From an optimization exercise on the open Yosys and OpenROAD flow, aimed at small area, a short achievable clock period and few clock cycles; shortcuts taken in it are not production practice. At most, simulation tests tie the RTL to the original design; equivalence was not proved. The series may have gaps, and a smaller design here may also do less where the tests do not look. For runs 2 to 8, only the layout was checked, not whether the RTL still works.

$ cat design/flow/config.mk
export PLATFORM = sky130hd
export DESIGN_NAME = alu32
export DESIGN_NICKNAME = alu32
export VERILOG_FILES = /design/flow/design.v
export SDC_FILE = /design/flow/constraint.sdc
export NUM_CORES = 4
export LEC_CHECK = 0
export CAP_MARGIN = 20
export CORE_MARGIN = 2
export CORE_UTILIZATION = 40
export SLEW_MARGIN = 20
$ cat design/flow/constraint.sdc
create_clock -name core_clock -period 23.0 [get_ports {clk}]
set_input_delay 4.6000 -clock core_clock [delete_from_list [all_inputs] [get_ports {clk}]]
set_output_delay 4.6000 -clock core_clock [all_outputs]
set_load 0.01 [all_outputs]
$ cat design/flow/design.v
module half_adder(a,b,s,c); 
  input a,b;
  output s,c;
  xor x1(s,a,b);
  and a1(c,a,b);
endmodule
module full_adder(a,b,cin,cout,sum);
  input a,b,cin;
  output sum,cout;
  wire x,y,z;
  half_adder h1(.a(a),.b(b),.s(x),.c(y));
  half_adder h2(.a(x),.b(cin),.s(sum),.c(z));
  or o1(cout,y,z);
endmodule
module add32(
	input [31:0]A,
	input [31:0]B,
	input c_in,
	output c_out,
	output [31:0]R);
	wire [31:0]c;
	full_adder fa31(A[0],B[0],c_in,c[0],R[0]);
	full_adder fa30(A[1],B[1],c[0],c[1],R[1]);
	full_adder fa29(A[2],B[2],c[1],c[2],R[2]);
	full_adder fa28(A[3],B[3],c[2],c[3],R[3]);
	full_adder fa27(A[4],B[4],c[3],c[4],R[4]);
	full_adder fa26(A[5],B[5],c[4],c[5],R[5]);
	full_adder fa25(A[6],B[6],c[5],c[6],R[6]);
	full_adder fa24(A[7],B[7],c[6],c[7],R[7]);
	full_adder fa23(A[8],B[8],c[7],c[8],R[8]);
	full_adder fa22(A[9],B[9],c[8],c[9],R[9]);
	full_adder fa21(A[10],B[10],c[9],c[10],R[10]);
	full_adder fa20(A[11],B[11],c[10],c[11],R[11]);
	full_adder fa19(A[12],B[12],c[11],c[12],R[12]);
	full_adder fa18(A[13],B[13],c[12],c[13],R[13]);
	full_adder fa17(A[14],B[14],c[13],c[14],R[14]);
	full_adder fa16(A[15],B[15],c[14],c[15],R[15]);
	full_adder fa15(A[16],B[16],c[15],c[16],R[16]);
	full_adder fa14(A[17],B[17],c[16],c[17],R[17]);
	full_adder fa13(A[18],B[18],c[17],c[18],R[18]);
	full_adder fa12(A[19],B[19],c[18],c[19],R[19]);
	full_adder fa11(A[20],B[20],c[19],c[20],R[20]);
	full_adder fa10(A[21],B[21],c[20],c[21],R[21]);
	full_adder fa9(A[22],B[22],c[21],c[22],R[22]);
	full_adder fa8(A[23],B[23],c[22],c[23],R[23]);
	full_adder fa7(A[24],B[24],c[23],c[24],R[24]);
	full_adder fa6(A[25],B[25],c[24],c[25],R[25]);
	full_adder fa5(A[26],B[26],c[25],c[26],R[26]);
	full_adder fa4(A[27],B[27],c[26],c[27],R[27]);
	full_adder fa3(A[28],B[28],c[27],c[28],R[28]);
	full_adder fa2(A[29],B[29],c[28],c[29],R[29]);
	full_adder fa1(A[30],B[30],c[29],c[30],R[30]);
	full_adder fa0(A[31],B[31],c[30],c_out,R[31]);
endmodule
module sub32(A, B, R);
	input [31:0] A;
	input [31:0] B;
	output [31:0] R;
	wire [31:0]notB;
	wire [31:0]compB;
	wire tCout,tCout2;
	localparam zero = 1'b0;
	not not31(notB[31],B[31]);
	not not30(notB[30],B[30]);
	not not29(notB[29],B[29]);
	not not28(notB[28],B[28]);
	not not27(notB[27],B[27]);
	not not26(notB[26],B[26]);
	not not25(notB[25],B[25]);
	not not24(notB[24],B[24]);
	not not23(notB[23],B[23]);
	not not22(notB[22],B[22]);
	not not21(notB[21],B[21]);
	not not20(notB[20],B[20]);
	not not19(notB[19],B[19]);
	not not18(notB[18],B[18]);
	not not17(notB[17],B[17]);
	not not16(notB[16],B[16]);
	not not15(notB[15],B[15]);
	not not14(notB[14],B[14]);
	not not13(notB[13],B[13]);
	not not12(notB[12],B[12]);
	not not11(notB[11],B[11]);
	not not10(notB[10],B[10]);
	not not9(notB[9],B[9]);
	not not8(notB[8],B[8]);
	not not7(notB[7],B[7]);
	not not6(notB[6],B[6]);
	not not5(notB[5],B[5]);
	not not4(notB[4],B[4]);
	not not3(notB[3],B[3]);
	not not2(notB[2],B[2]);
	not not1(notB[1],B[1]);
	not not0(notB[0],B[0]);
	add32 compp1(notB,32'b1,zero,tCout,compB);
	add32 result(A,compB,zero,tCout2,R);
endmodule
module and32 (a, b, out);
input [31:0] a;
input [31:0] b;
output [31:0] out;
and and_0(out[0], b[0], a[0]);
and and_1(out[1], b[1], a[1]);
and and_2(out[2], b[2], a[2]);
and and_3(out[3], b[3], a[3]);
and and_4(out[4], b[4], a[4]);
and and_5(out[5], b[5], a[5]);
and and_6(out[6], b[6], a[6]);
and and_7(out[7], b[7], a[7]);
and and_8(out[8], b[8], a[8]);
and and_9(out[9], b[9], a[9]);
and and_10(out[10], b[10], a[10]);
and and_11(out[11], b[11], a[11]);
and and_12(out[12], b[12], a[12]);
and and_13(out[13], b[13], a[13]);
and and_14(out[14], b[14], a[14]);
and and_15(out[15], b[15], a[15]);
and and_16(out[16], b[16], a[16]);
and and_17(out[17], b[17], a[17]);
and and_18(out[18], b[18], a[18]);
and and_19(out[19], b[19], a[19]);
and and_20(out[20], b[20], a[20]);
and and_21(out[21], b[21], a[21]);
and and_22(out[22], b[22], a[22]);
and and_23(out[23], b[23], a[23]);
and and_24(out[24], b[24], a[24]);
and and_25(out[25], b[25], a[25]);
and and_26(out[26], b[26], a[26]);
and and_27(out[27], b[27], a[27]);
and and_28(out[28], b[28], a[28]);
and and_29(out[29], b[29], a[29]);
and and_30(out[30], b[30], a[30]);
and and_31(out[31], b[31], a[31]);
endmodule
module or32(a, b, out);
input [31:0] a;
input [31:0] b;
output [31:0] out;
or or_0(out[0], b[0], a[0]);
or or_1(out[1], b[1], a[1]);
or or_2(out[2], b[2], a[2]);
or or_3(out[3], b[3], a[3]);
or or_4(out[4], b[4], a[4]);
or or_5(out[5], b[5], a[5]);
or or_6(out[6], b[6], a[6]);
or or_7(out[7], b[7], a[7]);
or or_8(out[8], b[8], a[8]);
or or_9(out[9], b[9], a[9]);
or or_10(out[10], b[10], a[10]);
or or_11(out[11], b[11], a[11]);
or or_12(out[12], b[12], a[12]);
or or_13(out[13], b[13], a[13]);
or or_14(out[14], b[14], a[14]);
or or_15(out[15], b[15], a[15]);
or or_16(out[16], b[16], a[16]);
or or_17(out[17], b[17], a[17]);
or or_18(out[18], b[18], a[18]);
or or_19(out[19], b[19], a[19]);
or or_20(out[20], b[20], a[20]);
or or_21(out[21], b[21], a[21]);
or or_22(out[22], b[22], a[22]);
or or_23(out[23], b[23], a[23]);
or or_24(out[24], b[24], a[24]);
or or_25(out[25], b[25], a[25]);
or or_26(out[26], b[26], a[26]);
or or_27(out[27], b[27], a[27]);
or or_28(out[28], b[28], a[28]);
or or_29(out[29], b[29], a[29]);
or or_30(out[30], b[30], a[30]);
or or_31(out[31], b[31], a[31]);
endmodule
module xor32 (a, b, out);
input [31:0] a;
input [31:0] b;
output [31:0] out;
xor xor_0(out[0], b[0], a[0]);
xor xor_1(out[1], b[1], a[1]);
xor xor_2(out[2], b[2], a[2]);
xor xor_3(out[3], b[3], a[3]);
xor xor_4(out[4], b[4], a[4]);
xor xor_5(out[5], b[5], a[5]);
xor xor_6(out[6], b[6], a[6]);
xor xor_7(out[7], b[7], a[7]);
xor xor_8(out[8], b[8], a[8]);
xor xor_9(out[9], b[9], a[9]);
xor xor_10(out[10], b[10], a[10]);
xor xor_11(out[11], b[11], a[11]);
xor xor_12(out[12], b[12], a[12]);
xor xor_13(out[13], b[13], a[13]);
xor xor_14(out[14], b[14], a[14]);
xor xor_15(out[15], b[15], a[15]);
xor xor_16(out[16], b[16], a[16]);
xor xor_17(out[17], b[17], a[17]);
xor xor_18(out[18], b[18], a[18]);
xor xor_19(out[19], b[19], a[19]);
xor xor_20(out[20], b[20], a[20]);
xor xor_21(out[21], b[21], a[21]);
xor xor_22(out[22], b[22], a[22]);
xor xor_23(out[23], b[23], a[23]);
xor xor_24(out[24], b[24], a[24]);
xor xor_25(out[25], b[25], a[25]);
xor xor_26(out[26], b[26], a[26]);
xor xor_27(out[27], b[27], a[27]);
xor xor_28(out[28], b[28], a[28]);
xor xor_29(out[29], b[29], a[29]);
xor xor_30(out[30], b[30], a[30]);
xor xor_31(out[31], b[31], a[31]);
endmodule
module nor32(a, b, out);
input [31:0] a;
input [31:0] b;
output [31:0] out;
nor nor_0(out[0], b[0], a[0]);
nor nor_1(out[1], b[1], a[1]);
nor nor_2(out[2], b[2], a[2]);
nor nor_3(out[3], b[3], a[3]);
nor nor_4(out[4], b[4], a[4]);
nor nor_5(out[5], b[5], a[5]);
nor nor_6(out[6], b[6], a[6]);
nor nor_7(out[7], b[7], a[7]);
nor nor_8(out[8], b[8], a[8]);
nor nor_9(out[9], b[9], a[9]);
nor nor_10(out[10], b[10], a[10]);
nor nor_11(out[11], b[11], a[11]);
nor nor_12(out[12], b[12], a[12]);
nor nor_13(out[13], b[13], a[13]);
nor nor_14(out[14], b[14], a[14]);
nor nor_15(out[15], b[15], a[15]);
nor nor_16(out[16], b[16], a[16]);
nor nor_17(out[17], b[17], a[17]);
nor nor_18(out[18], b[18], a[18]);
nor nor_19(out[19], b[19], a[19]);
nor nor_20(out[20], b[20], a[20]);
nor nor_21(out[21], b[21], a[21]);
nor nor_22(out[22], b[22], a[22]);
nor nor_23(out[23], b[23], a[23]);
nor nor_24(out[24], b[24], a[24]);
nor nor_25(out[25], b[25], a[25]);
nor nor_26(out[26], b[26], a[26]);
nor nor_27(out[27], b[27], a[27]);
nor nor_28(out[28], b[28], a[28]);
nor nor_29(out[29], b[29], a[29]);
nor nor_30(out[30], b[30], a[30]);
nor nor_31(out[31], b[31], a[31]);
endmodule
module lessthan32 (a, b, out);
input [31:0] a;
input [31:0] b;
output [31:0] out;
wire [31:0] sub1_w;
localparam one = 1'b1;
sub32 sub_1(a, b, sub1_w);
and and_1(out[0], sub1_w[31], one);
assign out[31:1] = 31'b0;
endmodule
module mux8x1(a, b, c, d, e, f, g, h, S,out);
	input a, b, c, d, e, f, g, h;
	input [2:0] S;
	output out;
	wire sNot0;
	wire sNot1;
	wire sNot2;
	wire w1;
	wire w2;
	wire w3;
	wire w4;
	wire w5;
	wire w6;
	wire w7;
	wire w8;
	not (sNot2,S[2]);
	not (sNot1,S[1]);
	not (sNot0,S[0]);
	and (w1,sNot2,sNot1,sNot0,a);
	and (w2,S[2],sNot1,sNot0,b);
	and (w3,sNot2,S[1],sNot0,c);
	and (w4,S[2],S[1],sNot0,d);
	and (w5,sNot2,sNot1,S[0],e);
	and (w6,S[2],sNot1,S[0],f);
	and (w7,sNot2,S[1],S[0],g);
	and (w8,S[2],S[1],S[0],h);
	or (out,w1,w2,w3,w4,w5,w6,w7,w8);
endmodule
module mod_cu(
    input clk,
    input reset,
    input start,
    input less_than_B,   
    output reg save_A,   
    output reg subtract,  
    output reg done       
);
localparam [1:0] 
    first_s = 2'b00,
    secod_s = 2'b01,
    third_s = 2'b10,
    final_s = 2'b11;
reg [1:0] state;
always @(posedge clk or posedge reset) begin
    if (reset)
        state <= first_s;
    else begin
        case (state)
            first_s: state <= start ? secod_s : first_s;
            secod_s: state <= third_s;
            third_s: state <= less_than_B ? final_s : third_s;
            final_s: state <= first_s;
        endcase
    end
end
always @(*) begin
    save_A = (state == secod_s);
    subtract = (state == third_s) && !less_than_B;
    done = (state == final_s);
end
endmodule
module mod_dp(
    input clk,
    input [31:0] A,
    input [31:0] B,
    input save_A,        
    input subtract,      
    output reg [31:0] result,
    output less_than_B   
);
reg [31:0] TEMP;
always @(posedge clk) begin
    if (save_A) begin
        TEMP <= A;
    end
    else if (subtract) begin
        TEMP <= TEMP - B;
    end
end
assign less_than_B = TEMP < B;
always @(posedge clk) begin
    if (less_than_B) begin
        result <= TEMP;
    end
end
endmodule
module mod(
    input clk,
    input reset,
    input start,
    input [31:0] A,
    input [31:0] B,
    output [31:0] result,
    output done
);
wire save_A, subtract, less_than_B;
mod_cu control_unit(.clk(clk),.reset(reset),.start(start),.less_than_B(less_than_B),.save_A(save_A),.subtract(subtract),.done(done));
mod_dp datapath(.clk(clk),.A(A),.B(B),.save_A(save_A),.subtract(subtract),.result(result),.less_than_B(less_than_B));
endmodule
module alu32(clk,reset,start,a, b, aluop,out,done);
input wire clk;
input wire reset;
input wire start;
input [31:0] a;
input [31:0] b;
input [2:0] aluop;
output [31:0] out;
output wire done;
wire [31:0] w1, w2, w3, w4, w5, w6, w7, w8;
wire cout;
and32 op1(a,b,w1);
or32  op2(a,b,w2);
xor32 op3(a,b,w3);
nor32 op4(a,b,w4);
lessthan32 op5(a,b,w5);
add32 op6(a,b,1'b0,cout,w6);
sub32 op7(a,b,w7);
mod   op8(clk,reset,start,a,b,w8,done);
mux8x1 mux31(w1[31],w2[31],w3[31],w4[31],w5[31],w6[31],w7[31],w8[31],aluop,out[31]);
mux8x1 mux30(w1[30],w2[30],w3[30],w4[30],w5[30],w6[30],w7[30],w8[30],aluop,out[30]);
mux8x1 mux29(w1[29],w2[29],w3[29],w4[29],w5[29],w6[29],w7[29],w8[29],aluop,out[29]);
mux8x1 mux28(w1[28],w2[28],w3[28],w4[28],w5[28],w6[28],w7[28],w8[28],aluop,out[28]);
mux8x1 mux27(w1[27],w2[27],w3[27],w4[27],w5[27],w6[27],w7[27],w8[27],aluop,out[27]);
mux8x1 mux26(w1[26],w2[26],w3[26],w4[26],w5[26],w6[26],w7[26],w8[26],aluop,out[26]);
mux8x1 mux25(w1[25],w2[25],w3[25],w4[25],w5[25],w6[25],w7[25],w8[25],aluop,out[25]);
mux8x1 mux24(w1[24],w2[24],w3[24],w4[24],w5[24],w6[24],w7[24],w8[24],aluop,out[24]);
mux8x1 mux23(w1[23],w2[23],w3[23],w4[23],w5[23],w6[23],w7[23],w8[23],aluop,out[23]);
mux8x1 mux22(w1[22],w2[22],w3[22],w4[22],w5[22],w6[22],w7[22],w8[22],aluop,out[22]);
mux8x1 mux21(w1[21],w2[21],w3[21],w4[21],w5[21],w6[21],w7[21],w8[21],aluop,out[21]);
mux8x1 mux20(w1[20],w2[20],w3[20],w4[20],w5[20],w6[20],w7[20],w8[20],aluop,out[20]);
mux8x1 mux19(w1[19],w2[19],w3[19],w4[19],w5[19],w6[19],w7[19],w8[19],aluop,out[19]);
mux8x1 mux18(w1[18],w2[18],w3[18],w4[18],w5[18],w6[18],w7[18],w8[18],aluop,out[18]);
mux8x1 mux17(w1[17],w2[17],w3[17],w4[17],w5[17],w6[17],w7[17],w8[17],aluop,out[17]);
mux8x1 mux16(w1[16],w2[16],w3[16],w4[16],w5[16],w6[16],w7[16],w8[16],aluop,out[16]);
mux8x1 mux15(w1[15],w2[15],w3[15],w4[15],w5[15],w6[15],w7[15],w8[15],aluop,out[15]);
mux8x1 mux14(w1[14],w2[14],w3[14],w4[14],w5[14],w6[14],w7[14],w8[14],aluop,out[14]);
mux8x1 mux13(w1[13],w2[13],w3[13],w4[13],w5[13],w6[13],w7[13],w8[13],aluop,out[13]);
mux8x1 mux12(w1[12],w2[12],w3[12],w4[12],w5[12],w6[12],w7[12],w8[12],aluop,out[12]);
mux8x1 mux11(w1[11],w2[11],w3[11],w4[11],w5[11],w6[11],w7[11],w8[11],aluop,out[11]);
mux8x1 mux10(w1[10],w2[10],w3[10],w4[10],w5[10],w6[10],w7[10],w8[10],aluop,out[10]);
mux8x1 mux9(w1[9],w2[9],w3[9],w4[9],w5[9],w6[9],w7[9],w8[9],aluop,out[9]);
mux8x1 mux8(w1[8],w2[8],w3[8],w4[8],w5[8],w6[8],w7[8],w8[8],aluop,out[8]);
mux8x1 mux7(w1[7],w2[7],w3[7],w4[7],w5[7],w6[7],w7[7],w8[7],aluop,out[7]);
mux8x1 mux6(w1[6],w2[6],w3[6],w4[6],w5[6],w6[6],w7[6],w8[6],aluop,out[6]);
mux8x1 mux5(w1[5],w2[5],w3[5],w4[5],w5[5],w6[5],w7[5],w8[5],aluop,out[5]);
mux8x1 mux4(w1[4],w2[4],w3[4],w4[4],w5[4],w6[4],w7[4],w8[4],aluop,out[4]);
mux8x1 mux3(w1[3],w2[3],w3[3],w4[3],w5[3],w6[3],w7[3],w8[3],aluop,out[3]);
mux8x1 mux2(w1[2],w2[2],w3[2],w4[2],w5[2],w6[2],w7[2],w8[2],aluop,out[2]);
mux8x1 mux1(w1[1],w2[1],w3[1],w4[1],w5[1],w6[1],w7[1],w8[1],aluop,out[1]);
mux8x1 mux0(w1[0],w2[0],w3[0],w4[0],w5[0],w6[0],w7[0],w8[0],aluop,out[0]);
endmodule
$ cat design/flow/run.sh
#!/bin/bash
# synth_recipe.tcl (not shown) runs the flow's synth.tcl, then flattens the netlist and writes it again
# the make line also repeats each setting of config.mk as NAME=value (left out here)
make -C /OpenROAD-flow-scripts/flow DESIGN_CONFIG=/design/flow/config.mk WORK_HOME=/design/flow/orfs CLKGATE_MAP_FILE= SYNTH_SCRIPT=/design/flow/synth_recipe.tcl finish
Fig. 1: run 1, cell placement
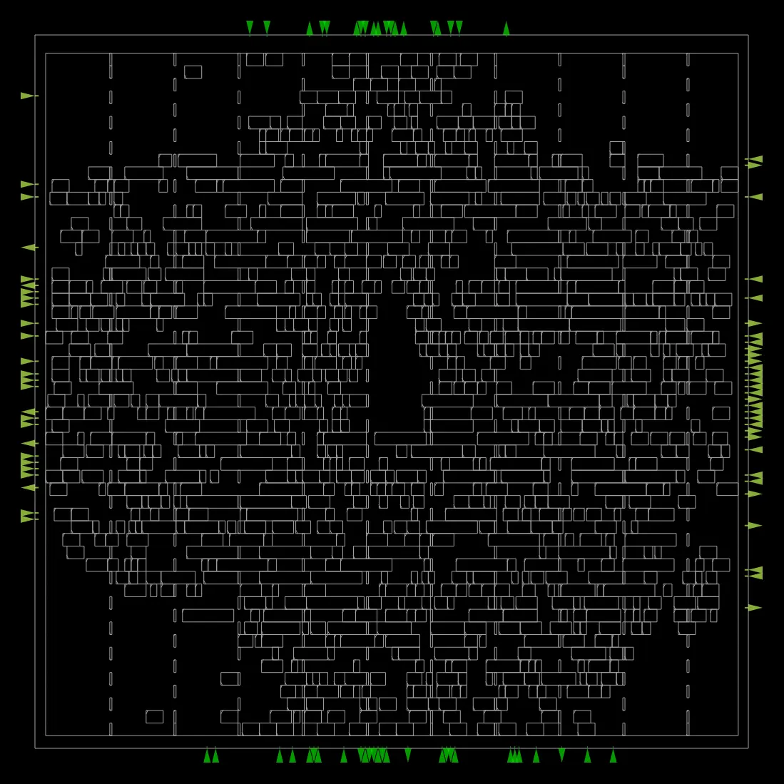
Util after Layout: 47.1%
sequential cell count: 66

Fig. 2: run 1, M2 wires
(4 px per um) Cells faint in the background.
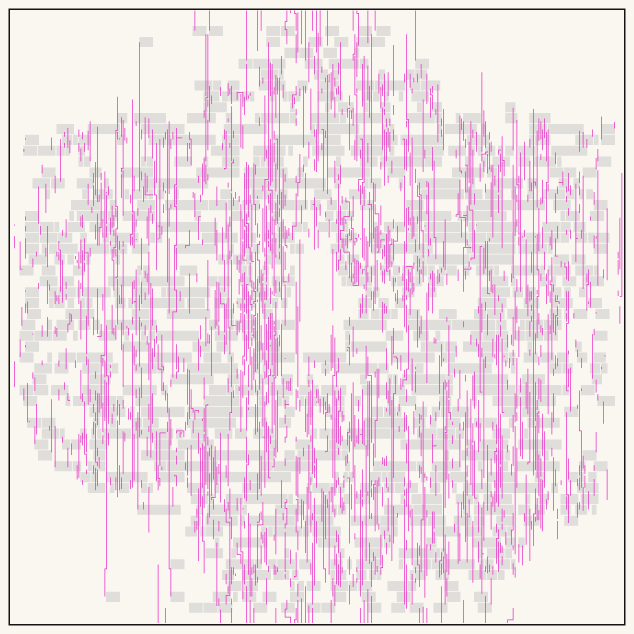
longest straight run	91.5 um
wire length on this layer	9940 um
share of all routed wire	45%

Fig. 3: run 1, sequential cells coloured by netlist name
(2 px per um)
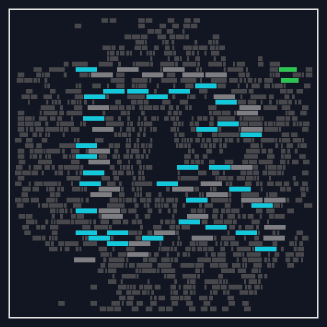
colour	signal	flops
cyan	op8.datapath.TEMP	32
green	op8.control_unit.state	2
not coloured	32

==> impl_results.md, run 1 <==
- Commonest non-fill, non-tap cells in the layout: ha_1, nand2_1, clkdlybuf4s50_1
- #FFs+latches synth: 66
- Synth area leader: edfxtp_1
- Number of diodes: 0
- Worst hold slack: 0.452 ns
- Die Ht: 154 um
- Die Span X: 154 um
- DRC errors left: 0
- FF-to-FF setup slack: 19.18 ns
- Period utilization: 98.0%
- Crit-path most repeated cell: fa_1
- Unrepaired setup endpoints after global routing: no
- Synth Flop Type: edfxtp_1
- Antenna Nets Post-Route: 0
- Final Hold Fails: 0
- IO Pins: 103
- Synthesized instance count: 983
- Fin crit period: 22.54 ns
- Die area: 23600 um^2
- WHS Path Cells: 0
- Slowest stage delay, CP: 0.50 ns
- Reg-to-Reg Start: op8.datapath.TEMP[0]
- Avg Cell Area, Syn: 9.10 um^2
- Via density: 5.36
- Mapped Area: 8940 um^2
- First-pass GRT wire length: 36600 um
- R2R Path End: op8.datapath.result[1]
- Max Fanout on Critical Path: 2
- Synth warn: 2
- Fin. max-slew vios: 0
- Synthesis-to-layout area growth: 15.3%
- Initial Util: 40.8%
- CTS tree: yes
- Std-Cell Rows: 54
- Clock Sinks: 66
- Dpl cell area: 9980 um^2
- Worst-Skew Late Latency: 0.33 ns
- Total number of vias: 7040
- Most common cell after layout, fill and taps aside: ha_1
- Detailed Route Iter0 Violations: 339
- EDFF count, synth: 64
- Final wirelength: 22000 um
- Worst hold path type: register to register
- Worst r2r path cells: 12
- Dpl ws: -0.475 ns
- Slew margin rel.: 41.2%
- Core area: 21900 um^2
- CTS Root Cell: clkbuf_16
- Slowest cell on crit path: clkdlybuf4s50_1
- Worst Min Path Start: op8.datapath.TEMP[30]
- Post-synth top area share: 21.5%
- Post-synth net total: 1244
- Outcome: no timing/DRC/antenna violations
- Worst-margin pin slew: 0.883 ns
- Inst Count DP: 1297
- Setup crit start: b[1]
- Most area-consuming cells after synthesis: edfxtp_1, ha_1, fa_1, o21ai_0, nand2_1
- Nets: 1290
- CP startpoint kind: input pin
- Vias in the first global route: 7002
- TritonCTS Buffers: 9
- Synth unique cells: 61
- CP required: 18.40 ns
- Peak Freq: 44.4 MHz
- Tot GR Track Use: 19.1%
- Finished Layout Cells: 1313
- IO Port Bufs: 102
- CP Data Arrival Time: 17.94 ns
- Setup_tns: 0 ns
Testbench counts for the RTL of run 1, summed over its fixed seeds: cycles 493,847.
==> run 1: critical path, delay by kind of cell <==
kind	cells	cell delay (ns)
buffers and inverters	5	0.99
AOI/OAI and AO/OA	3	0.59
adders and majority gates	31	11.39
xor gates and xnor gates	2	0.38
==> run 1: metal layers <==
layer / vias up / track usage [%] / part of all wire, %
li1: 3521 / - / -
met1: 3370 / 27.4 / 49
met2: 127 / 30.4 / 45
met3: 22 / 2.65 / 3.6
met4: 0 / 5.29 / 2.0
met5: - / 0 / 0
==> run 1: registers in the layout, indices dropped and copies added, names as in the netlist <==
register,count
op8.control_unit.state,2
op8.datapath.result,32
op8.datapath.TEMP,32
==> run 1: synthesized netlist by cell type (4+ instances only) <==
cell	n
ha_1	130
nand2_1	99
inv_1	87
o21ai_0	80
a21oi_1	70
edfxtp_1	64
fa_1	61
clkbuf_1	35
nor2_1	35
buf_4	32
xor2_1	32
a22oi_1	24
a211oi_1	22
nor2b_1	22
xnor2_1	22
nand3_1	19
a21o_1	18
buf_1	13
mux2i_1	11
o211ai_1	11
o31ai_1	10
a31oi_1	8
and3_1	6
nand2b_1	6
o21bai_1	6
mux2_2	5
nor3_1	5
nor3b_1	4
o22a_1	4
==> run 1: timing repair <==
| item | 4_1_cts | 5_1_grt |
|---|---|---|
| buffers inserted | 0 | 1 |
| hold buffers | 0 | 0 |
| pin swaps | 2 | 2 |
| setup endpoints to repair | 3 | 4 |
| resized for setup | 9 | 15 |
==> run 1: logic make-up (layout without fill, tap and decap cells) <==
group	after synthesis	in the layout	synth area share [%]
compound gates	282	282	20.0
xor+xnor	54	54	5.29
fa+ha+maj	191	191	31.8
buf+inv	170	220	8.52
flops	66	66	22.1
mux	16	16	1.86
simple gates	204	204	10.4
==> run 1: layout make-up <==
type,instances,area (um^2)
Clock inverter,4,43.8
Fill cell,2151,11600
Multi-Input combinational cell,747,6260
Timing Repair Buffer,118,1120
Clock buffer,11,233
Sequential cell,66,1970
Tap cell,280,350
Inverter,87,327
## Run 2: what changed since run 1
--- a/design/flow/design.v
+++ b/design/flow/design.v
@@ -339,7 +339,7 @@
     end
 end
 endmodule
-module mod(
+module mod #(parameter M = 3) (
     input clk,
     input reset,
     input start,
@@ -348,9 +348,81 @@
     output [31:0] result,
     output done
 );
-wire save_A, subtract, less_than_B;
-mod_cu control_unit(.clk(clk),.reset(reset),.start(start),.less_than_B(less_than_B),.save_A(save_A),.subtract(subtract),.done(done));
-mod_dp datapath(.clk(clk),.A(A),.B(B),.save_A(save_A),.subtract(subtract),.result(result),.less_than_B(less_than_B));
+function [5:0] clz32(input [31:0] v);
+    integer i;
+    reg found;
+    begin
+        clz32 = 6'd32;
+        found = 1'b0;
+        for (i = 31; i >= 0; i = i - 1)
+            if (!found && v[i]) begin
+                clz32 = 31 - i;
+                found = 1'b1;
+            end
+    end
+endfunction
+function [32:0] bksub(input [31:0] r, input [31:0] d);
+    reg [31:0] g0, p0, g, p;
+    integer i, l;
+    begin
+        g0 = r & ~d;
+        p0 = r ^ ~d;
+        g = g0;
+        p = p0;
+        g[0] = g0[0] | p0[0];
+        for (l = 1; l < 32; l = l * 2)
+            for (i = 2*l-1; i < 32; i = i + 2*l) begin
+                g[i] = g[i] | (p[i] & g[i-l]);
+                p[i] = p[i] & p[i-l];
+            end
+        for (l = 8; l >= 1; l = l / 2)
+            for (i = 3*l-1; i < 32; i = i + 2*l) begin
+                g[i] = g[i] | (p[i] & g[i-l]);
+                p[i] = p[i] & p[i-l];
+            end
+        bksub = {g[31], p0 ^ {g[30:0], 1'b1}};
+    end
+endfunction
+reg busy;
+reg signed [5:0] kt;
+reg [31:0] R;
+reg [31:0] X;
+wire [5:0] lza = clz32(A);
+wire [5:0] lzb = clz32(B);
+wire [6:0] kd = {1'b0, lzb} - {1'b0, lza};
+wire [4:0] k0 = kd[6] ? 5'd0 : (kd[5] ? 5'd31 : kd[4:0]);
+reg [31:0] r [0:M];
+reg [32:0] t [0:M-1];
+integer j;
+always @(*) begin
+    r[0] = R;
+    for (j = 0; j < M; j = j + 1) begin
+        t[j] = bksub(r[j], X >> j);
+        r[j+1] = (kt >= j && t[j][32]) ? t[j][31:0] : r[j];
+    end
+end
+wire last = kt < M;
+assign done = busy && last;
+assign result = r[M];
+always @(posedge clk or posedge reset) begin
+    if (reset)
+        busy <= 1'b0;
+    else if (busy)
+        busy <= !last;
+    else
+        busy <= start;
+end
+always @(posedge clk) begin
+    if (!busy) begin
+        R <= A;
+        X <= B << k0;
+        kt <= {1'b0, k0};
+    end else begin
+        R <= r[M];
+        X <= X >> M;
+        kt <= kt - M;
+    end
+end
 endmodule
 module alu32(clk,reset,start,a, b, aluop,out,done);
 input wire clk;
@@ -359,48 +431,42 @@
 input [31:0] a;
 input [31:0] b;
 input [2:0] aluop;
-output [31:0] out;
+output reg [31:0] out;
 output wire done;
-wire [31:0] w1, w2, w3, w4, w5, w6, w7, w8;
-wire cout;
-and32 op1(a,b,w1);
-or32  op2(a,b,w2);
-xor32 op3(a,b,w3);
-nor32 op4(a,b,w4);
-lessthan32 op5(a,b,w5);
-add32 op6(a,b,1'b0,cout,w6);
-sub32 op7(a,b,w7);
-mod   op8(clk,reset,start,a,b,w8,done);
-mux8x1 mux31(w1[31],w2[31],w3[31],w4[31],w5[31],w6[31],w7[31],w8[31],aluop,out[31]);
-mux8x1 mux30(w1[30],w2[30],w3[30],w4[30],w5[30],w6[30],w7[30],w8[30],aluop,out[30]);
-mux8x1 mux29(w1[29],w2[29],w3[29],w4[29],w5[29],w6[29],w7[29],w8[29],aluop,out[29]);
-mux8x1 mux28(w1[28],w2[28],w3[28],w4[28],w5[28],w6[28],w7[28],w8[28],aluop,out[28]);
-mux8x1 mux27(w1[27],w2[27],w3[27],w4[27],w5[27],w6[27],w7[27],w8[27],aluop,out[27]);
-mux8x1 mux26(w1[26],w2[26],w3[26],w4[26],w5[26],w6[26],w7[26],w8[26],aluop,out[26]);
-mux8x1 mux25(w1[25],w2[25],w3[25],w4[25],w5[25],w6[25],w7[25],w8[25],aluop,out[25]);
-mux8x1 mux24(w1[24],w2[24],w3[24],w4[24],w5[24],w6[24],w7[24],w8[24],aluop,out[24]);
-mux8x1 mux23(w1[23],w2[23],w3[23],w4[23],w5[23],w6[23],w7[23],w8[23],aluop,out[23]);
-mux8x1 mux22(w1[22],w2[22],w3[22],w4[22],w5[22],w6[22],w7[22],w8[22],aluop,out[22]);
-mux8x1 mux21(w1[21],w2[21],w3[21],w4[21],w5[21],w6[21],w7[21],w8[21],aluop,out[21]);
-mux8x1 mux20(w1[20],w2[20],w3[20],w4[20],w5[20],w6[20],w7[20],w8[20],aluop,out[20]);
-mux8x1 mux19(w1[19],w2[19],w3[19],w4[19],w5[19],w6[19],w7[19],w8[19],aluop,out[19]);
-mux8x1 mux18(w1[18],w2[18],w3[18],w4[18],w5[18],w6[18],w7[18],w8[18],aluop,out[18]);
-mux8x1 mux17(w1[17],w2[17],w3[17],w4[17],w5[17],w6[17],w7[17],w8[17],aluop,out[17]);
-mux8x1 mux16(w1[16],w2[16],w3[16],w4[16],w5[16],w6[16],w7[16],w8[16],aluop,out[16]);
-mux8x1 mux15(w1[15],w2[15],w3[15],w4[15],w5[15],w6[15],w7[15],w8[15],aluop,out[15]);
-mux8x1 mux14(w1[14],w2[14],w3[14],w4[14],w5[14],w6[14],w7[14],w8[14],aluop,out[14]);
-mux8x1 mux13(w1[13],w2[13],w3[13],w4[13],w5[13],w6[13],w7[13],w8[13],aluop,out[13]);
-mux8x1 mux12(w1[12],w2[12],w3[12],w4[12],w5[12],w6[12],w7[12],w8[12],aluop,out[12]);
-mux8x1 mux11(w1[11],w2[11],w3[11],w4[11],w5[11],w6[11],w7[11],w8[11],aluop,out[11]);
-mux8x1 mux10(w1[10],w2[10],w3[10],w4[10],w5[10],w6[10],w7[10],w8[10],aluop,out[10]);
-mux8x1 mux9(w1[9],w2[9],w3[9],w4[9],w5[9],w6[9],w7[9],w8[9],aluop,out[9]);
-mux8x1 mux8(w1[8],w2[8],w3[8],w4[8],w5[8],w6[8],w7[8],w8[8],aluop,out[8]);
-mux8x1 mux7(w1[7],w2[7],w3[7],w4[7],w5[7],w6[7],w7[7],w8[7],aluop,out[7]);
-mux8x1 mux6(w1[6],w2[6],w3[6],w4[6],w5[6],w6[6],w7[6],w8[6],aluop,out[6]);
-mux8x1 mux5(w1[5],w2[5],w3[5],w4[5],w5[5],w6[5],w7[5],w8[5],aluop,out[5]);
-mux8x1 mux4(w1[4],w2[4],w3[4],w4[4],w5[4],w6[4],w7[4],w8[4],aluop,out[4]);
-mux8x1 mux3(w1[3],w2[3],w3[3],w4[3],w5[3],w6[3],w7[3],w8[3],aluop,out[3]);
-mux8x1 mux2(w1[2],w2[2],w3[2],w4[2],w5[2],w6[2],w7[2],w8[2],aluop,out[2]);
-mux8x1 mux1(w1[1],w2[1],w3[1],w4[1],w5[1],w6[1],w7[1],w8[1],aluop,out[1]);
-mux8x1 mux0(w1[0],w2[0],w3[0],w4[0],w5[0],w6[0],w7[0],w8[0],aluop,out[0]);
+wire [31:0] modres;
+wire sub = ~(aluop[2] & ~aluop[1]);
+wire [31:0] bx = b ^ {32{sub}};
+wire [31:0] g0 = a & bx;
+wire [31:0] p0 = a ^ bx;
+reg [31:0] g, p;
+integer i, l;
+always @(*) begin
+    g = g0;
+    p = p0;
+    g[0] = g0[0] | (p0[0] & sub);
+    for (l = 1; l < 32; l = l * 2)
+        for (i = 2*l-1; i < 32; i = i + 2*l) begin
+            g[i] = g[i] | (p[i] & g[i-l]);
+            p[i] = p[i] & p[i-l];
+        end
+    for (l = 8; l >= 1; l = l / 2)
+        for (i = 3*l-1; i < 32; i = i + 2*l) begin
+            g[i] = g[i] | (p[i] & g[i-l]);
+            p[i] = p[i] & p[i-l];
+        end
+end
+wire [31:0] sum = p0 ^ {g[30:0], sub};
+mod op8(.clk(clk), .reset(reset), .start(start), .A(a), .B(b), .result(modres), .done(done));
+always @(*) begin
+    case (aluop)
+        3'b000: out = a & b;
+        3'b100: out = a | b;
+        3'b010: out = a ^ b;
+        3'b110: out = ~(a | b);
+        3'b001: out = {31'b0, sum[31]};
+        3'b101: out = sum;
+        3'b011: out = sum;
+        default: out = modres;
+    endcase
+end
 endmodule
--- a/design/flow/config.mk
+++ b/design/flow/config.mk
@@ -5,6 +5,7 @@
 export SDC_FILE = /design/flow/constraint.sdc
 export NUM_CORES = 4
 export LEC_CHECK = 0
+export ABC_AREA = 1
 export CAP_MARGIN = 20
 export CORE_MARGIN = 2
 export CORE_UTILIZATION = 40
Fig. 4: run 2, cell placement
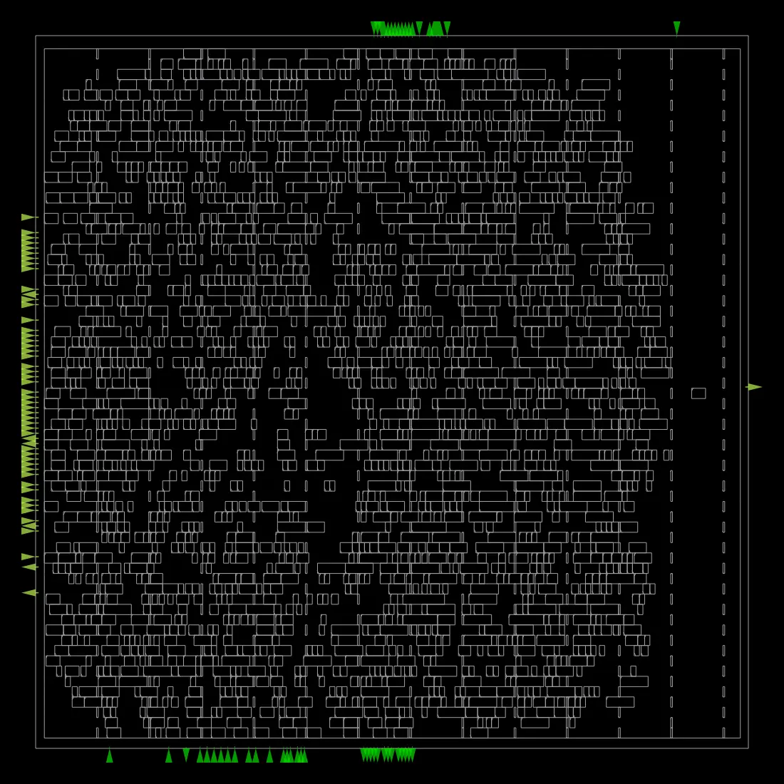
fraction of area in registers: 9.32%
core area: 33500 um^2
Fillers: 3488

Fig. 5: run 2, M2 wires
(4 px per um) Cells faint in the background.
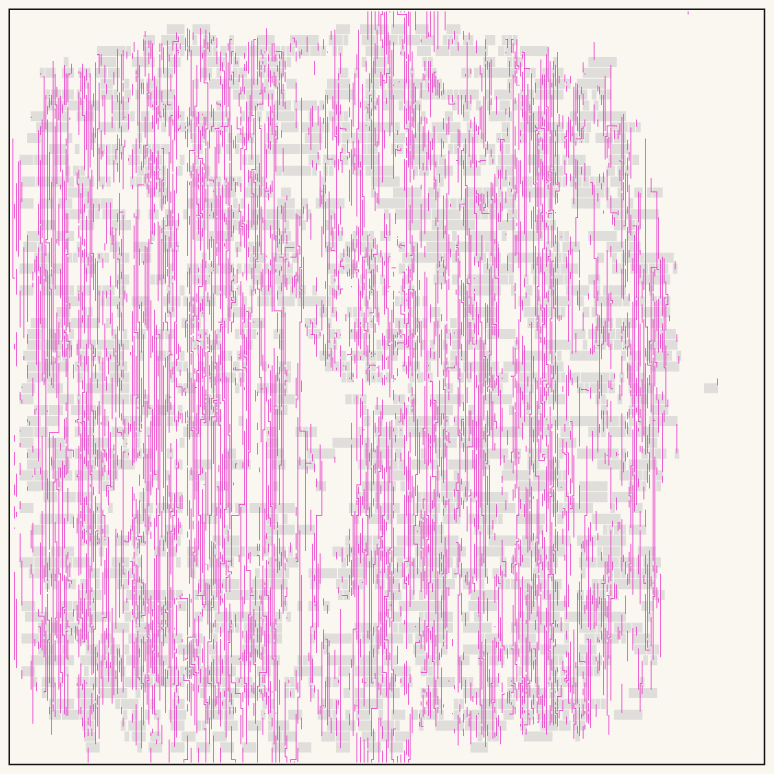
share of all routed wire	46%
wire length on this layer	23.0 mm
longest straight run	89.1 um
main direction	vertical

Fig. 6: run 2, sequential cells coloured by netlist name
(2 px per um)
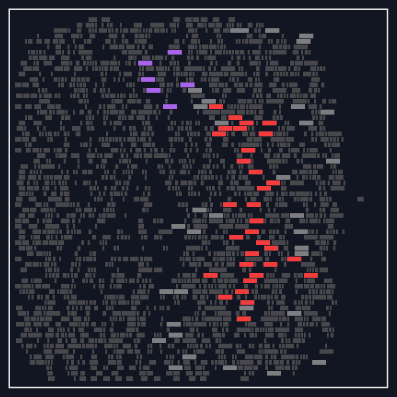
register area: 1430 um^2
Util after Layout: 45.7%

==> impl_results.md, run 2 <==
- Outcome: no timing/DRC/antenna violations
- Initial Util: 40.6% (-0.27 points)
- Nets: 2418 (+87%)
- Period utilization: 66.0% (-32 points)
- Most area-consuming cells after synthesis: ha_1, nand2_1, dfxtp_1, fa_1, inv_1
- Vias in the first global route: 13800 (+97%)
- TritonCTS Buffers: 9 (unchanged)
- Die area: 35500 um^2 (+51%)
- First-pass GRT wire length: 78100 um (+110%)
- 1st-pass router iterations: 7
- Max Fanout on Critical Path: 13 (+11)
- Drt wl/cell: 19.8 um
- Commonest cells in the netlist: nand2_1, inv_1, ha_1
- Worst-path clk slew: 0.06 ns
- FF-to-FF setup slack: 13.67 ns (-5.51 ns)
- CP startpoint kind: input pin
- Share of cells above drive strength 1: 4.87%
- Setup crit start: aluop[2]
- IO Port Bufs: 102 (unchanged)
- Ys async rst share: 1.41%
- Total number of vias: 14200 (+100%)
- Synthesis-to-layout area growth: 12.5%
- Worst hold path type: register to register
- Commonest non-fill, non-tap cells in the layout: nand2_1, inv_1, ha_1
- Setup_tns: 0 ns (unchanged)
- Count leader, synth: nand2_1
- EDFF count, synth: 0 (-100%)
- Tot GR Track Use: 28.4% (+9.2 points)
- Fin. max-slew vios: 0 (unchanged)
- Worst-Skew Late Latency: 0.35 ns (+0.02 ns)
- Worst-margin pin slew: 1.10 ns (+0.221 ns)
- CTS tree: yes
- Reg-to-Reg Start: op8.R[0]
- WHS Path Cells: 2 (+2)
- Post-CTS Resized: 0 (-9)
- Peak Freq: 65.9 MHz (+49%)
- Number of diodes: 0 (unchanged)
- Clock Skew: 0.0165 ns
- Final Hold Fails: 0 (unchanged)
- Worst Min Path Start: op8.kt[4]
- CP Data Arrival Time: 10.58 ns (-7.36 ns)
- Clock Sinks: 71 (+7.6%)
- Critical path class: input pin to primary output
- Synth Flop Type: dfxtp_1
- Mapped Area: 13600 um^2 (+52%)
- Unrepaired setup endpoints after global routing: no
- Worst r2r path cells: 55 (+43)
- Post-synth top area share: 17.8% (-3.7 points)
- Synth unique cells: 60 (-1.6%)
- Synth area leader: ha_1
- Synth warn: 4 (+2)
- CTS Root Cell: clkbuf_16
- DRC errors left: 0 (unchanged)
- Slew margin rel.: 26.4% (-15 points)
- Post-synth net total: 2363 (+90%)
- Std-Cell Rows: 67 (+24%)
- Die Ht: 188 um (+23%)
- Antenna Nets Post-Route: 0 (unchanged)
- Cts hold-fix bufs: 0 (unchanged)
- WHS Endpoint: op8.kt[4]
- Synthesized instance count: 2035 (+110%)
- Most common cell after layout, fill and taps aside: nand2_1
- Routability congestion estimate: 0.916
- Post-CTS Setup Bufs: 0 (unchanged)
- #FFs+latches synth: 71 (+7.6%)
- CP required: 18.40 ns (about the same)
- Avg Cell Area, Syn: 6.69 um^2 (-27%)
- Sequential share of the synthesized area: 10.5%
- Detailed Route Iter0 Violations: 1149 (+240%)
- Die Span X: 188 um (+23%)
- R2R Path End: op8.R[15]
- Largest regs: op8.R (32), op8.X (32), op8.kt (6)
- Fin crit period: 15.18 ns (-7.37 ns)
- Final wirelength: 50400 um (+130%)
- IO Pins: 103 (unchanged)
- Via density: 5.59 (+4.3%)
## run 2: cell count changes after synthesis, sizes merged, moves of 25 or more
cell	delta
nand4	+35
ha	+64
inv	+186
edfxtp	-64
nand2	+408
dfxtp	+70
xor2	+25
nor2	+83
o21ai	+112
nand3	+104
## run 2: kinds of logic after synthesis
family / Yosys count / synth area share, %
fa+ha+maj: 258 / 27.3
flops: 71 / 10.5
compound gates: 429 / 19.3
mux: 7 / 0.515
xor+xnor: 84 / 5.46
buf+inv: 353 / 10.3
simple gates: 833 / 26.7
## run 2: layout make-up
class                      instances  area (um^2)  share of cell area [%]
inverter                         278         1040                    6.82
tap                              448          561                    3.66
clock buffer                       9          225                    1.47
sequential                        71         1430                    9.32
multi-input combinational       1611        10800                    70.7
clock inverter                     7         72.6                   0.474
timing repair buffer             119         1160                    7.58
## run 2: worst max path at each step
| stage | to | cells past startpoint |
|---|---|---|
| after floorplan | out[31] | 27 |
| after global placement | out[0] | 26 |
| after detailed placement | out[0] | 26 |
| after CTS | out[0] | 26 |
| after global routing | out[13] | 53 |
| final | out[0] | 26 |
## run 2: worst max-delay path, stage by stage
cell and delay, ns:
clkdlybuf4s50_1 0.50, inv_1 0.10, nor2_4 0.42, o21ai_0 0.20
fa_1 0.48, a31oi_1 0.38, inv_1 0.12, a221o_1 0.33
inv_1 0.10, nor2_1 0.05, nor2_1 0.21, o21ai_0 0.20
nand3_1 0.11, nand3_1 0.19, nand3b_1 0.16, nand2_1 0.11
inv_1 0.11, o21ai_0 0.18, nand2_1 0.11, nand2_1 0.08
fa_1 0.41, xnor2_1 0.15, xor2_1 0.19, a311oi_1 0.49
nand2_1 0.13, clkdlybuf4s50_1 0.50
## run 2: metrics by stage
step / area, um^2 / hold slack, ns / instances / utilization (%) / worst slack, ns
2_1_floorplan: 13600 / 0.474 / 2035 / - / 9.64
3_3_place_gp: 15000 / 0.488 / 2526 / 44.7 / 7.37
4_1_cts: 15300 / 0.511 / 2543 / 45.7 / 7.76
5_1_grt: 15300 / 0.525 / 2543 / 45.7 / 7.30
6_report: 15300 / 0.513 / 2543 / 45.7 / 7.82
3_5_place_dp: 15000 / 0.499 / 2527 / 44.8 / 7.76
## run 2: routing by layer
metal / global-route usage, % / wire, um
met1: 37.9 / 22700
met2: 47.4 / 23000
met3: 2.83 / 3080
met4: 10.3 / 1700
met5: 0 / 0
## Run 3: what changed since run 2
--- a/design/flow/design.v
+++ b/design/flow/design.v
@@ -349,16 +349,18 @@
     output done
 );
 function [5:0] clz32(input [31:0] v);
-    integer i;
-    reg found;
+    reg [31:0] x;
+    reg [5:0] n;
     begin
-        clz32 = 6'd32;
-        found = 1'b0;
-        for (i = 31; i >= 0; i = i - 1)
-            if (!found && v[i]) begin
-                clz32 = 31 - i;
-                found = 1'b1;
-            end
+        n = 6'd0;
+        x = v;
+        if (x[31:16] == 16'b0) begin n[4] = 1'b1; x = {x[15:0], 16'b0}; end
+        if (x[31:24] == 8'b0) begin n[3] = 1'b1; x = {x[23:0], 8'b0}; end
+        if (x[31:28] == 4'b0) begin n[2] = 1'b1; x = {x[27:0], 4'b0}; end
+        if (x[31:30] == 2'b0) begin n[1] = 1'b1; x = {x[29:0], 2'b0}; end
+        if (!x[31]) n[0] = 1'b1;
+        if (!x[31] && !x[30]) n = 6'd32;
+        clz32 = n;
     end
 endfunction
 function [32:0] bksub(input [31:0] r, input [31:0] d);
Fig. 7: run 3, sequential cells coloured by netlist name
(2 px per um)
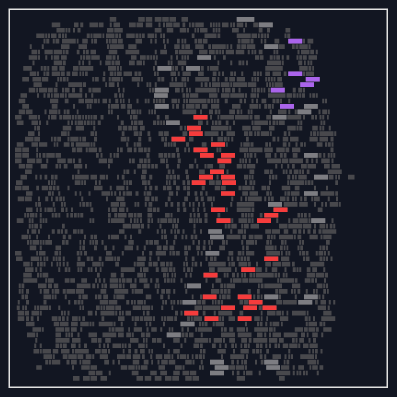
colour	signal	flops
red	op8.X	32
purple	op8.kt	6

Fig. 8: run 3, M2 wires
(4 px per um) Cells faint in the background.
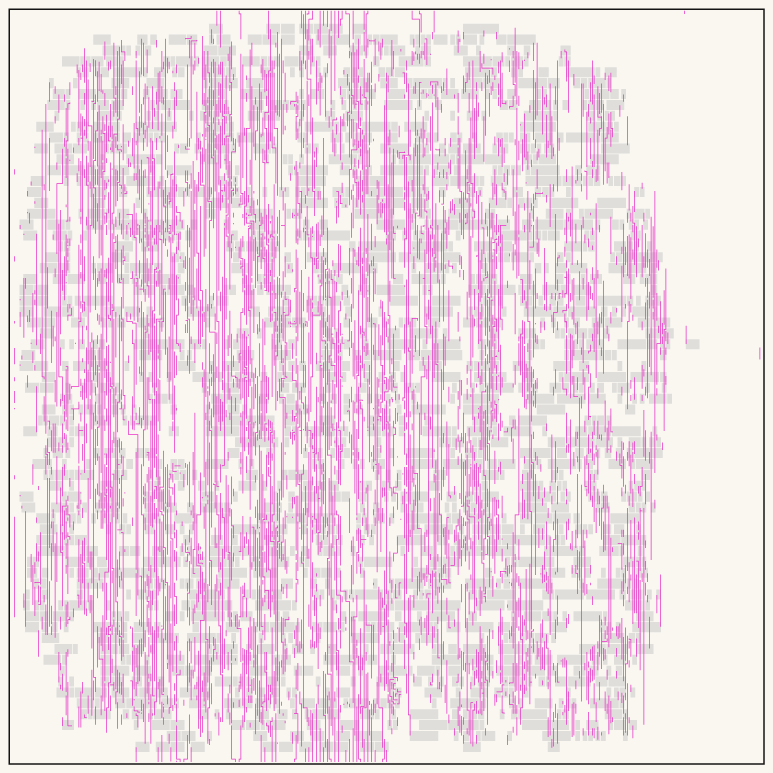
nets with wire on the layer	1908
share of all routed wire	44%
main direction	vertical

Fig. 9: run 3, clock wires, drivers and flops
(4 px per um)
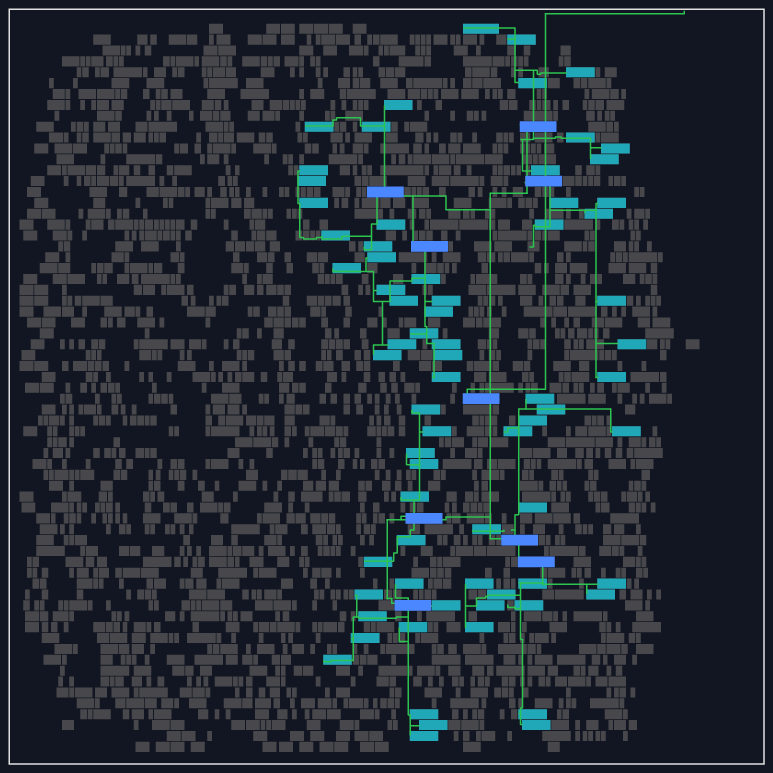
[cyan] flip-flops | count: 71
[blue] clock drivers | count: 9
[green] clock wires | length: 1120 um
routed clock nets	10

==> impl_results.md, run 3 <==
- Outcome: no timing/DRC/antenna violations
- CTS Root Cell: clkbuf_16
- Post-synthesis simple-gate area fraction: 27.3% (+0.58 points)
- Avg Cell Area, Syn: 6.55 um^2 (-2.0%)
- Synthesis-to-layout area growth: 12.6% (about the same)
- Count leader, synth: nand2_1
- 1st-pass router iterations: 5 (-2)
- Final wirelength: 48700 um (-3.4%)
- Number of diodes: 0 (unchanged)
- Total number of vias: 14100 (-0.65%)
- Largest regs: op8.R (32), op8.X (32), op8.kt (6)
- Inst Count DP: 2561 (+1.3%)
- Worst-Skew Late Latency: 0.35 ns (about the same)
- Ys async rst share: 1.41% (unchanged)
- Die area: 35500 um^2 (-0.14%)
- EDFF count, synth: 0 (unchanged)
- WHS Endpoint: op8.X[19]
- Core area: 33400 um^2 (-0.25%)
- Worst hold path type: register to register
- Worst setup margin: 8.17 ns (+0.349 ns)
- Synthesized instance count: 2073 (+1.9%)
- Std-Cell Rows: 67 (unchanged)
- Worst-path clk slew: 0.06 ns (about the same)
- Commonest non-fill, non-tap cells in the layout: nand2_1, inv_1, ha_1
- Worst r2r path cells: 48 (-13%)
- Period utilization: 64.5% (-1.5 points)
- Clock Skew: 0.00605 ns (-0.0105 ns)
- R2R Path End: op8.R[21]
- Slew margin rel.: 39.9% (+14 points)
- Initial Util: 40.6% (+0.046 points)
- Fin crit period: 14.83 ns (-0.349 ns)
- Post-synth net total: 2401 (+1.6%)
- CP Data Arrival Time: 10.23 ns (-0.35 ns)
- Reg-to-Reg Start: op8.R[0]
- #FFs+latches synth: 71 (unchanged)
- Nets: 2454 (+1.5%)
- Final Hold Fails: 0 (unchanged)
- Tot GR Track Use: 27.6% (-0.74 points)
- Die Span X: 188 um (about the same)
- Buffers & Inverters on Critical Path: 4 (-2)
- Sequential share of the synthesized area: 10.5% (+0.014 points)
- Synth Flop Type: dfxtp_1
- Fin. max-slew vios: 0 (unchanged)
- Crit-path most repeated cell: nand2_1
- IO Pins: 103 (unchanged)
- CTS tree: yes
- Commonest cells in the netlist: nand2_1, inv_1, ha_1
- Via density: 5.48 (-2.0%)
- Post-CTS Setup Bufs: 0 (unchanged)
- Worst-margin pin slew: 0.879 ns (-0.225 ns)
- Post-CTS Resized: 0 (unchanged)
- Max Fanout on Critical Path: 13 (unchanged)
- DRC errors left: 0 (unchanged)
- CP required: 18.40 ns (about the same)
- Slowest cell on crit path: clkdlybuf4s50_1
- Die Ht: 188 um (about the same)
- Xor/xnor cell area share of the yosys netlist: 5.48% (+0.017 points)
- Synth warn: 4 (unchanged)
- Drt wl/cell: 18.9 um (-4.8%)
- Peak Freq: 67.4 MHz (+2.4%)
- Setup_tns: 0 ns (unchanged)
- Clock Sinks: 71 (unchanged)
- Unrepaired setup endpoints after global routing: no
- Adder-cell share of the synthesized area: 27.3% (+0.038 points)
-- run 3: per-layer routing --
| layer | share of wire (%) | up-vias | global-route usage (%) | wire length (um) |
|---|---|---|---|---|
| met4 | 4.0 | 0 | 11.0 | 1960 |
| li1 | - | 6963 | - | - |
| met3 | 5.9 | 92 | 2.44 | 2870 |
| met2 | 44 | 484 | 44.2 | 21500 |
| met5 | 0 | - | 0 | 0 |
| met1 | 46 | 6586 | 38.4 | 22300 |
-- run 3: final cells by class --
| cell class | instances | area, um^2 |
|---|---|---|
| flip-flops and latches | 71 | 1430 |
| clock buffers | 9 | 225 |
| repair buffers | 120 | 1180 |
| clock inverters | 7 | 73.8 |
| inverters | 300 | 1130 |
| multi-input cells | 1624 | 10700 |
| fillers | 3461 | 18200 |
| well taps | 448 | 561 |
-- run 3: logic make-up (layout without fill, tap and decap cells) --
group	Yosys count	after routing
AOI/OAI and AO/OA	404	404
buffers and inverters	378	436
and+or+nand+nor	874	874
xor gates and xnor gates	85	85
DFF	71	71
adders and majority gates	258	258
muxes	3	3
-- run 3: stage by stage --
| stage | cell area, um^2 | utilization, % | hold slack (ns) |
|---|---|---|---|
| global route | 15300 | 45.7 | 0.523 |
| floorplan | 13600 | - | 0.453 |
| finish | 15300 | 45.7 | 0.509 |
| detailed placement | 15000 | 44.7 | 0.495 |
| global placement | 15000 | 44.7 | 0.477 |
| CTS | 15300 | 45.6 | 0.511 |
-- run 3: worst max-delay path by stage --
stage | from | end | slack, ns | cells after the start
global placement | aluop[2] | out[0] | 7.75 | 24
finish | aluop[2] | out[0] | 8.17 | 24
detailed placement | aluop[2] | out[0] | 7.61 | 24
global route | op8.R[0] | out[19] | 7.30 | 52
CTS | aluop[2] | out[0] | 7.59 | 24
floorplan | aluop[2] | out[0] | 9.99 | 23
-- run 3: tightest hold or removal path, stage by stage (launching register included) --
cell      delay (ns)
dfxtp_1         0.31
nand2_1         0.06
o211ai_1        0.08
## Run 4: what changed since run 3
==> design/flow/flow/run.sh (new file) <==
#!/bin/bash
set -euo pipefail
bash standard.sh SETUP_SLACK_MARGIN=10 finish > standard.log 2>&1
==> design/flow/standard.sh (new file) <==
#!/bin/bash
# synth_recipe.tcl (not shown) runs the flow's synth.tcl, then flattens the netlist and writes it again
# the make line also repeats each setting of config.mk as NAME=value (left out here)
make -C /OpenROAD-flow-scripts/flow DESIGN_CONFIG=/design/flow/config.mk WORK_HOME=/design/flow/orfs CLKGATE_MAP_FILE= SYNTH_SCRIPT=/design/flow/synth_recipe.tcl "${@:-finish}"
removed: design/flow/run.sh
Fig. 10: run 4, close-up of the layout
Window x 79 to 109, y 79 to 109 um. Cells in grey, sequential cells in the stronger grey; small squares are vias.
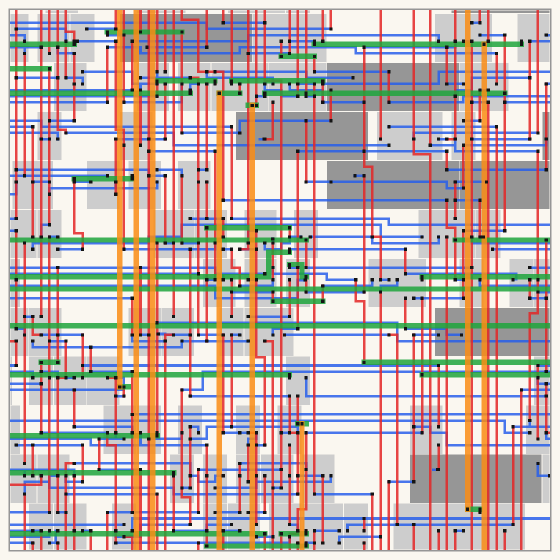
colour	layer
red	metal 2
orange	metal 4
blue	metal 1
green	metal 3
cells with their middle in the window	75
sequential cells in the window	7
most frequent	nand3_1 (26), nand2_1 (23), dfxtp_1 (7)
netlist names of flops here include	op8.X (7)

Fig. 11: run 4, clock wires, drivers and flops
(4 px per um)
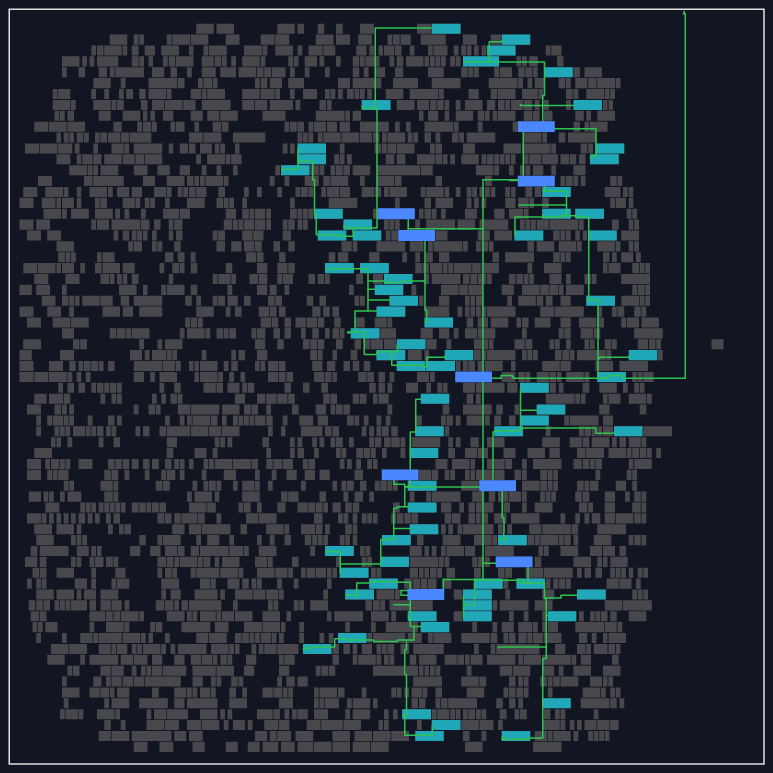
[blue] clock drivers | count: 9
[cyan] flip-flops | count: 71
[green] clock wires | length: 1190 um
routed clock nets	10

Fig. 12: run 4, M2 wires
(4 px per um) Cells faint in the background.
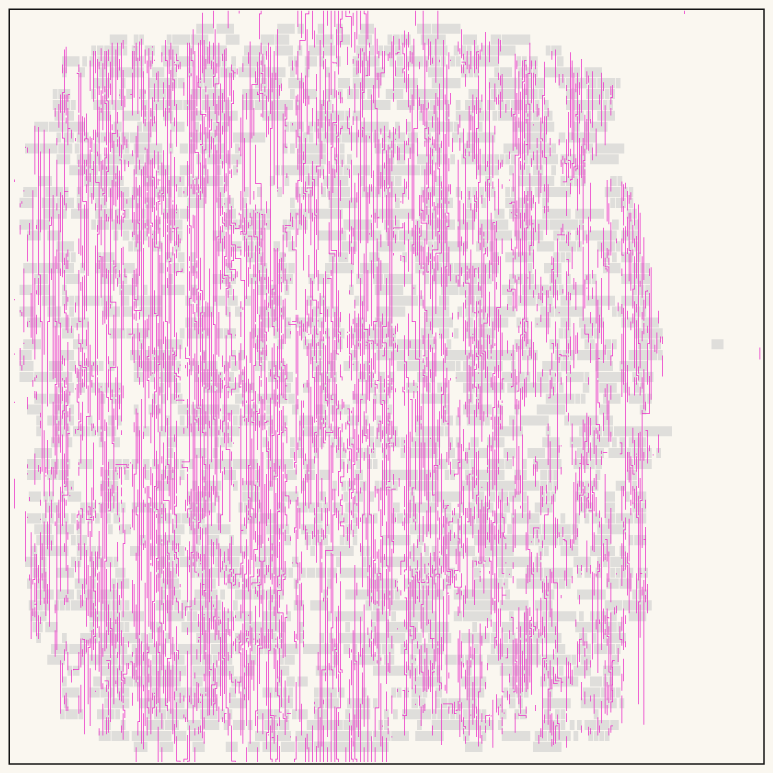
wire length on this layer	23.3 mm
main direction	vertical
nets with wire on the layer	1957

==> impl_results.md, run 4 <==
- Outcome: no timing/DRC/antenna violations
- Die Ht: 188 um (unchanged)
- R2R Path End: op8.R[21]
- Tot GR Track Use: 28.3% (+0.69 points)
- DRC errors left: 0 (unchanged)
- 1st-pass router iterations: 8 (+3)
- Ys async rst share: 1.41% (unchanged)
- Multi-input logic area: 11200 um^2 (+4.2%)
- Final wirelength: 51300 um (+5.4%)
- Worst setup margin: 10.05 ns (+1.88 ns)
- Synth Flop Type: dfxtp_1
- Avg Cell Area, Syn: 6.55 um^2 (unchanged)
- Initial Util: 40.6% (unchanged)
- Die Span X: 188 um (unchanged)
- Count leader, synth: nand2_1
- Slew margin rel.: 34.4% (-5.5 points)
- Antenna violations before repair: 1
- Via density: 5.56 (+1.5%)
- Worst-path clk slew: 0.06 ns (about the same)
- Worst-Skew Late Latency: 0.35 ns (about the same)
- Clock Sinks: 71 (unchanged)
- Util after Layout: 48.3% (+2.5 points)
- Fillers: 3414 (-1.4%)
- Synth warn: 4 (unchanged)
- Register area: 1430 um^2 (unchanged)
- Post-synth net total: 2401 (unchanged)
- CTS Root Cell: clkbuf_16
- Reg-to-Reg Start: op8.R[0]
- Nets: 2497 (+1.8%)
- Sequential share of the synthesized area: 10.5% (unchanged)
- Fin. max-slew vios: 0 (unchanged)
- CTS tree: yes
- CP required: 18.40 ns (about the same)
- Drt wl/cell: 19.6 um (+3.7%)
- Number of diodes: 0 (unchanged)
- CP Data Arrival Time: 8.35 ns (-1.88 ns)
- Fin crit period: 12.95 ns (-1.88 ns)
- Final Hold Fails: 0 (unchanged)
- WHS Endpoint: op8.X[19]
- Setup_tns: 0 ns (unchanged)
- Core area: 33400 um^2 (unchanged)
- Std-Cell Rows: 67 (unchanged)
- Worst hold path type: register to register
- Die area: 35500 um^2 (unchanged)
- Largest regs: op8.R (32), op8.X (32), op8.kt (6)
- Synthesis-to-layout area growth: 18.8%
- Peak Freq: 77.2 MHz (+15%)
- IO Pins: 103 (unchanged)
- Total number of vias: 14600 (+3.2%)
- EDFF count, synth: 0 (unchanged)
- Unrepaired setup endpoints after global routing: yes
- Commonest non-fill, non-tap cells in the layout: nand2_1, inv_1, ha_1
- Period utilization: 56.3% (-8.2 points)
- Most area-consuming cells after synthesis: ha_1, nand2_1, dfxtp_1, fa_1, inv_1
- Commonest cells in the netlist: nand2_1, inv_1, ha_1
- Synthesized instance count: 2073 (unchanged)
- Worst-margin pin slew: 0.977 ns (+0.0984 ns)
-- run 4: cell counts after synthesis --
No cell type changed its count.
-- run 4: worst max-delay path by stage --
stage	to	from	slack (ns)
final	out[23]	b[1]	10.05
after global routing	out[0]	aluop[2]	9.89
after CTS	out[0]	aluop[2]	9.93
after detailed placement	out[0]	aluop[2]	7.70
after global placement	out[0]	aluop[2]	7.77
after floorplan	out[0]	aluop[2]	10.04
-- run 4: area by class of cell --
type / count / area share [%]
clock buffer: 9 / 1.40
multi-input combinational: 1630 / 69.1
sequential: 71 / 8.84
tap: 448 / 3.47
timing repair buffer: 157 / 9.42
clock inverter: 7 / 0.744
inverter: 300 / 7.02
-- run 4: critical path, stage by stage --
cell and delay (ns):
clkdlybuf4s15_1 0.26, inv_2 0.11, xor2_1 0.20, fa_2 0.40
a31oi_4 0.20, inv_2 0.06, a221o_1 0.36, nand2_2 0.10
a21oi_2 0.07, nor2_4 0.13, o21ai_4 0.10, buf_4 0.16
a21oi_2 0.20, o31ai_2 0.11, fa_1 0.38, or2_2 0.31
a311oi_2 0.31, nand2_1 0.12, buf_2 0.16
-- run 4: kinds of logic after synthesis --
family,synth area share (%)
and+or+nand+nor,27.3
AOI/OAI and AO/OA,18.3
buffers and inverters,10.9
adders and majority gates,27.3
xor gates and xnor gates,5.48
DFF,10.5
muxes,0.221
-- run 4: what timing repair did --
action                                  CTS  global route
buffers inserted                         25            13
resized for setup                        98            82
gates cloned                              4             2
hold buffers                              0             0
pin swaps                                27            29
endpoints found under the setup margin   32            32
-- run 4: routing by layer --
layer | up-vias | global-route usage [%] | part of all wire, %
met1 | 6846 | 38.1 | 43
met2 | 578 | 45.9 | 45
met5 | - | 0 | 0.023
met4 | 2 | 12.3 | 4.3
li1 | 7052 | - | -
met3 | 97 | 3.17 | 7.0
-- run 4: stage by stage --
stage,area [um^2],cells,hold WS [ns]
6_report,16100,2622,0.512
3_3_place_gp,15000,2561,0.473
4_1_cts,15700,2606,0.506
2_1_floorplan,13600,2073,0.453
5_1_grt,16100,2622,0.545
3_5_place_dp,15000,2561,0.492
## Run 5: what changed since run 4
--- a/design/flow/design.v
+++ b/design/flow/design.v
@@ -436,7 +436,7 @@
 output reg [31:0] out;
 output wire done;
 wire [31:0] modres;
-wire sub = ~(aluop[2] & ~aluop[1]);
+wire sub = ~aluop[2];
 wire [31:0] bx = b ^ {32{sub}};
 wire [31:0] g0 = a & bx;
 wire [31:0] p0 = a ^ bx;
==> design/flow/flow/run.sh (replaced) <==
#!/bin/bash
set -euo pipefail
bash standard.sh SETUP_SLACK_MARGIN=12 finish > standard.log 2>&1
Fig. 13: run 5, cell placement
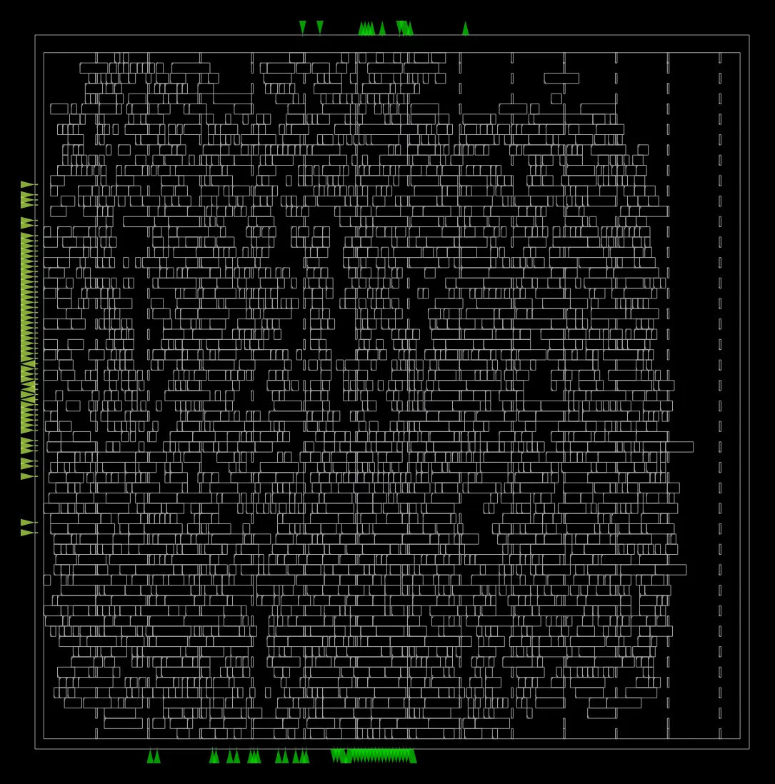
sequential cell count: 71
Util after Layout: 58.1%

Fig. 14: run 5, clock wires, drivers and flops
(4 px per um)
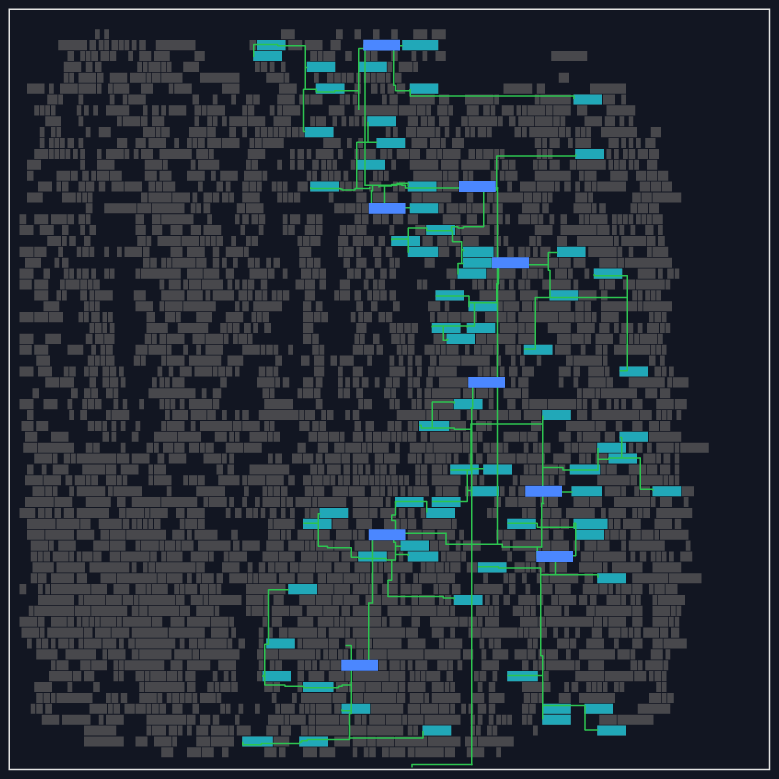
[cyan] flip-flops | count: 71
[green] clock wires | length: 1330 um
[blue] clock drivers | count: 9
routed clock nets	10

Fig. 15: run 5, M2 wires
(4 px per um) Cells faint in the background.
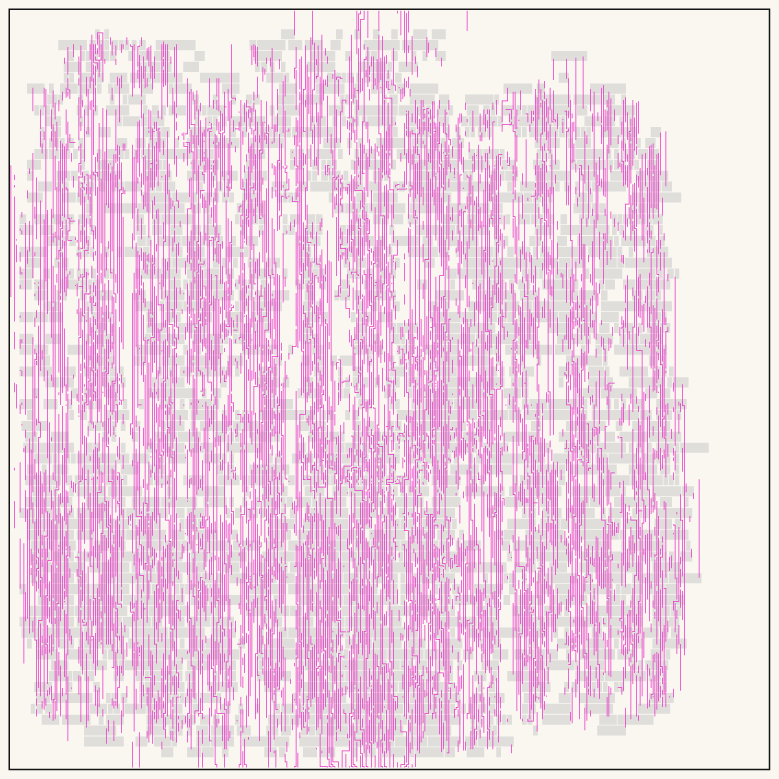
wire length on this layer	28.3 mm
main direction	vertical
nets with wire on the layer	2267
longest straight run	81.3 um
share of all routed wire	46%

==> impl_results.md, run 5 <==
- Outcome: no timing/DRC/antenna violations
- CP required: 18.40 ns (about the same)
- Antenna violations before repair: 1 (unchanged)
- 1st-pass router iterations: 8 (unchanged)
- Slew margin rel.: 45.0% (+11 points)
- Met2 wire length: 28300 um (+22%)
- Clock Skew: 0.0136 ns
- Register area: 1440 um^2 (+1.1%)
- Adder-cell share of the synthesized area: 26.9% (-0.40 points)
- Compound-Gate Fraction of Synth Area: 17.8% (-0.55 points)
- CP Capture Type: primary output
- Critical path class: input pin to primary output
- Inst Count DP: 2598 (+1.4%)
- Total number of vias: 16300 (+12%)
- Setup_tns: 0 ns (unchanged)
- Synthesis-to-layout area growth: 42.1%
- Max-cap violations: 0
- Synth unique cells: 55
- Clock Sinks: 71 (unchanged)
- Peak Freq: 76.8 MHz (-0.59%)
- Initial Util: 40.9% (+0.30 points)
- Xor/xnor cell area share of the yosys netlist: 5.40% (-0.081 points)
- Worst-Skew Late Latency: 0.36 ns (about the same)
- Dpl cell area: 15200 um^2 (+1.6%)
- Synthesized instance count: 2111 (+1.8%)
- Via density: 5.76 (+3.7%)
- Avg Cell Area, Syn: 6.53 um^2 (-0.33%)
- #FFs+latches synth: 71
- Nets: 2696 (+8.0%)
- Fin crit period: 13.03 ns (+0.0773 ns)
- Std-Cell Rows: 67 (unchanged)
- Highest routed layer: met5
- DRC errors left: 0 (unchanged)
- Die area: 36000 um^2 (+1.5%)
- Worst-margin pin slew: 0.822 ns (-0.155 ns)
- Share of cells above drive strength 1: 27.7%
- Finished Layout Cells: 2821 (+7.6%)
- Most area-consuming cells after synthesis: ha_1, nand2_1, dfxtp_1, fa_1, inv_1
- Worst hold slack: 0.508 ns (-0.00392 ns)
- Largest family of logic cells by synthesized area: simple AND/OR/NAND/NOR gates
- Period utilization: 56.6% (+0.34 points)
- Mapped Area: 13800 um^2
- Unrepaired setup endpoints after global routing: yes
- Drt wl/cell: 21.6 um (+10%)
- Dpl ws: 8.77 ns
- CTS tree: yes
- H-tree Lvls: 3
- Final Hold Fails: 0 (unchanged)
- Die Span X: 190 um (+0.73%)
- Post-synth top area share: 17.6%
- Sequential share of the synthesized area: 10.3% (-0.15 points)
- CP Data Arrival Time: 8.43 ns (+0.08 ns)
- Number of diodes: 0 (unchanged)
- Antenna Nets Post-Route: 0
- Commonest non-fill, non-tap cells in the layout: nand2_1, inv_1, nand3_1
- Max Fanout on Critical Path: 4
- Worst-path clk slew: 0.07 ns (about the same)
- Tot GR Track Use: 31.4% (+3.1 points)
- TritonCTS Buffers: 9
- Worst setup margin: 9.97 ns (-0.0773 ns)
- Multiplexer share of the synthesized area: 0.218% (-0.0032 points)
- Routability congestion estimate: 1.01
- Synth Flop Type: dfxtp_1
- CTS Root Cell: clkbuf_16
- Fillers: 3110 (-8.9%)
- Detailed Route Iter0 Violations: 1604
- Synth warn: 4 (unchanged)
- EDFF count, synth: 0 (unchanged)
- Worst hold path type: register to register
- WL met1: 24100 um (+8.3%)
- Multi-input logic area: 12900 um^2 (+15%)
- Post-synthesis simple-gate area fraction: 28.1% (+0.80 points)
- Synth area leader: ha_1
- Met3 routed WL: 4560 um (+27%)
- Post-route design area: 19600 um^2 (+21%)
- Grt total ovfl: 0
- Core area: 33700 um^2 (+0.75%)
- Post-synth net total: 2439 (+1.6%)
- Final wirelength: 61000 um (+19%)
- Fin. max-slew vios: 0 (unchanged)
- Cts hold-fix bufs: 0 (unchanged)
- Count leader, synth: nand2_1
- Die Ht: 190 um (+0.73%)
- IO Pins: 103 (unchanged)
- Ys async rst share: 1.41% (unchanged)
- Commonest cells in the netlist: nand2_1, inv_1, nand3_1
- Largest regs: op8.R (32), op8.X (32), op8.kt (6)
-- run 5: worst max-delay path, cell delays in order --
cell and delay (ns):
buf_12 0.09, buf_12 0.10, buf_16 0.11, buf_12 0.10, o21ai_4 0.06, fa_2 0.39
a31oi_4 0.18, inv_2 0.08, buf_6 0.12, buf_6 0.10, buf_6 0.10, buf_6 0.10
buf_6 0.10, buf_6 0.10, buf_6 0.10, buf_6 0.10, buf_6 0.10, buf_6 0.10
buf_6 0.11, a31o_4 0.21, fa_2 0.35, xnor2_2 0.18, nor2_2 0.07, a2111oi_4 0.45
nand2_2 0.15, buf_6 0.15
-- run 5: final timing paths --
kind / startpoint / endpoint / slack [ns] / cells past startpoint
worst max-delay path: aluop[2] / out[7] / 9.97 / 26
worst min-delay path: op8.kt[4] / op8.kt[4] / 0.51 / 2
worst max register to register: op8.X[2] / op8.R[5] / 11.52 / 98
worst min register to register: op8.kt[4] / op8.kt[4] / 0.51 / 2
max in group asynchronous: reset / op8.busy / 18.54 / 2
min in group asynchronous: reset / op8.busy / 4.37 / 2
-- run 5: area by class of cell --
type                    count  share of cell area [%]
flip-flops and latches     71                    7.36
repair buffers            320                    16.4
well taps                 448                    2.86
multi-input cells        1652                    65.6
clock inverters             7                   0.370
clock buffers               9                    1.15
inverters                 314                    6.22
-- run 5: cells by family (layout without fill, tap and decap cells) --
logic type / after synthesis / in the layout
AO/OA/AOI/OAI: 403 / 403
XOR/XNOR: 85 / 85
flip-flops: 71 / 71
adder cells (fa/ha/maj): 258 / 258
multiplexers: 3 / 3
AND/OR/NAND/NOR: 895 / 903
buffers and inverters: 396 / 650
-- run 5: what timing repair did --
item                       CTS  global route
gates cloned                11             2
pin swaps                   81           135
gates resized for setup    384           359
setup buffers              121            72
setup endpoints to repair   60            65
-- run 5: routing by layer --
metal | up-vias | GRT usage [%]
li1 | 7496 | -
met1 | 7727 | 40.3
met2 | 807 | 52.5
met3 | 223 | 3.39
met4 | 2 | 15.6
met5 | - | 0
## Run 6: what changed since run 5
==> design/flow/flow/run.sh (replaced) <==
#!/bin/bash
set -euo pipefail
bash standard.sh SETUP_SLACK_MARGIN=11 finish > standard.log 2>&1
Fig. 16: run 6, clock wires, drivers and flops
(4 px per um)
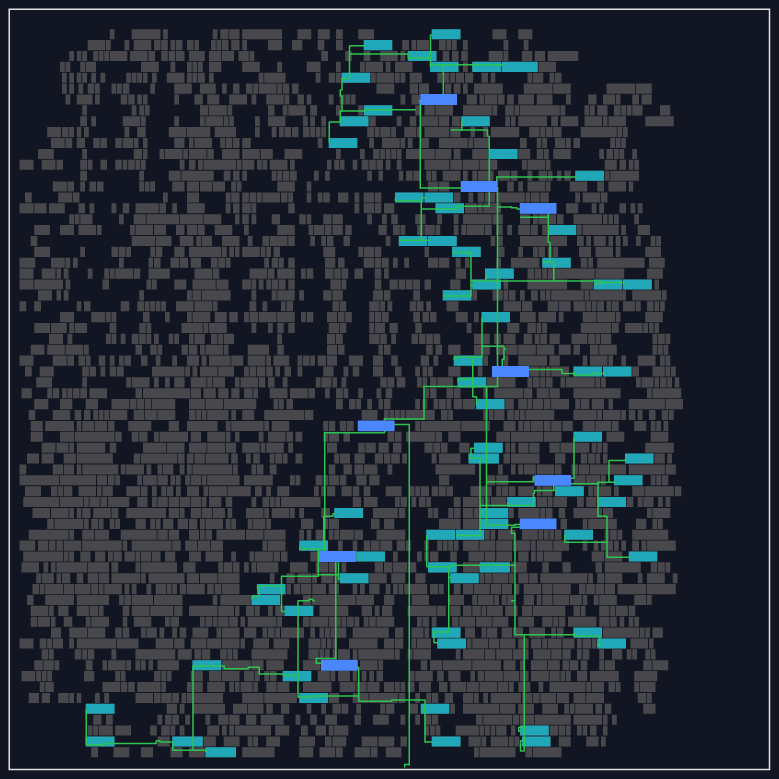
Worst-Skew Late Latency: 0.37 ns

Fig. 17: run 6, sequential cells coloured by netlist name
(2 px per um)
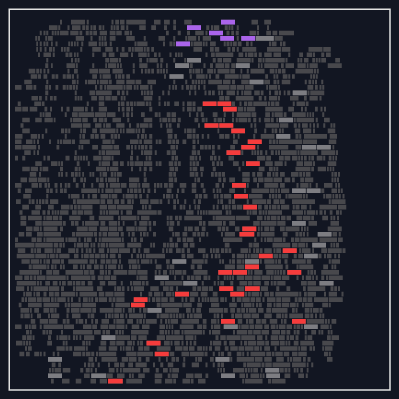
colour	signal	flops
purple	op8.kt	6
red	op8.X	32

Fig. 18: run 6, cell placement
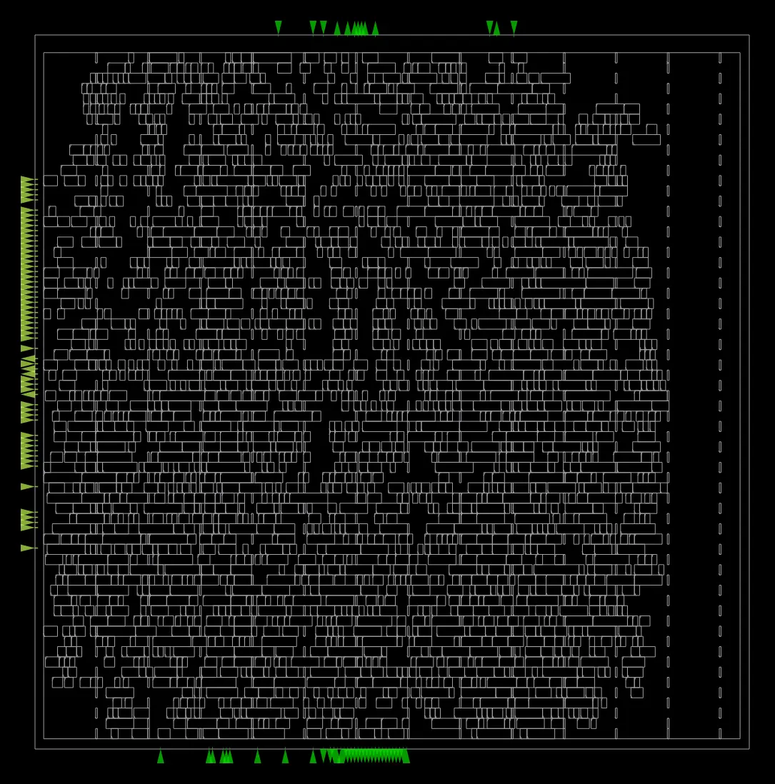
tap cells: 448
core area: 33700 um^2
Fillers: 3143

==> impl_results.md, run 6 <==
- EDFF count, synth: 0 (unchanged)
- Final wirelength: 58700 um (-3.7%)
- Setup_tns: 0 ns (unchanged)
- CP required: 18.40 ns (about the same)
- Ys async rst share: 1.41% (unchanged)
- Final Hold Fails: 0 (unchanged)
- Cts hold-fix bufs: 0 (unchanged)
- DRC errors left: 0 (unchanged)
- Dpl cell area: 15200 um^2 (-0.12%)
- FF-to-FF setup slack: 11.08 ns (-0.44 ns)
- Commonest cells in the netlist: nand2_1, inv_1, nand3_1
- Commonest non-fill, non-tap cells in the layout: nand2_1, inv_1, nand3_1
- Max-cap violations: 0 (unchanged)
- Antenna Nets Post-Route: 0 (unchanged)
- Outcome: no timing/DRC/antenna violations
- Worst-path clk slew: 0.06 ns (about the same)
- Synth Flop Type: dfxtp_1
- Worst Min Path Start: op8.kt[4]
- Critical path class: input pin to primary output
- H-tree Lvls: 3 (unchanged)
- Worst-margin pin slew: 0.998 ns (+0.175 ns)
- Post-route design area: 18700 um^2 (-4.5%)
- Std-Cell Rows: 67 (unchanged)
- CTS Root Cell: clkbuf_16
- Clock Sinks: 71 (unchanged)
- Synthesis-to-layout area growth: 35.8%
- TritonCTS Buffers: 9 (unchanged)
- Worst hold slack: 0.506 ns (-0.00150 ns)
- Post-synth net total: 2439 (unchanged)
- Via density: 5.71 (-0.94%)
- Mapped Area: 13800 um^2 (unchanged)
- WHS Endpoint: op8.kt[4]
- Avg Cell Area, Syn: 6.53 um^2 (unchanged)
- Synth area leader: ha_1
- WHS Path Cells: 2 (unchanged)
- Max Fanout on Critical Path: 4 (unchanged)
- Die Ht: 190 um (unchanged)
- Unrepaired setup endpoints after global routing: yes
- CP Capture Type: primary output
- Tot GR Track Use: 31.0% (-0.44 points)
- Sequential share of the synthesized area: 10.3% (unchanged)
- IO Pins: 103 (unchanged)
- Largest regs: op8.R (32), op8.X (32), op8.kt (6)
- Most area-consuming cells after synthesis: ha_1, nand2_1, dfxtp_1, fa_1, inv_1
- Die area: 36000 um^2 (unchanged)
- CP Data Arrival Time: 8.06 ns (-0.37 ns)
- Drt wl/cell: 21.0 um (-2.6%)
- Synth unique cells: 55 (unchanged)
- Fin crit period: 12.66 ns (-0.367 ns)
- Grt total ovfl: 0 (unchanged)
- Post-CTS Setup Bufs: 107 (-12%)
- Initial Util: 40.9% (unchanged)
- Die Span X: 190 um (unchanged)
- Antenna violations before repair: 1 (unchanged)
- Fin. max-slew vios: 0 (unchanged)
run 6: area by class of cell:
cell class	count	area (um^2)	share of cell area [%]
clock inverter	7	72.6	0.388
inverter	314	1200	6.42
multi-input combinational	1647	12400	66.0
tap	448	561	2.99
clock buffer	9	225	1.20
timing repair buffer	294	2880	15.4
sequential	71	1430	7.65
run 6: metal layers:
metal	share of wire (%)	GRT usage (%)	wire length [um]
met1	41	41.0	24000
met2	46	50.8	27200
met3	7.1	2.86	4200
met4	5.6	14.8	3270
met5	0.020	0	12
run 6: logic make-up (layout without fill, tap and decap cells):
group,count (synthesis),in the layout,share of synthesized area [%]
AND/OR/NAND/NOR,895,898,28.1
AO/OA/AOI/OAI,403,403,17.8
buffers and inverters,396,624,11.3
adder cells (fa/ha/maj),258,258,26.9
XOR/XNOR,85,85,5.40
flip-flops,71,71,10.3
multiplexers,3,3,0.218
run 6: how the worst max path moves through the flow:
stage	startpoint	endpoint	slack, ns	cells past startpoint
floorplan	aluop[2]	out[31]	10.42	25
global placement	aluop[2]	out[0]	8.52	23
detailed placement	aluop[2]	out[0]	8.42	23
CTS	aluop[2]	out[0]	10.10	24
global route	op8.R[0]	out[23]	10.21	49
finish	b[5]	out[31]	10.34	23
run 6: worst max-delay path: stages:
cell       delay [ns]
buf_2            0.14
xnor2_1          0.29
ha_4             0.26
a21o_1           0.17
a221o_1          0.35
nand2_1          0.11
a21oi_2          0.07
nor2_2           0.12
o21ai_2          0.10
nand3_1          0.09
nand2_2          0.08
nand2_2          0.08
nand2_2          0.05
nand3_2          0.07
nand2_2          0.06
fa_2             0.37
xor2_2           0.18
xnor2_2          0.14
buf_6            0.15
nor2_1           0.05
a2111oi_2        0.22
nand2_1          0.13
buf_2            0.17
run 6: through the flow:
stage	setup WS [ns]	cells	util (%)
after floorplan	10.42	2111	-
after global placement	8.52	2599	45.1
after detailed placement	8.42	2599	45.1
after CTS	10.10	2732	51.1
after global routing	10.21	2790	55.6
final	10.34	2790	55.6
## Run 7: what changed since run 6
--- a/design/flow/design.v
+++ b/design/flow/design.v
@@ -404,6 +404,7 @@
     end
 end
 wire last = kt < M;
+wire [4:0] kn = busy ? kt[4:0] - M : k0;
 assign done = busy && last;
 assign result = r[M];
 always @(posedge clk or posedge reset) begin
@@ -417,13 +418,12 @@
 always @(posedge clk) begin
     if (!busy) begin
         R <= A;
-        X <= B << k0;
         kt <= {1'b0, k0};
     end else begin
         R <= r[M];
-        X <= X >> M;
         kt <= kt - M;
     end
+    X <= B << kn;
 end
 endmodule
 module alu32(clk,reset,start,a, b, aluop,out,done);
==> design/flow/flow/run.sh (replaced) <==
#!/bin/bash
set -euo pipefail
bash standard.sh "BUFFER_PORTS_ARGS=-buffer_cell sky130_fd_sc_hd__buf_1" SETUP_SLACK_MARGIN=10 finish > standard.log 2>&1
Fig. 19: run 7, close-up of the layout
Window x 79 to 109, y 79 to 109 um. Cells in grey, sequential cells in the stronger grey; small squares are vias.
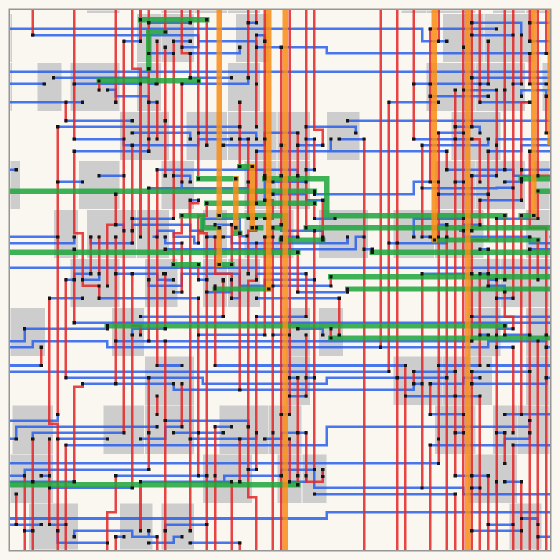

Fig. 20: run 7, M2 wires
(4 px per um) Cells faint in the background.
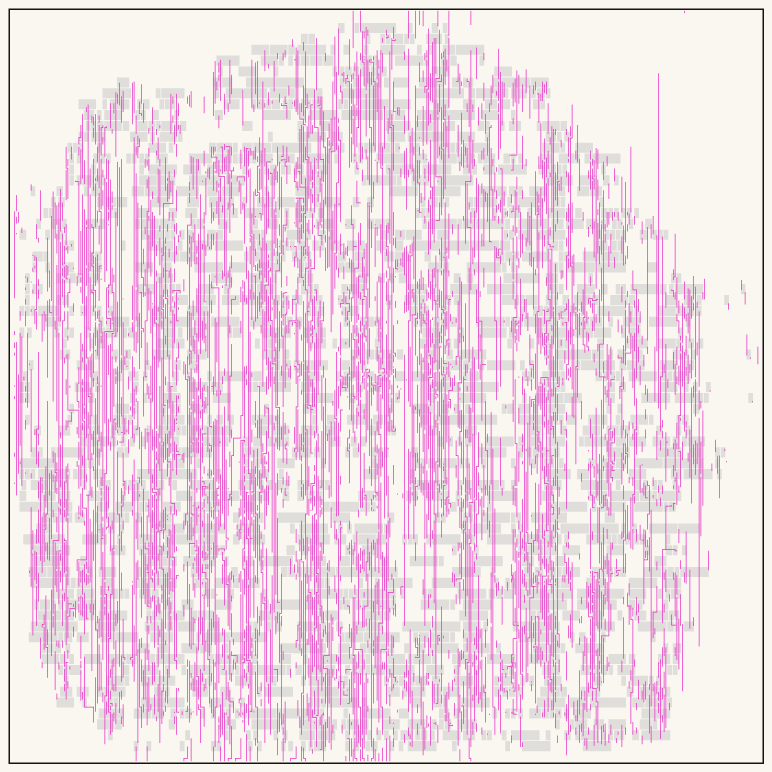
M2 GR Usage: 45.9%
total number of vias: 14300

Fig. 21: run 7, cell placement
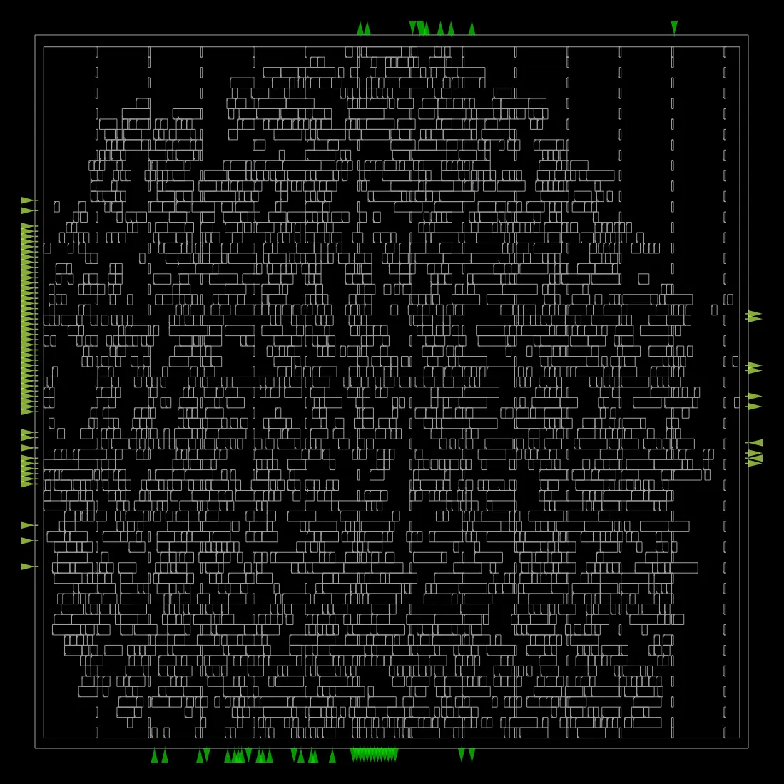
fraction of area in registers: 9.40%
Fillers: 3475

==> impl_results.md, run 7 <==
- Outcome: no timing/DRC/antenna violations
- Setup crit start: aluop[2]
- Core area: 33400 um^2 (-0.75%)
- Commonest non-fill, non-tap cells in the layout: nand2_1, inv_1, ha_1
- Grt total ovfl: 0 (unchanged)
- Largest regs: op8.R (32), op8.X (32), op8.kt (6)
- Most area-consuming cells after synthesis: ha_1, nand2_1, dfxtp_1, fa_1, inv_1
- FF-to-FF setup slack: 15.54 ns (+4.46 ns)
- Tot GR Track Use: 28.0% (-3.0 points)
- Dpl ws: 7.88 ns (-0.547 ns)
- Worst setup margin: 10.13 ns (-0.207 ns)
- Ys async rst share: 1.41% (unchanged)
- Final Hold Fails: 0 (unchanged)
- End of the critical path: out[23]
- Cts hold-fix bufs: 0 (unchanged)
- Final wirelength: 50500 um (-14%)
- Synth area leader: ha_1
- DRC errors left: 0 (unchanged)
- H-tree Lvls: 3 (unchanged)
- Max-cap violations: 0 (unchanged)
- CP Capture Type: primary output
- Clock Sinks: 71 (unchanged)
- CP required: 18.40 ns (about the same)
- Critical path class: input pin to primary output
- CP Data Arrival Time: 8.27 ns (+0.21 ns)
- Post-synth net total: 2401 (-1.6%)
- Mapped Area: 13600 um^2 (-1.7%)
- Dpl cell area: 14300 um^2 (-6.0%)
- Max Fanout on Critical Path: 6 (+2)
- Fin crit period: 12.87 ns (+0.207 ns)
- Die Span X: 188 um (-0.82%)
- Avg Cell Area, Syn: 6.54 um^2 (+0.13%)
- TritonCTS Buffers: 9 (unchanged)
- Setup_tns: 0 ns (unchanged)
- Die area: 35400 um^2 (-1.6%)
- Std-Cell Rows: 67 (unchanged)
- Drt wl/cell: 19.5 um (-7.6%)
- Post-route design area: 15200 um^2 (-19%)
- Fin. max-slew vios: 0 (unchanged)
- CTS Root Cell: clkbuf_16
- Unrepaired setup endpoints after global routing: yes
- Worst-path clk slew: 0.06 ns (about the same)
- IO Pins: 103 (unchanged)
- Synth Flop Type: dfxtp_1
- Die Ht: 188 um (-0.82%)
- Synth unique cells: 56 (+1.8%)
- #FFs+latches synth: 71
- Worst Min Path Start: op8.kt[5]
- Worst-margin pin slew: 1.13 ns (+0.132 ns)
- Antenna violations before repair: 0 (-1)
run 7: worst min path at each step:
stage                            to  slack (ns)  cells after the start
after CTS                 op8.kt[5]        0.63                      2
final                     op8.kt[5]        0.66                      2
after global routing      op8.kt[5]        0.70                      2
after detailed placement  op8.kt[5]        0.62                      2
after floorplan           op8.kt[5]        0.53                      2
after global placement    op8.kt[5]        0.60                      2
run 7: layout make-up:
cell class	instances	area, um^2
clock buffer	9	225
clock inverter	7	62.6
fill	3475	18300
inverter	308	1160
multi-input combinational	1613	10900
sequential	71	1430
tap	448	561
timing repair buffer	141	823
run 7: critical path, stage by stage:
cell and delay [ns]:
clkbuf_16 0.14, xnor2_2 0.13, ha_1 0.30, nand2_1 0.08, nand2_1 0.08, a31oi_4 0.17
inv_2 0.05, a221o_1 0.32, nand2_1 0.07, a21oi_1 0.07, nor2_2 0.12, o21ai_2 0.09
buf_4 0.15, a21oi_1 0.25, o31ai_1 0.15, fa_1 0.42, or2_2 0.31, a311oi_2 0.40
nand2_1 0.18, buf_1 0.17
run 7: cell families (layout without fill, tap and decap cells):
group / count (synthesis) / in the layout / share of synthesized area, %
buffers and inverters: 393 / 465 / 11.3
adders and majority gates: 258 / 258 / 27.4
AOI/OAI and AO/OA: 400 / 400 / 18.0
and+or+nand+nor: 864 / 868 / 27.2
xor gates and xnor gates: 85 / 85 / 5.55
muxes: 2 / 2 / 0.148
DFF: 71 / 71 / 10.5
run 7: what timing repair did:
item | CTS | global route
gates cloned | 3 | 3
setup endpoints to repair | 32 | 32
resized for setup | 42 | 52
buffers inserted | 13 | 7
pin swaps | 17 | 20
hold endpoints to repair | 0 | 0
run 7: through the flow:
step	utilization [%]	hold slack, ns	instances
6_report	45.4	0.656	2597
5_1_grt	45.4	0.705	2597
4_1_cts	44.7	0.628	2587
3_5_place_dp	42.7	0.623	2555
3_3_place_gp	42.7	0.605	2555
2_1_floorplan	-	0.529	2073
run 7: routing by layer:
metal / wire, um / GRT usage [%] / vias up
li1: - / - / 6965
met2: 22800 / 45.9 / 514
met5: 0 / 0 / -
met3: 2870 / 2.30 / 78
met1: 23400 / 38.9 / 6755
met4: 1500 / 8.60 / 0
## Run 8: what changed since run 7
==> design/flow/flow/run.sh (replaced) <==
#!/bin/bash
set -euo pipefail
bash standard.sh "BUFFER_PORTS_ARGS=-buffer_cell sky130_fd_sc_hd__buf_2" SETUP_SLACK_MARGIN=10 finish > standard.log 2>&1
Fig. 22: run 8, clock wires, drivers and flops
(4 px per um)
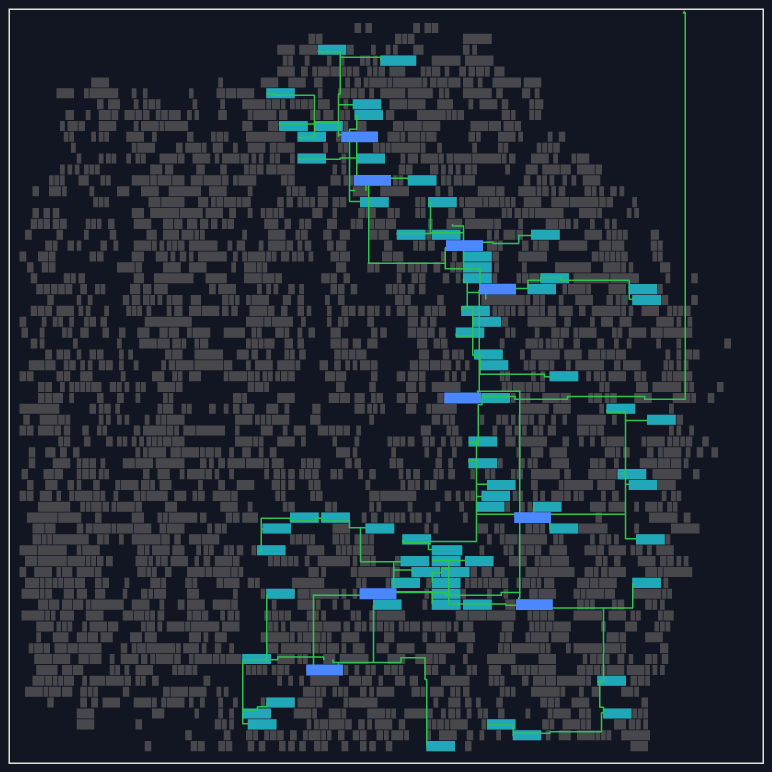
[cyan] flip-flops | count: 71
[blue] clock drivers | count: 9
[green] clock wires | length: 1220 um
routed clock nets	10

Fig. 23: run 8, close-up of the layout
Window x 79 to 109, y 79 to 109 um. Cells in grey, sequential cells in the stronger grey; small squares are vias.
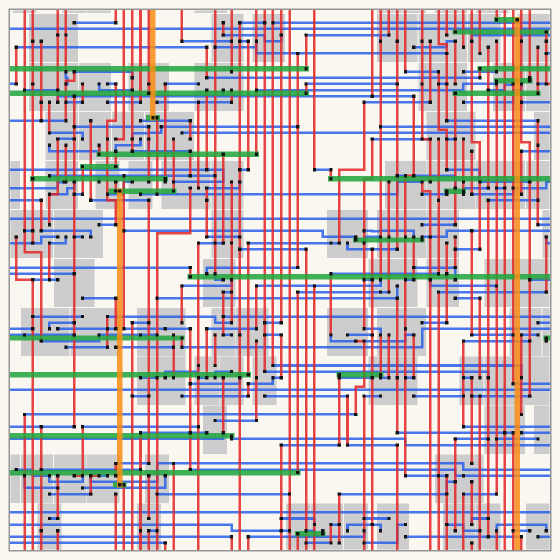
colour	layer
green	metal 3
red	metal 2
blue	metal 1
orange	metal 4
most frequent	o211ai_1 (20), nand3_1 (20), nand2_1 (14)
cells with their middle in the window	68
sequential cells in the window	0

Fig. 24: run 8, sequential cells coloured by netlist name
(2 px per um)
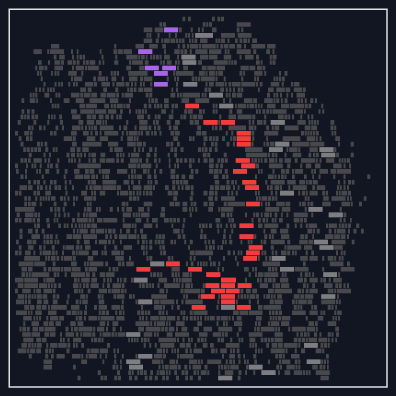
colour	signal	flops
red	op8.X	32
purple	op8.kt	6
not coloured	33

==> impl_results.md, run 8 <==
- Xor/xnor cell area share of the yosys netlist: 5.55% (unchanged)
- Total number of vias: 14500 (+1.1%)
- Largest family of logic cells by synthesized area: adder cells
- Setup_tns: 0 ns (unchanged)
- FF-to-FF setup slack: 15.43 ns (-0.11 ns)
- Worst Min Path Start: op8.kt[5]
- WHS Path Cells: 2 (unchanged)
- Antenna violations before repair: 0 (unchanged)
- #FFs+latches synth: 71 (unchanged)
- Synth unique cells: 56 (unchanged)
- Synth area leader: ha_1
- Worst hold slack: 0.665 ns (+0.00891 ns)
- Core area: 33400 um^2 (unchanged)
- Dpl cell area: 14400 um^2 (+0.89%)
- Mapped Area: 13600 um^2 (unchanged)
- Critical path class: input pin to primary output
- Inst Count DP: 2555 (unchanged)
- Finished Layout Cells: 2615 (+0.69%)
- Grt total ovfl: 0 (unchanged)
- Worst-path clk slew: 0.06 ns (about the same)
- TritonCTS Buffers: 9 (unchanged)
- Die Span X: 188 um (unchanged)
- Outcome: no timing/DRC/antenna violations
- Unrepaired setup endpoints after global routing: yes
- Synth Flop Type: dfxtp_1
- Die Ht: 188 um (unchanged)
- Util after Layout: 46.6% (+1.2 points)
- CP required: 18.40 ns (about the same)
- Adder-cell share of the synthesized area: 27.4% (unchanged)
- Multiplexer share of the synthesized area: 0.148% (unchanged)
- CP Capture Type: primary output
- Ys async rst share: 1.41% (unchanged)
- Avg Cell Area, Syn: 6.54 um^2 (unchanged)
- Dpl ws: 7.93 ns (+0.0559 ns)
- Post-synth net total: 2401 (unchanged)
- DRC errors left: 0 (unchanged)
- Clock Sinks: 71 (unchanged)
- Max Fanout on Critical Path: 7 (+1)
- Drt wl/cell: 19.4 um (-0.27%)
- CTS Root Cell: clkbuf_16
- Fin. max-slew vios: 0 (unchanged)
- Largest regs: op8.R (32), op8.X (32), op8.kt (6)
- Compound-Gate Fraction of Synth Area: 18.0% (unchanged)
- Post-synthesis simple-gate area fraction: 27.2% (unchanged)
- Std-Cell Rows: 67 (unchanged)
- Max-cap violations: 0 (unchanged)
- H-tree Lvls: 3 (unchanged)
- Final wirelength: 50700 um (+0.42%)
- Most area-consuming cells after synthesis: ha_1, nand2_1, dfxtp_1, fa_1, inv_1
- Die area: 35400 um^2 (unchanged)
- Worst setup margin: 10.06 ns (-0.0725 ns)
- IO Pins: 103 (unchanged)
- Worst-margin pin slew: 1.12 ns (-0.00928 ns)
run 8: cell types whose count changed in the layout (fill, tap and decap cells not counted), moves of 4 or more:
cell / previous run / this run
buf_1: 85 / 0
o21ai_0: 153 / 162
nand2_1: 489 / 485
buf_2: 4 / 99
o21ai_1: 28 / 18
buf_4: 31 / 48
clkbuf_2: 10 / 0
run 8: layer usage:
metal | vias to the layer above | track usage, % | part of all wire [%]
met5 | - | 0 | 0
met4 | 0 | 8.27 | 2.9
met3 | 77 | 2.92 | 6.7
met2 | 564 | 45.6 | 45
met1 | 6828 | 39.4 | 45
li1 | 6999 | - | -
run 8: worst max-delay path, cell delays in order:
cell      delay, ns
buf_4          0.16
nand2_2        0.07
o21ai_2        0.06
fa_2           0.38
a31oi_4        0.20
inv_2          0.06
buf_4          0.13
buf_4          0.13
buf_4          0.13
buf_4          0.12
buf_4          0.12
buf_4          0.13
buf_4          0.12
buf_4          0.12
buf_4          0.12
buf_4          0.12
buf_4          0.12
buf_4          0.12
buf_4          0.12
a31o_2         0.21
fa_2           0.46
a211oi_2       0.30
nand2_1        0.11
buf_2          0.15
run 8: what timing repair did:
| item | 4_1_cts | 5_1_grt |
|---|---|---|
| cloned | 3 | 4 |
| gates resized for setup | 49 | 45 |
| buffers inserted | 25 | 12 |
| hold buffers | 0 | 0 |
| pin swaps | 22 | 24 |
| endpoints found under the setup margin | 32 | 32 |
run 8: layout make-up:
type | count | area [um^2]
Fill cell | 3483 | 17900
Multi-Input combinational cell | 1611 | 11000
Sequential cell | 71 | 1430
Inverter | 308 | 1160
Timing Repair Buffer | 161 | 1150
Tap cell | 448 | 561
Clock buffer | 9 | 225
Clock inverter | 7 | 85.1
run 8: worst max-delay path by stage:
stage	depth (start not counted)	end	slack, ns	startpoint
after floorplan	23	out[0]	10.01	aluop[2]
after global placement	23	out[0]	8.20	aluop[2]
after detailed placement	23	out[0]	7.93	aluop[2]
after CTS	25	out[0]	9.92	aluop[2]
after global routing	53	out[27]	9.92	op8.R[0]
final	24	out[6]	10.06	b[0]
## Run 9: what changed since run 8
--- a/design/flow/design.v
+++ b/design/flow/design.v
@@ -348,19 +348,30 @@
     output [31:0] result,
     output done
 );
-function [5:0] clz32(input [31:0] v);
-    reg [31:0] x;
-    reg [5:0] n;
+function [4:0] clz32(input [31:0] v);
+    reg [15:0] c1; reg [15:0] v1;
+    reg [15:0] c2; reg [7:0] v2;
+    reg [11:0] c3; reg [3:0] v3;
+    reg [7:0] c4; reg [1:0] v4;
+    integer i;
     begin
-        n = 6'd0;
-        x = v;
-        if (x[31:16] == 16'b0) begin n[4] = 1'b1; x = {x[15:0], 16'b0}; end
-        if (x[31:24] == 8'b0) begin n[3] = 1'b1; x = {x[23:0], 8'b0}; end
-        if (x[31:28] == 4'b0) begin n[2] = 1'b1; x = {x[27:0], 4'b0}; end
-        if (x[31:30] == 2'b0) begin n[1] = 1'b1; x = {x[29:0], 2'b0}; end
-        if (!x[31]) n[0] = 1'b1;
-        if (!x[31] && !x[30]) n = 6'd32;
-        clz32 = n;
+        for (i = 0; i < 16; i = i + 1) begin
+            v1[i] = v[2*i+1] | v[2*i];
+            c1[i] = ~v[2*i+1];
+        end
+        for (i = 0; i < 8; i = i + 1) begin
+            v2[i] = v1[2*i+1] | v1[2*i];
+            c2[2*i+1 -: 2] = v1[2*i+1] ? {1'b0, c1[2*i+1]} : {1'b1, c1[2*i]};
+        end
+        for (i = 0; i < 4; i = i + 1) begin
+            v3[i] = v2[2*i+1] | v2[2*i];
+            c3[3*i+2 -: 3] = v2[2*i+1] ? {1'b0, c2[4*i+3 -: 2]} : {1'b1, c2[4*i+1 -: 2]};
+        end
+        for (i = 0; i < 2; i = i + 1) begin
+            v4[i] = v3[2*i+1] | v3[2*i];
+            c4[4*i+3 -: 4] = v3[2*i+1] ? {1'b0, c3[6*i+5 -: 3]} : {1'b1, c3[6*i+2 -: 3]};
+        end
+        clz32 = v4[1] ? {1'b0, c4[7:4]} : {1'b1, c4[3:0]};
     end
 endfunction
 function [32:0] bksub(input [31:0] r, input [31:0] d);
@@ -389,10 +400,10 @@
 reg signed [5:0] kt;
 reg [31:0] R;
 reg [31:0] X;
-wire [5:0] lza = clz32(A);
-wire [5:0] lzb = clz32(B);
-wire [6:0] kd = {1'b0, lzb} - {1'b0, lza};
-wire [4:0] k0 = kd[6] ? 5'd0 : (kd[5] ? 5'd31 : kd[4:0]);
+wire [4:0] lza = clz32(A);
+wire [4:0] lzb = clz32(B);
+wire [5:0] kd = {1'b0, lzb} - {1'b0, lza};
+wire [4:0] k0 = kd[5] ? 5'd0 : kd[4:0];
 reg [31:0] r [0:M];
 reg [32:0] t [0:M-1];
 integer j;
==> design/flow/flow/run.sh (replaced) <==
#!/bin/bash
set -euo pipefail
bash standard.sh "BUFFER_PORTS_ARGS=-buffer_cell sky130_fd_sc_hd__buf_1" SETUP_SLACK_MARGIN=11 finish > standard.log 2>&1
Fig. 25: run 9, close-up of the layout
Window x 78 to 108, y 78 to 108 um. Cells in grey, sequential cells in the stronger grey; small squares are vias.
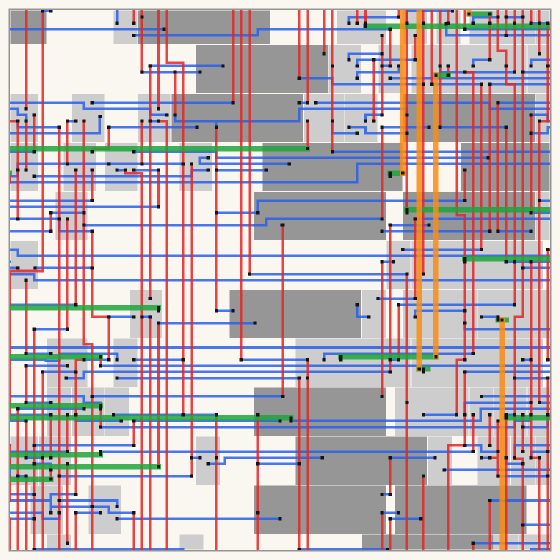
colour	layer
orange	metal 4
blue	metal 1
red	metal 2
green	metal 3
sequential cells in the window	13
cells with their middle in the window	57
netlist names of flops here include	op8.X (13)
most frequent	dfxtp_1 (12), o21ai_0 (10), nand2_1 (6)

Fig. 26: run 9, clock wires, drivers and flops
(4 px per um)
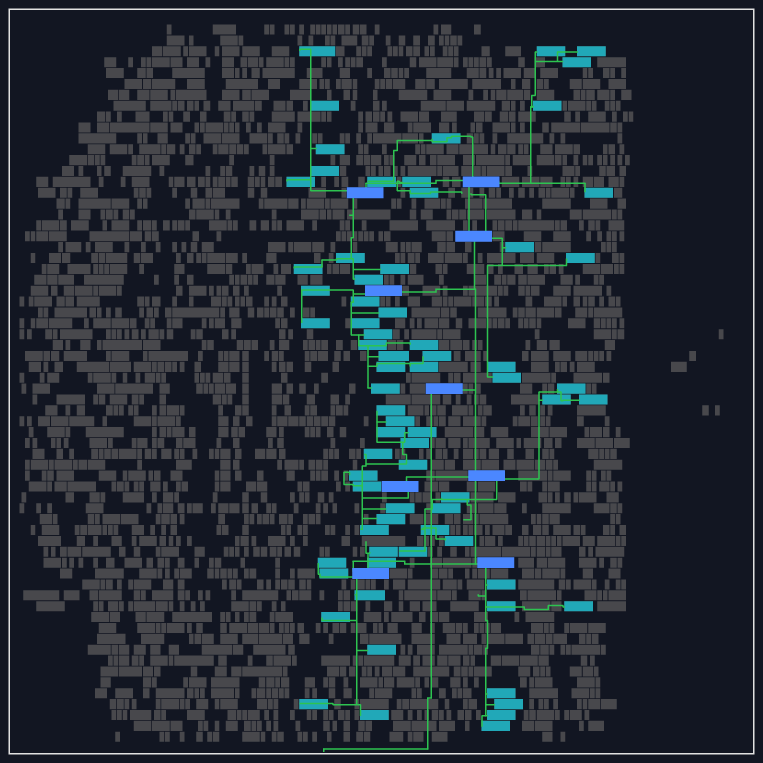
Worst-Skew Late Latency: 0.35 ns
Clock Skew: 0.00930 ns

Fig. 27: run 9, M2 wires
(4 px per um) Cells faint in the background.
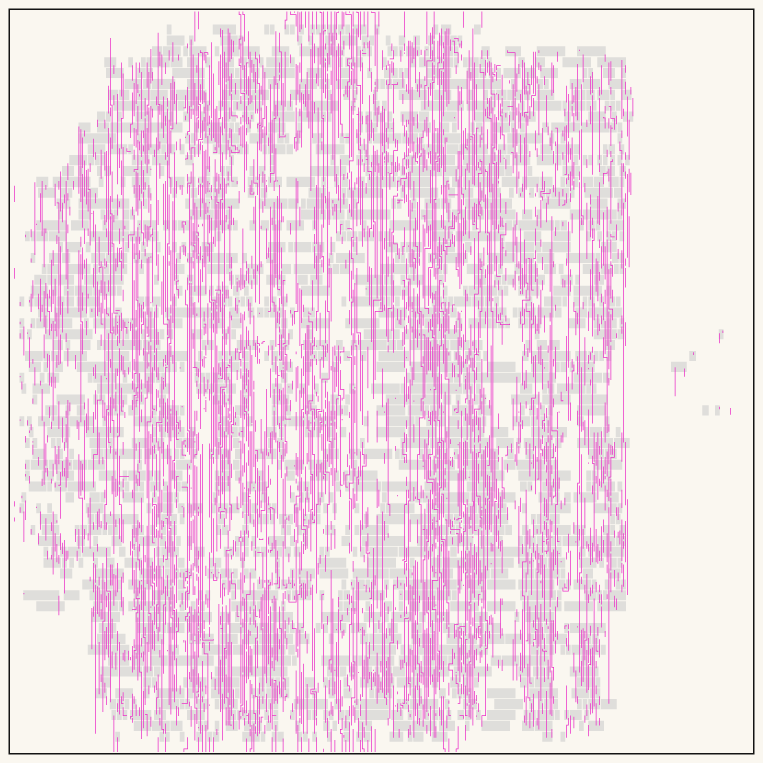
longest straight run	75.1 um
share of all routed wire	46%
main direction	vertical
wire length on this layer	20.8 mm

==> impl_results.md, run 9 <==
- Outcome: no timing/DRC/antenna violations
- Avg Cell Area, Syn: 6.53 um^2 (-0.11%)
- CP startpoint kind: input pin
- Worst-margin pin slew: 0.986 ns (-0.134 ns)
- Total number of vias: 13900 (-3.8%)
- Ys async rst share: 1.41% (unchanged)
- Final Hold Fails: 0
- DRC errors left: 0 (unchanged)
- CTS tree: yes
- CTS Root Cell: clkbuf_16
- Max-cap violations: 0 (unchanged)
- Unrepaired setup endpoints after global routing: yes
- Std-Cell Rows: 66 (-1.5%)
- Via density: 5.37
- Tot GR Track Use: 25.4%
- Worst Min Path Start: op8.kt[5]
- Worst r2r path cells: 48
- IO Pins: 103 (unchanged)
- WHS Endpoint: op8.kt[5]
- Final wirelength: 45100 um (-11%)
- TritonCTS Buffers: 9 (unchanged)
- Largest regs: op8.R (32), op8.X (32), op8.kt (6)
- WHS Path Cells: 2 (unchanged)
- Slowest cell on crit path: fa_2
- Vias in the first global route: 12900
- Synth warn: 4
- Commonest non-fill, non-tap cells in the layout: nand2_1, inv_1, ha_1
- Antenna violations before repair: 0 (unchanged)
- Die area: 34500 um^2 (-2.5%)
- Core area: 32500 um^2 (-2.7%)
- Synthesis-to-layout area growth: 21.6%
- Critical path class: input pin to primary output
- CP Cell Sequence: clkbuf_16, buf_16, xnor2_2, fa_2, a31oi_4, o21a_1, nor2_2, nand2_1, nand3_2, nand2_2, nand3_4, a21oi_4, buf_4, buf_6, buf_6, o21ai_2, fa_2, or2_4, a311oi_4, nand2_1, buf_2
- Clock Sinks: 71 (unchanged)
- Synthesized instance count: 2023
- Fin crit period: 12.70 ns
- Sequential share of the synthesized area: 10.8%
- Routability congestion estimate: 0.915
- Reg-to-Reg Start: op8.R[0]
- Most common cell after layout, fill and taps aside: nand2_1
- IO Port Bufs: 102
- Max Fanout on Critical Path: 4 (-3)
- CP required: 18.40 ns (about the same)
- Synth Flop Type: dfxtp_1
- Buffer levels on the longest clock path: 2
- Die Span X: 186 um (-1.2%)
- Drt wl/cell: 17.4 um (-10%)
- Post-synth net total: 2350 (-2.1%)
- Share of cells above drive strength 1: 14.9%
- Cts hold-fix bufs: 0 (unchanged)
- Finished Layout Cells: 2590 (-0.96%)
- Slowest stage delay, CP: 0.39 ns (-0.07 ns)
- #FFs+latches synth: 71 (unchanged)
- Number of diodes: 0
- Setup_tns: 0 ns (unchanged)
- Peak Freq: 78.8 MHz
- Nets: 2470
- CP Data Arrival Time: 8.10 ns
- Inst Count DP: 2507 (-1.9%)
- Period utilization: 55.2%
- Initial Util: 40.6%
- Setup-failing EPs final: 0
- H-tree Lvls: 3 (unchanged)
- Largest net degree at the start of global routing: 66
- Count leader, synth: nand2_1
- HPWL Detailed: 33700 um
- Commonest cells in the netlist: nand2_1, inv_1, ha_1
- Mapped Area: 13200 um^2 (-2.5%)
- Synth area leader: ha_1
- Worst hold path type: register to register
- Die Ht: 186 um (-1.2%)
- Detailed Route Iter0 Violations: 979
- Synth unique cells: 56 (unchanged)
- Post-synth top area share: 18.3%
- R2R Path End: op8.R[29]
- Fin. max-slew vios: 0 (unchanged)
- First-pass GRT wire length: 68600 um
- 1st-pass router iterations: 7
- Antenna Nets Post-Route: 0
- FF-to-FF setup slack: 16.08 ns (+0.65 ns)
- Slew margin rel.: 34.3%
- CP Capture Type: primary output
- Most area-consuming cells after synthesis: ha_1, nand2_1, dfxtp_1, fa_1, inv_1
- EDFF count, synth: 0
- Worst-path clk slew: 0.06 ns (about the same)
- Fillers: 3296 (-5.4%)
- Grt total ovfl: 0 (unchanged)
Testbench counts for the RTL of run 9, summed over its fixed seeds: cycles 4,027.
run 9: cells by family (layout without fill, tap and decap cells):
logic type,Yosys count,after routing,synth area share (%)
buffers and inverters,397,514,11.6
AO/OA/AOI/OAI,408,408,18.5
flip-flops,71,71,10.8
multiplexers,2,2,0.151
XOR/XNOR,84,84,5.57
adder cells (fa/ha/maj),257,257,28.0
AND/OR/NAND/NOR,804,812,25.4
run 9: layout make-up:
| cell class | instances | area [um^2] | area share (%) |
|---|---|---|---|
| multi-input combinational | 1563 | 11300 | 70.5 |
| tap | 442 | 553 | 3.44 |
| timing repair buffer | 180 | 1230 | 7.65 |
| clock buffer | 10 | 229 | 1.42 |
| sequential | 71 | 1430 | 8.89 |
| inverter | 318 | 1210 | 7.51 |
| clock inverter | 6 | 93.8 | 0.584 |
run 9: worst max-delay path by stage:
stage | startpoint | slack, ns | depth (start not counted) | end
floorplan | aluop[2] | 10.65 | 26 | out[31]
global placement | aluop[2] | 9.38 | 25 | out[31]
detailed placement | aluop[2] | 9.30 | 25 | out[31]
CTS | aluop[2] | 10.39 | 26 | out[0]
global route | aluop[2] | 10.17 | 26 | out[31]
finish | aluop[2] | 10.30 | 21 | out[23]
run 9: timing repair:
action,4_1_cts,5_1_grt
pin swaps,53,66
gates resized for setup,138,129
setup buffers,30,25
endpoints found under the setup margin,32,32
cloned,7,5
run 9: metrics by stage:
step	cell area, um^2	util [%]	worst slack, ns	hold WS, ns
6_report	16100	49.4	10.30	0.684
5_1_grt	16100	49.4	10.17	0.728
4_1_cts	15300	47.1	10.39	0.660
3_5_place_dp	14000	43.2	9.30	0.639
3_3_place_gp	14000	43.2	9.38	0.629
2_1_floorplan	13300	-	10.65	0.511
run 9: worst max-delay path, delay by kind of cell:
family	cells	cell delay (ns)
AO/OA/AOI/OAI	5	1.04
adder cells (fa/ha/maj)	2	0.78
AND/OR/NAND/NOR	7	0.78
buffers and inverters	6	0.76
XOR/XNOR	1	0.14
run 9: routing by layer:
metal	global-route usage [%]	up-vias	part of all wire [%]
li1	-	6884	-
met1	35.2	6511	45
met2	42.1	449	46
met3	1.94	77	5.6
met4	7.46	0	3.2
met5	0	-	0

## Gallery

Clock wires, drivers and flops.
(4 px per um)
shot_01.png
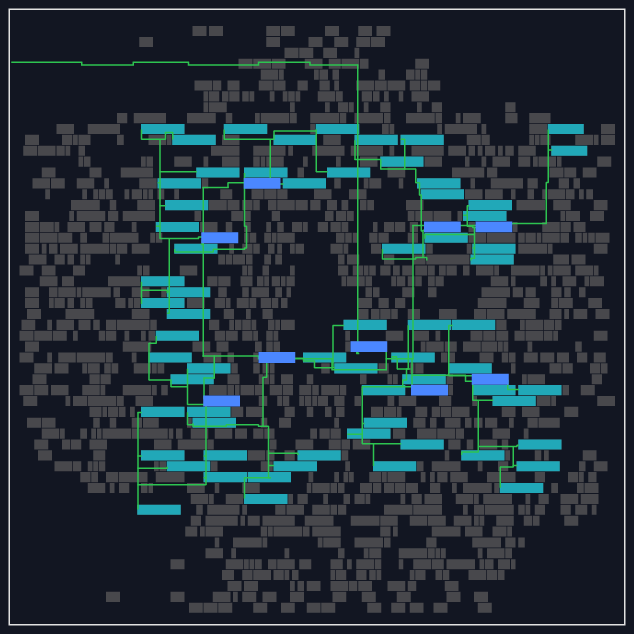
shot_02.png
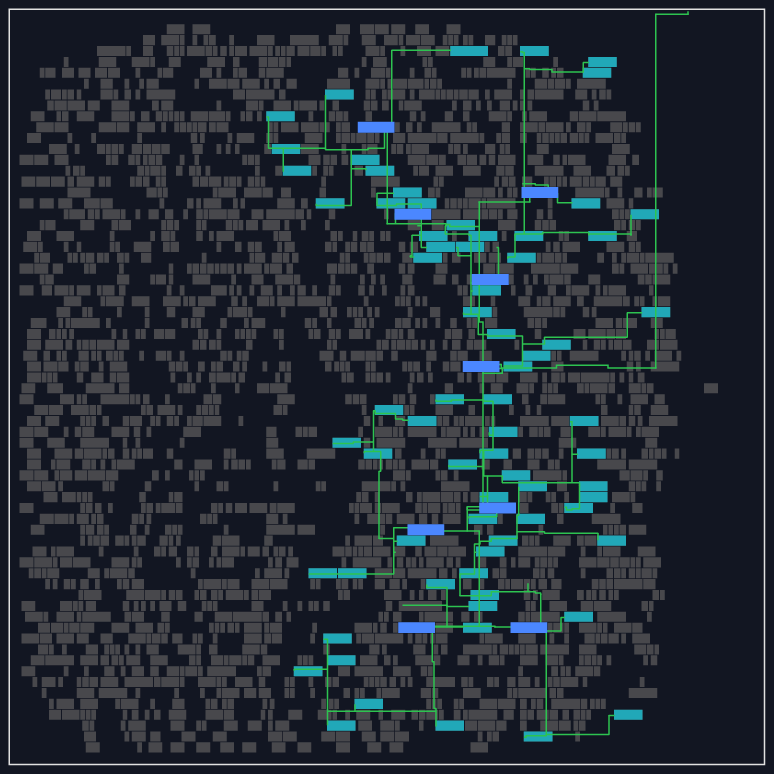
shot_03.png
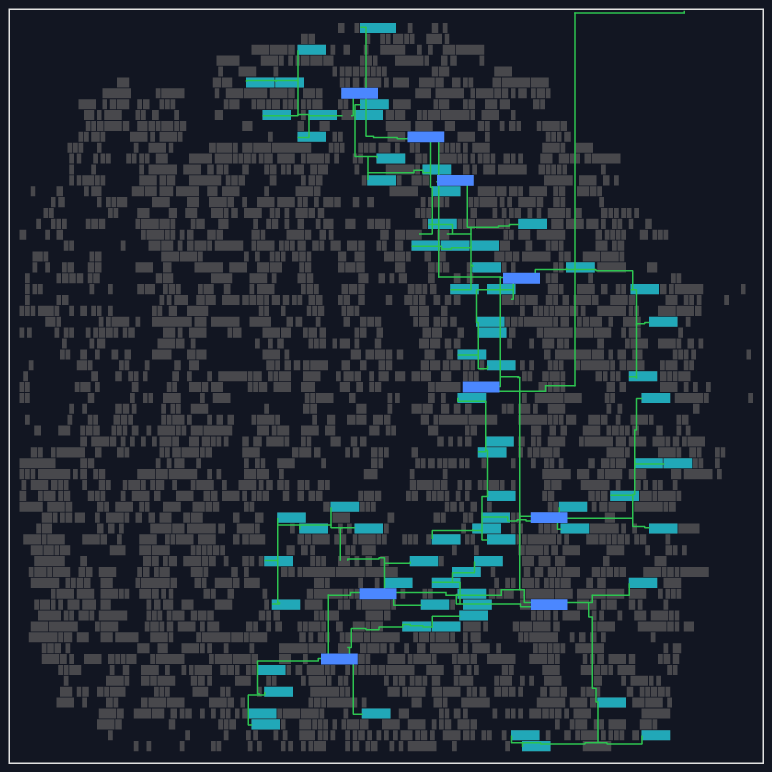
Of these, smallest die: shot_01.png
| from | picture |
|---|---|
| run 2 | shot_02.png |
| run 1 | shot_01.png |
| run 7 | shot_03.png |

Key to shot_03.png:
[cyan] flip-flops | count: 71
[blue] clock drivers | count: 9
[green] clock wires | length: 1250 um
routed clock nets	10

[what the ideal ports hide]
How much do the figures lean on ideal ports? The routed layouts below were timed once more, with nothing changed but the port constraints. Step 1, drivers: a clkbuf_16 drives clk and a buf_2 each remaining input, both assumed. Step 2, shift: input delay + t, output delay - t, t = (earliest + latest rising clock arrival at the registers) / 2. This alone moves slack from input paths to output paths. a / b / c = no drivers / after step 1 / after step 2; a / b = the first two.
run	t (ns)	setup WS [ns]	hold slack, ns	clock arrival spread, ns	cell pins on the clock port's net
run 1	0.381	0.455 / 0.428 / 0.428	0.452 / 0.452 / 0.452	0.008 / 0.008	1
run 2	0.393	7.823 / 7.802 / 7.802	0.513 / 0.513 / 0.513	0.017 / 0.017	1
run 3	0.390	8.173 / 8.150 / 8.150	0.509 / 0.509 / 0.509	0.006 / 0.006	1
run 4	0.392	10.052 / 10.006 / 10.006	0.512 / 0.512 / 0.512	0.009 / 0.008	1
run 5	0.399	9.975 / 9.911 / 9.911	0.508 / 0.508 / 0.508	0.014 / 0.015	1
run 6	0.402	10.342 / 10.178 / 10.178	0.506 / 0.506 / 0.506	0.015 / 0.016	1
run 7	0.398	10.135 / 10.057 / 10.057	0.656 / 0.656 / 0.656	0.010 / 0.010	1
run 8	0.401	10.062 / 9.989 / 9.989	0.665 / 0.665 / 0.665	0.012 / 0.012	1
run 9	0.390	10.303 / 10.264 / 10.264	0.684 / 0.684 / 0.684	0.009 / 0.009	1
After both steps every run listed still meets setup and hold. For run 6, which loses most, drivers alone change the setup slack by -0.164 ns; drivers and shift together by -0.164 ns.
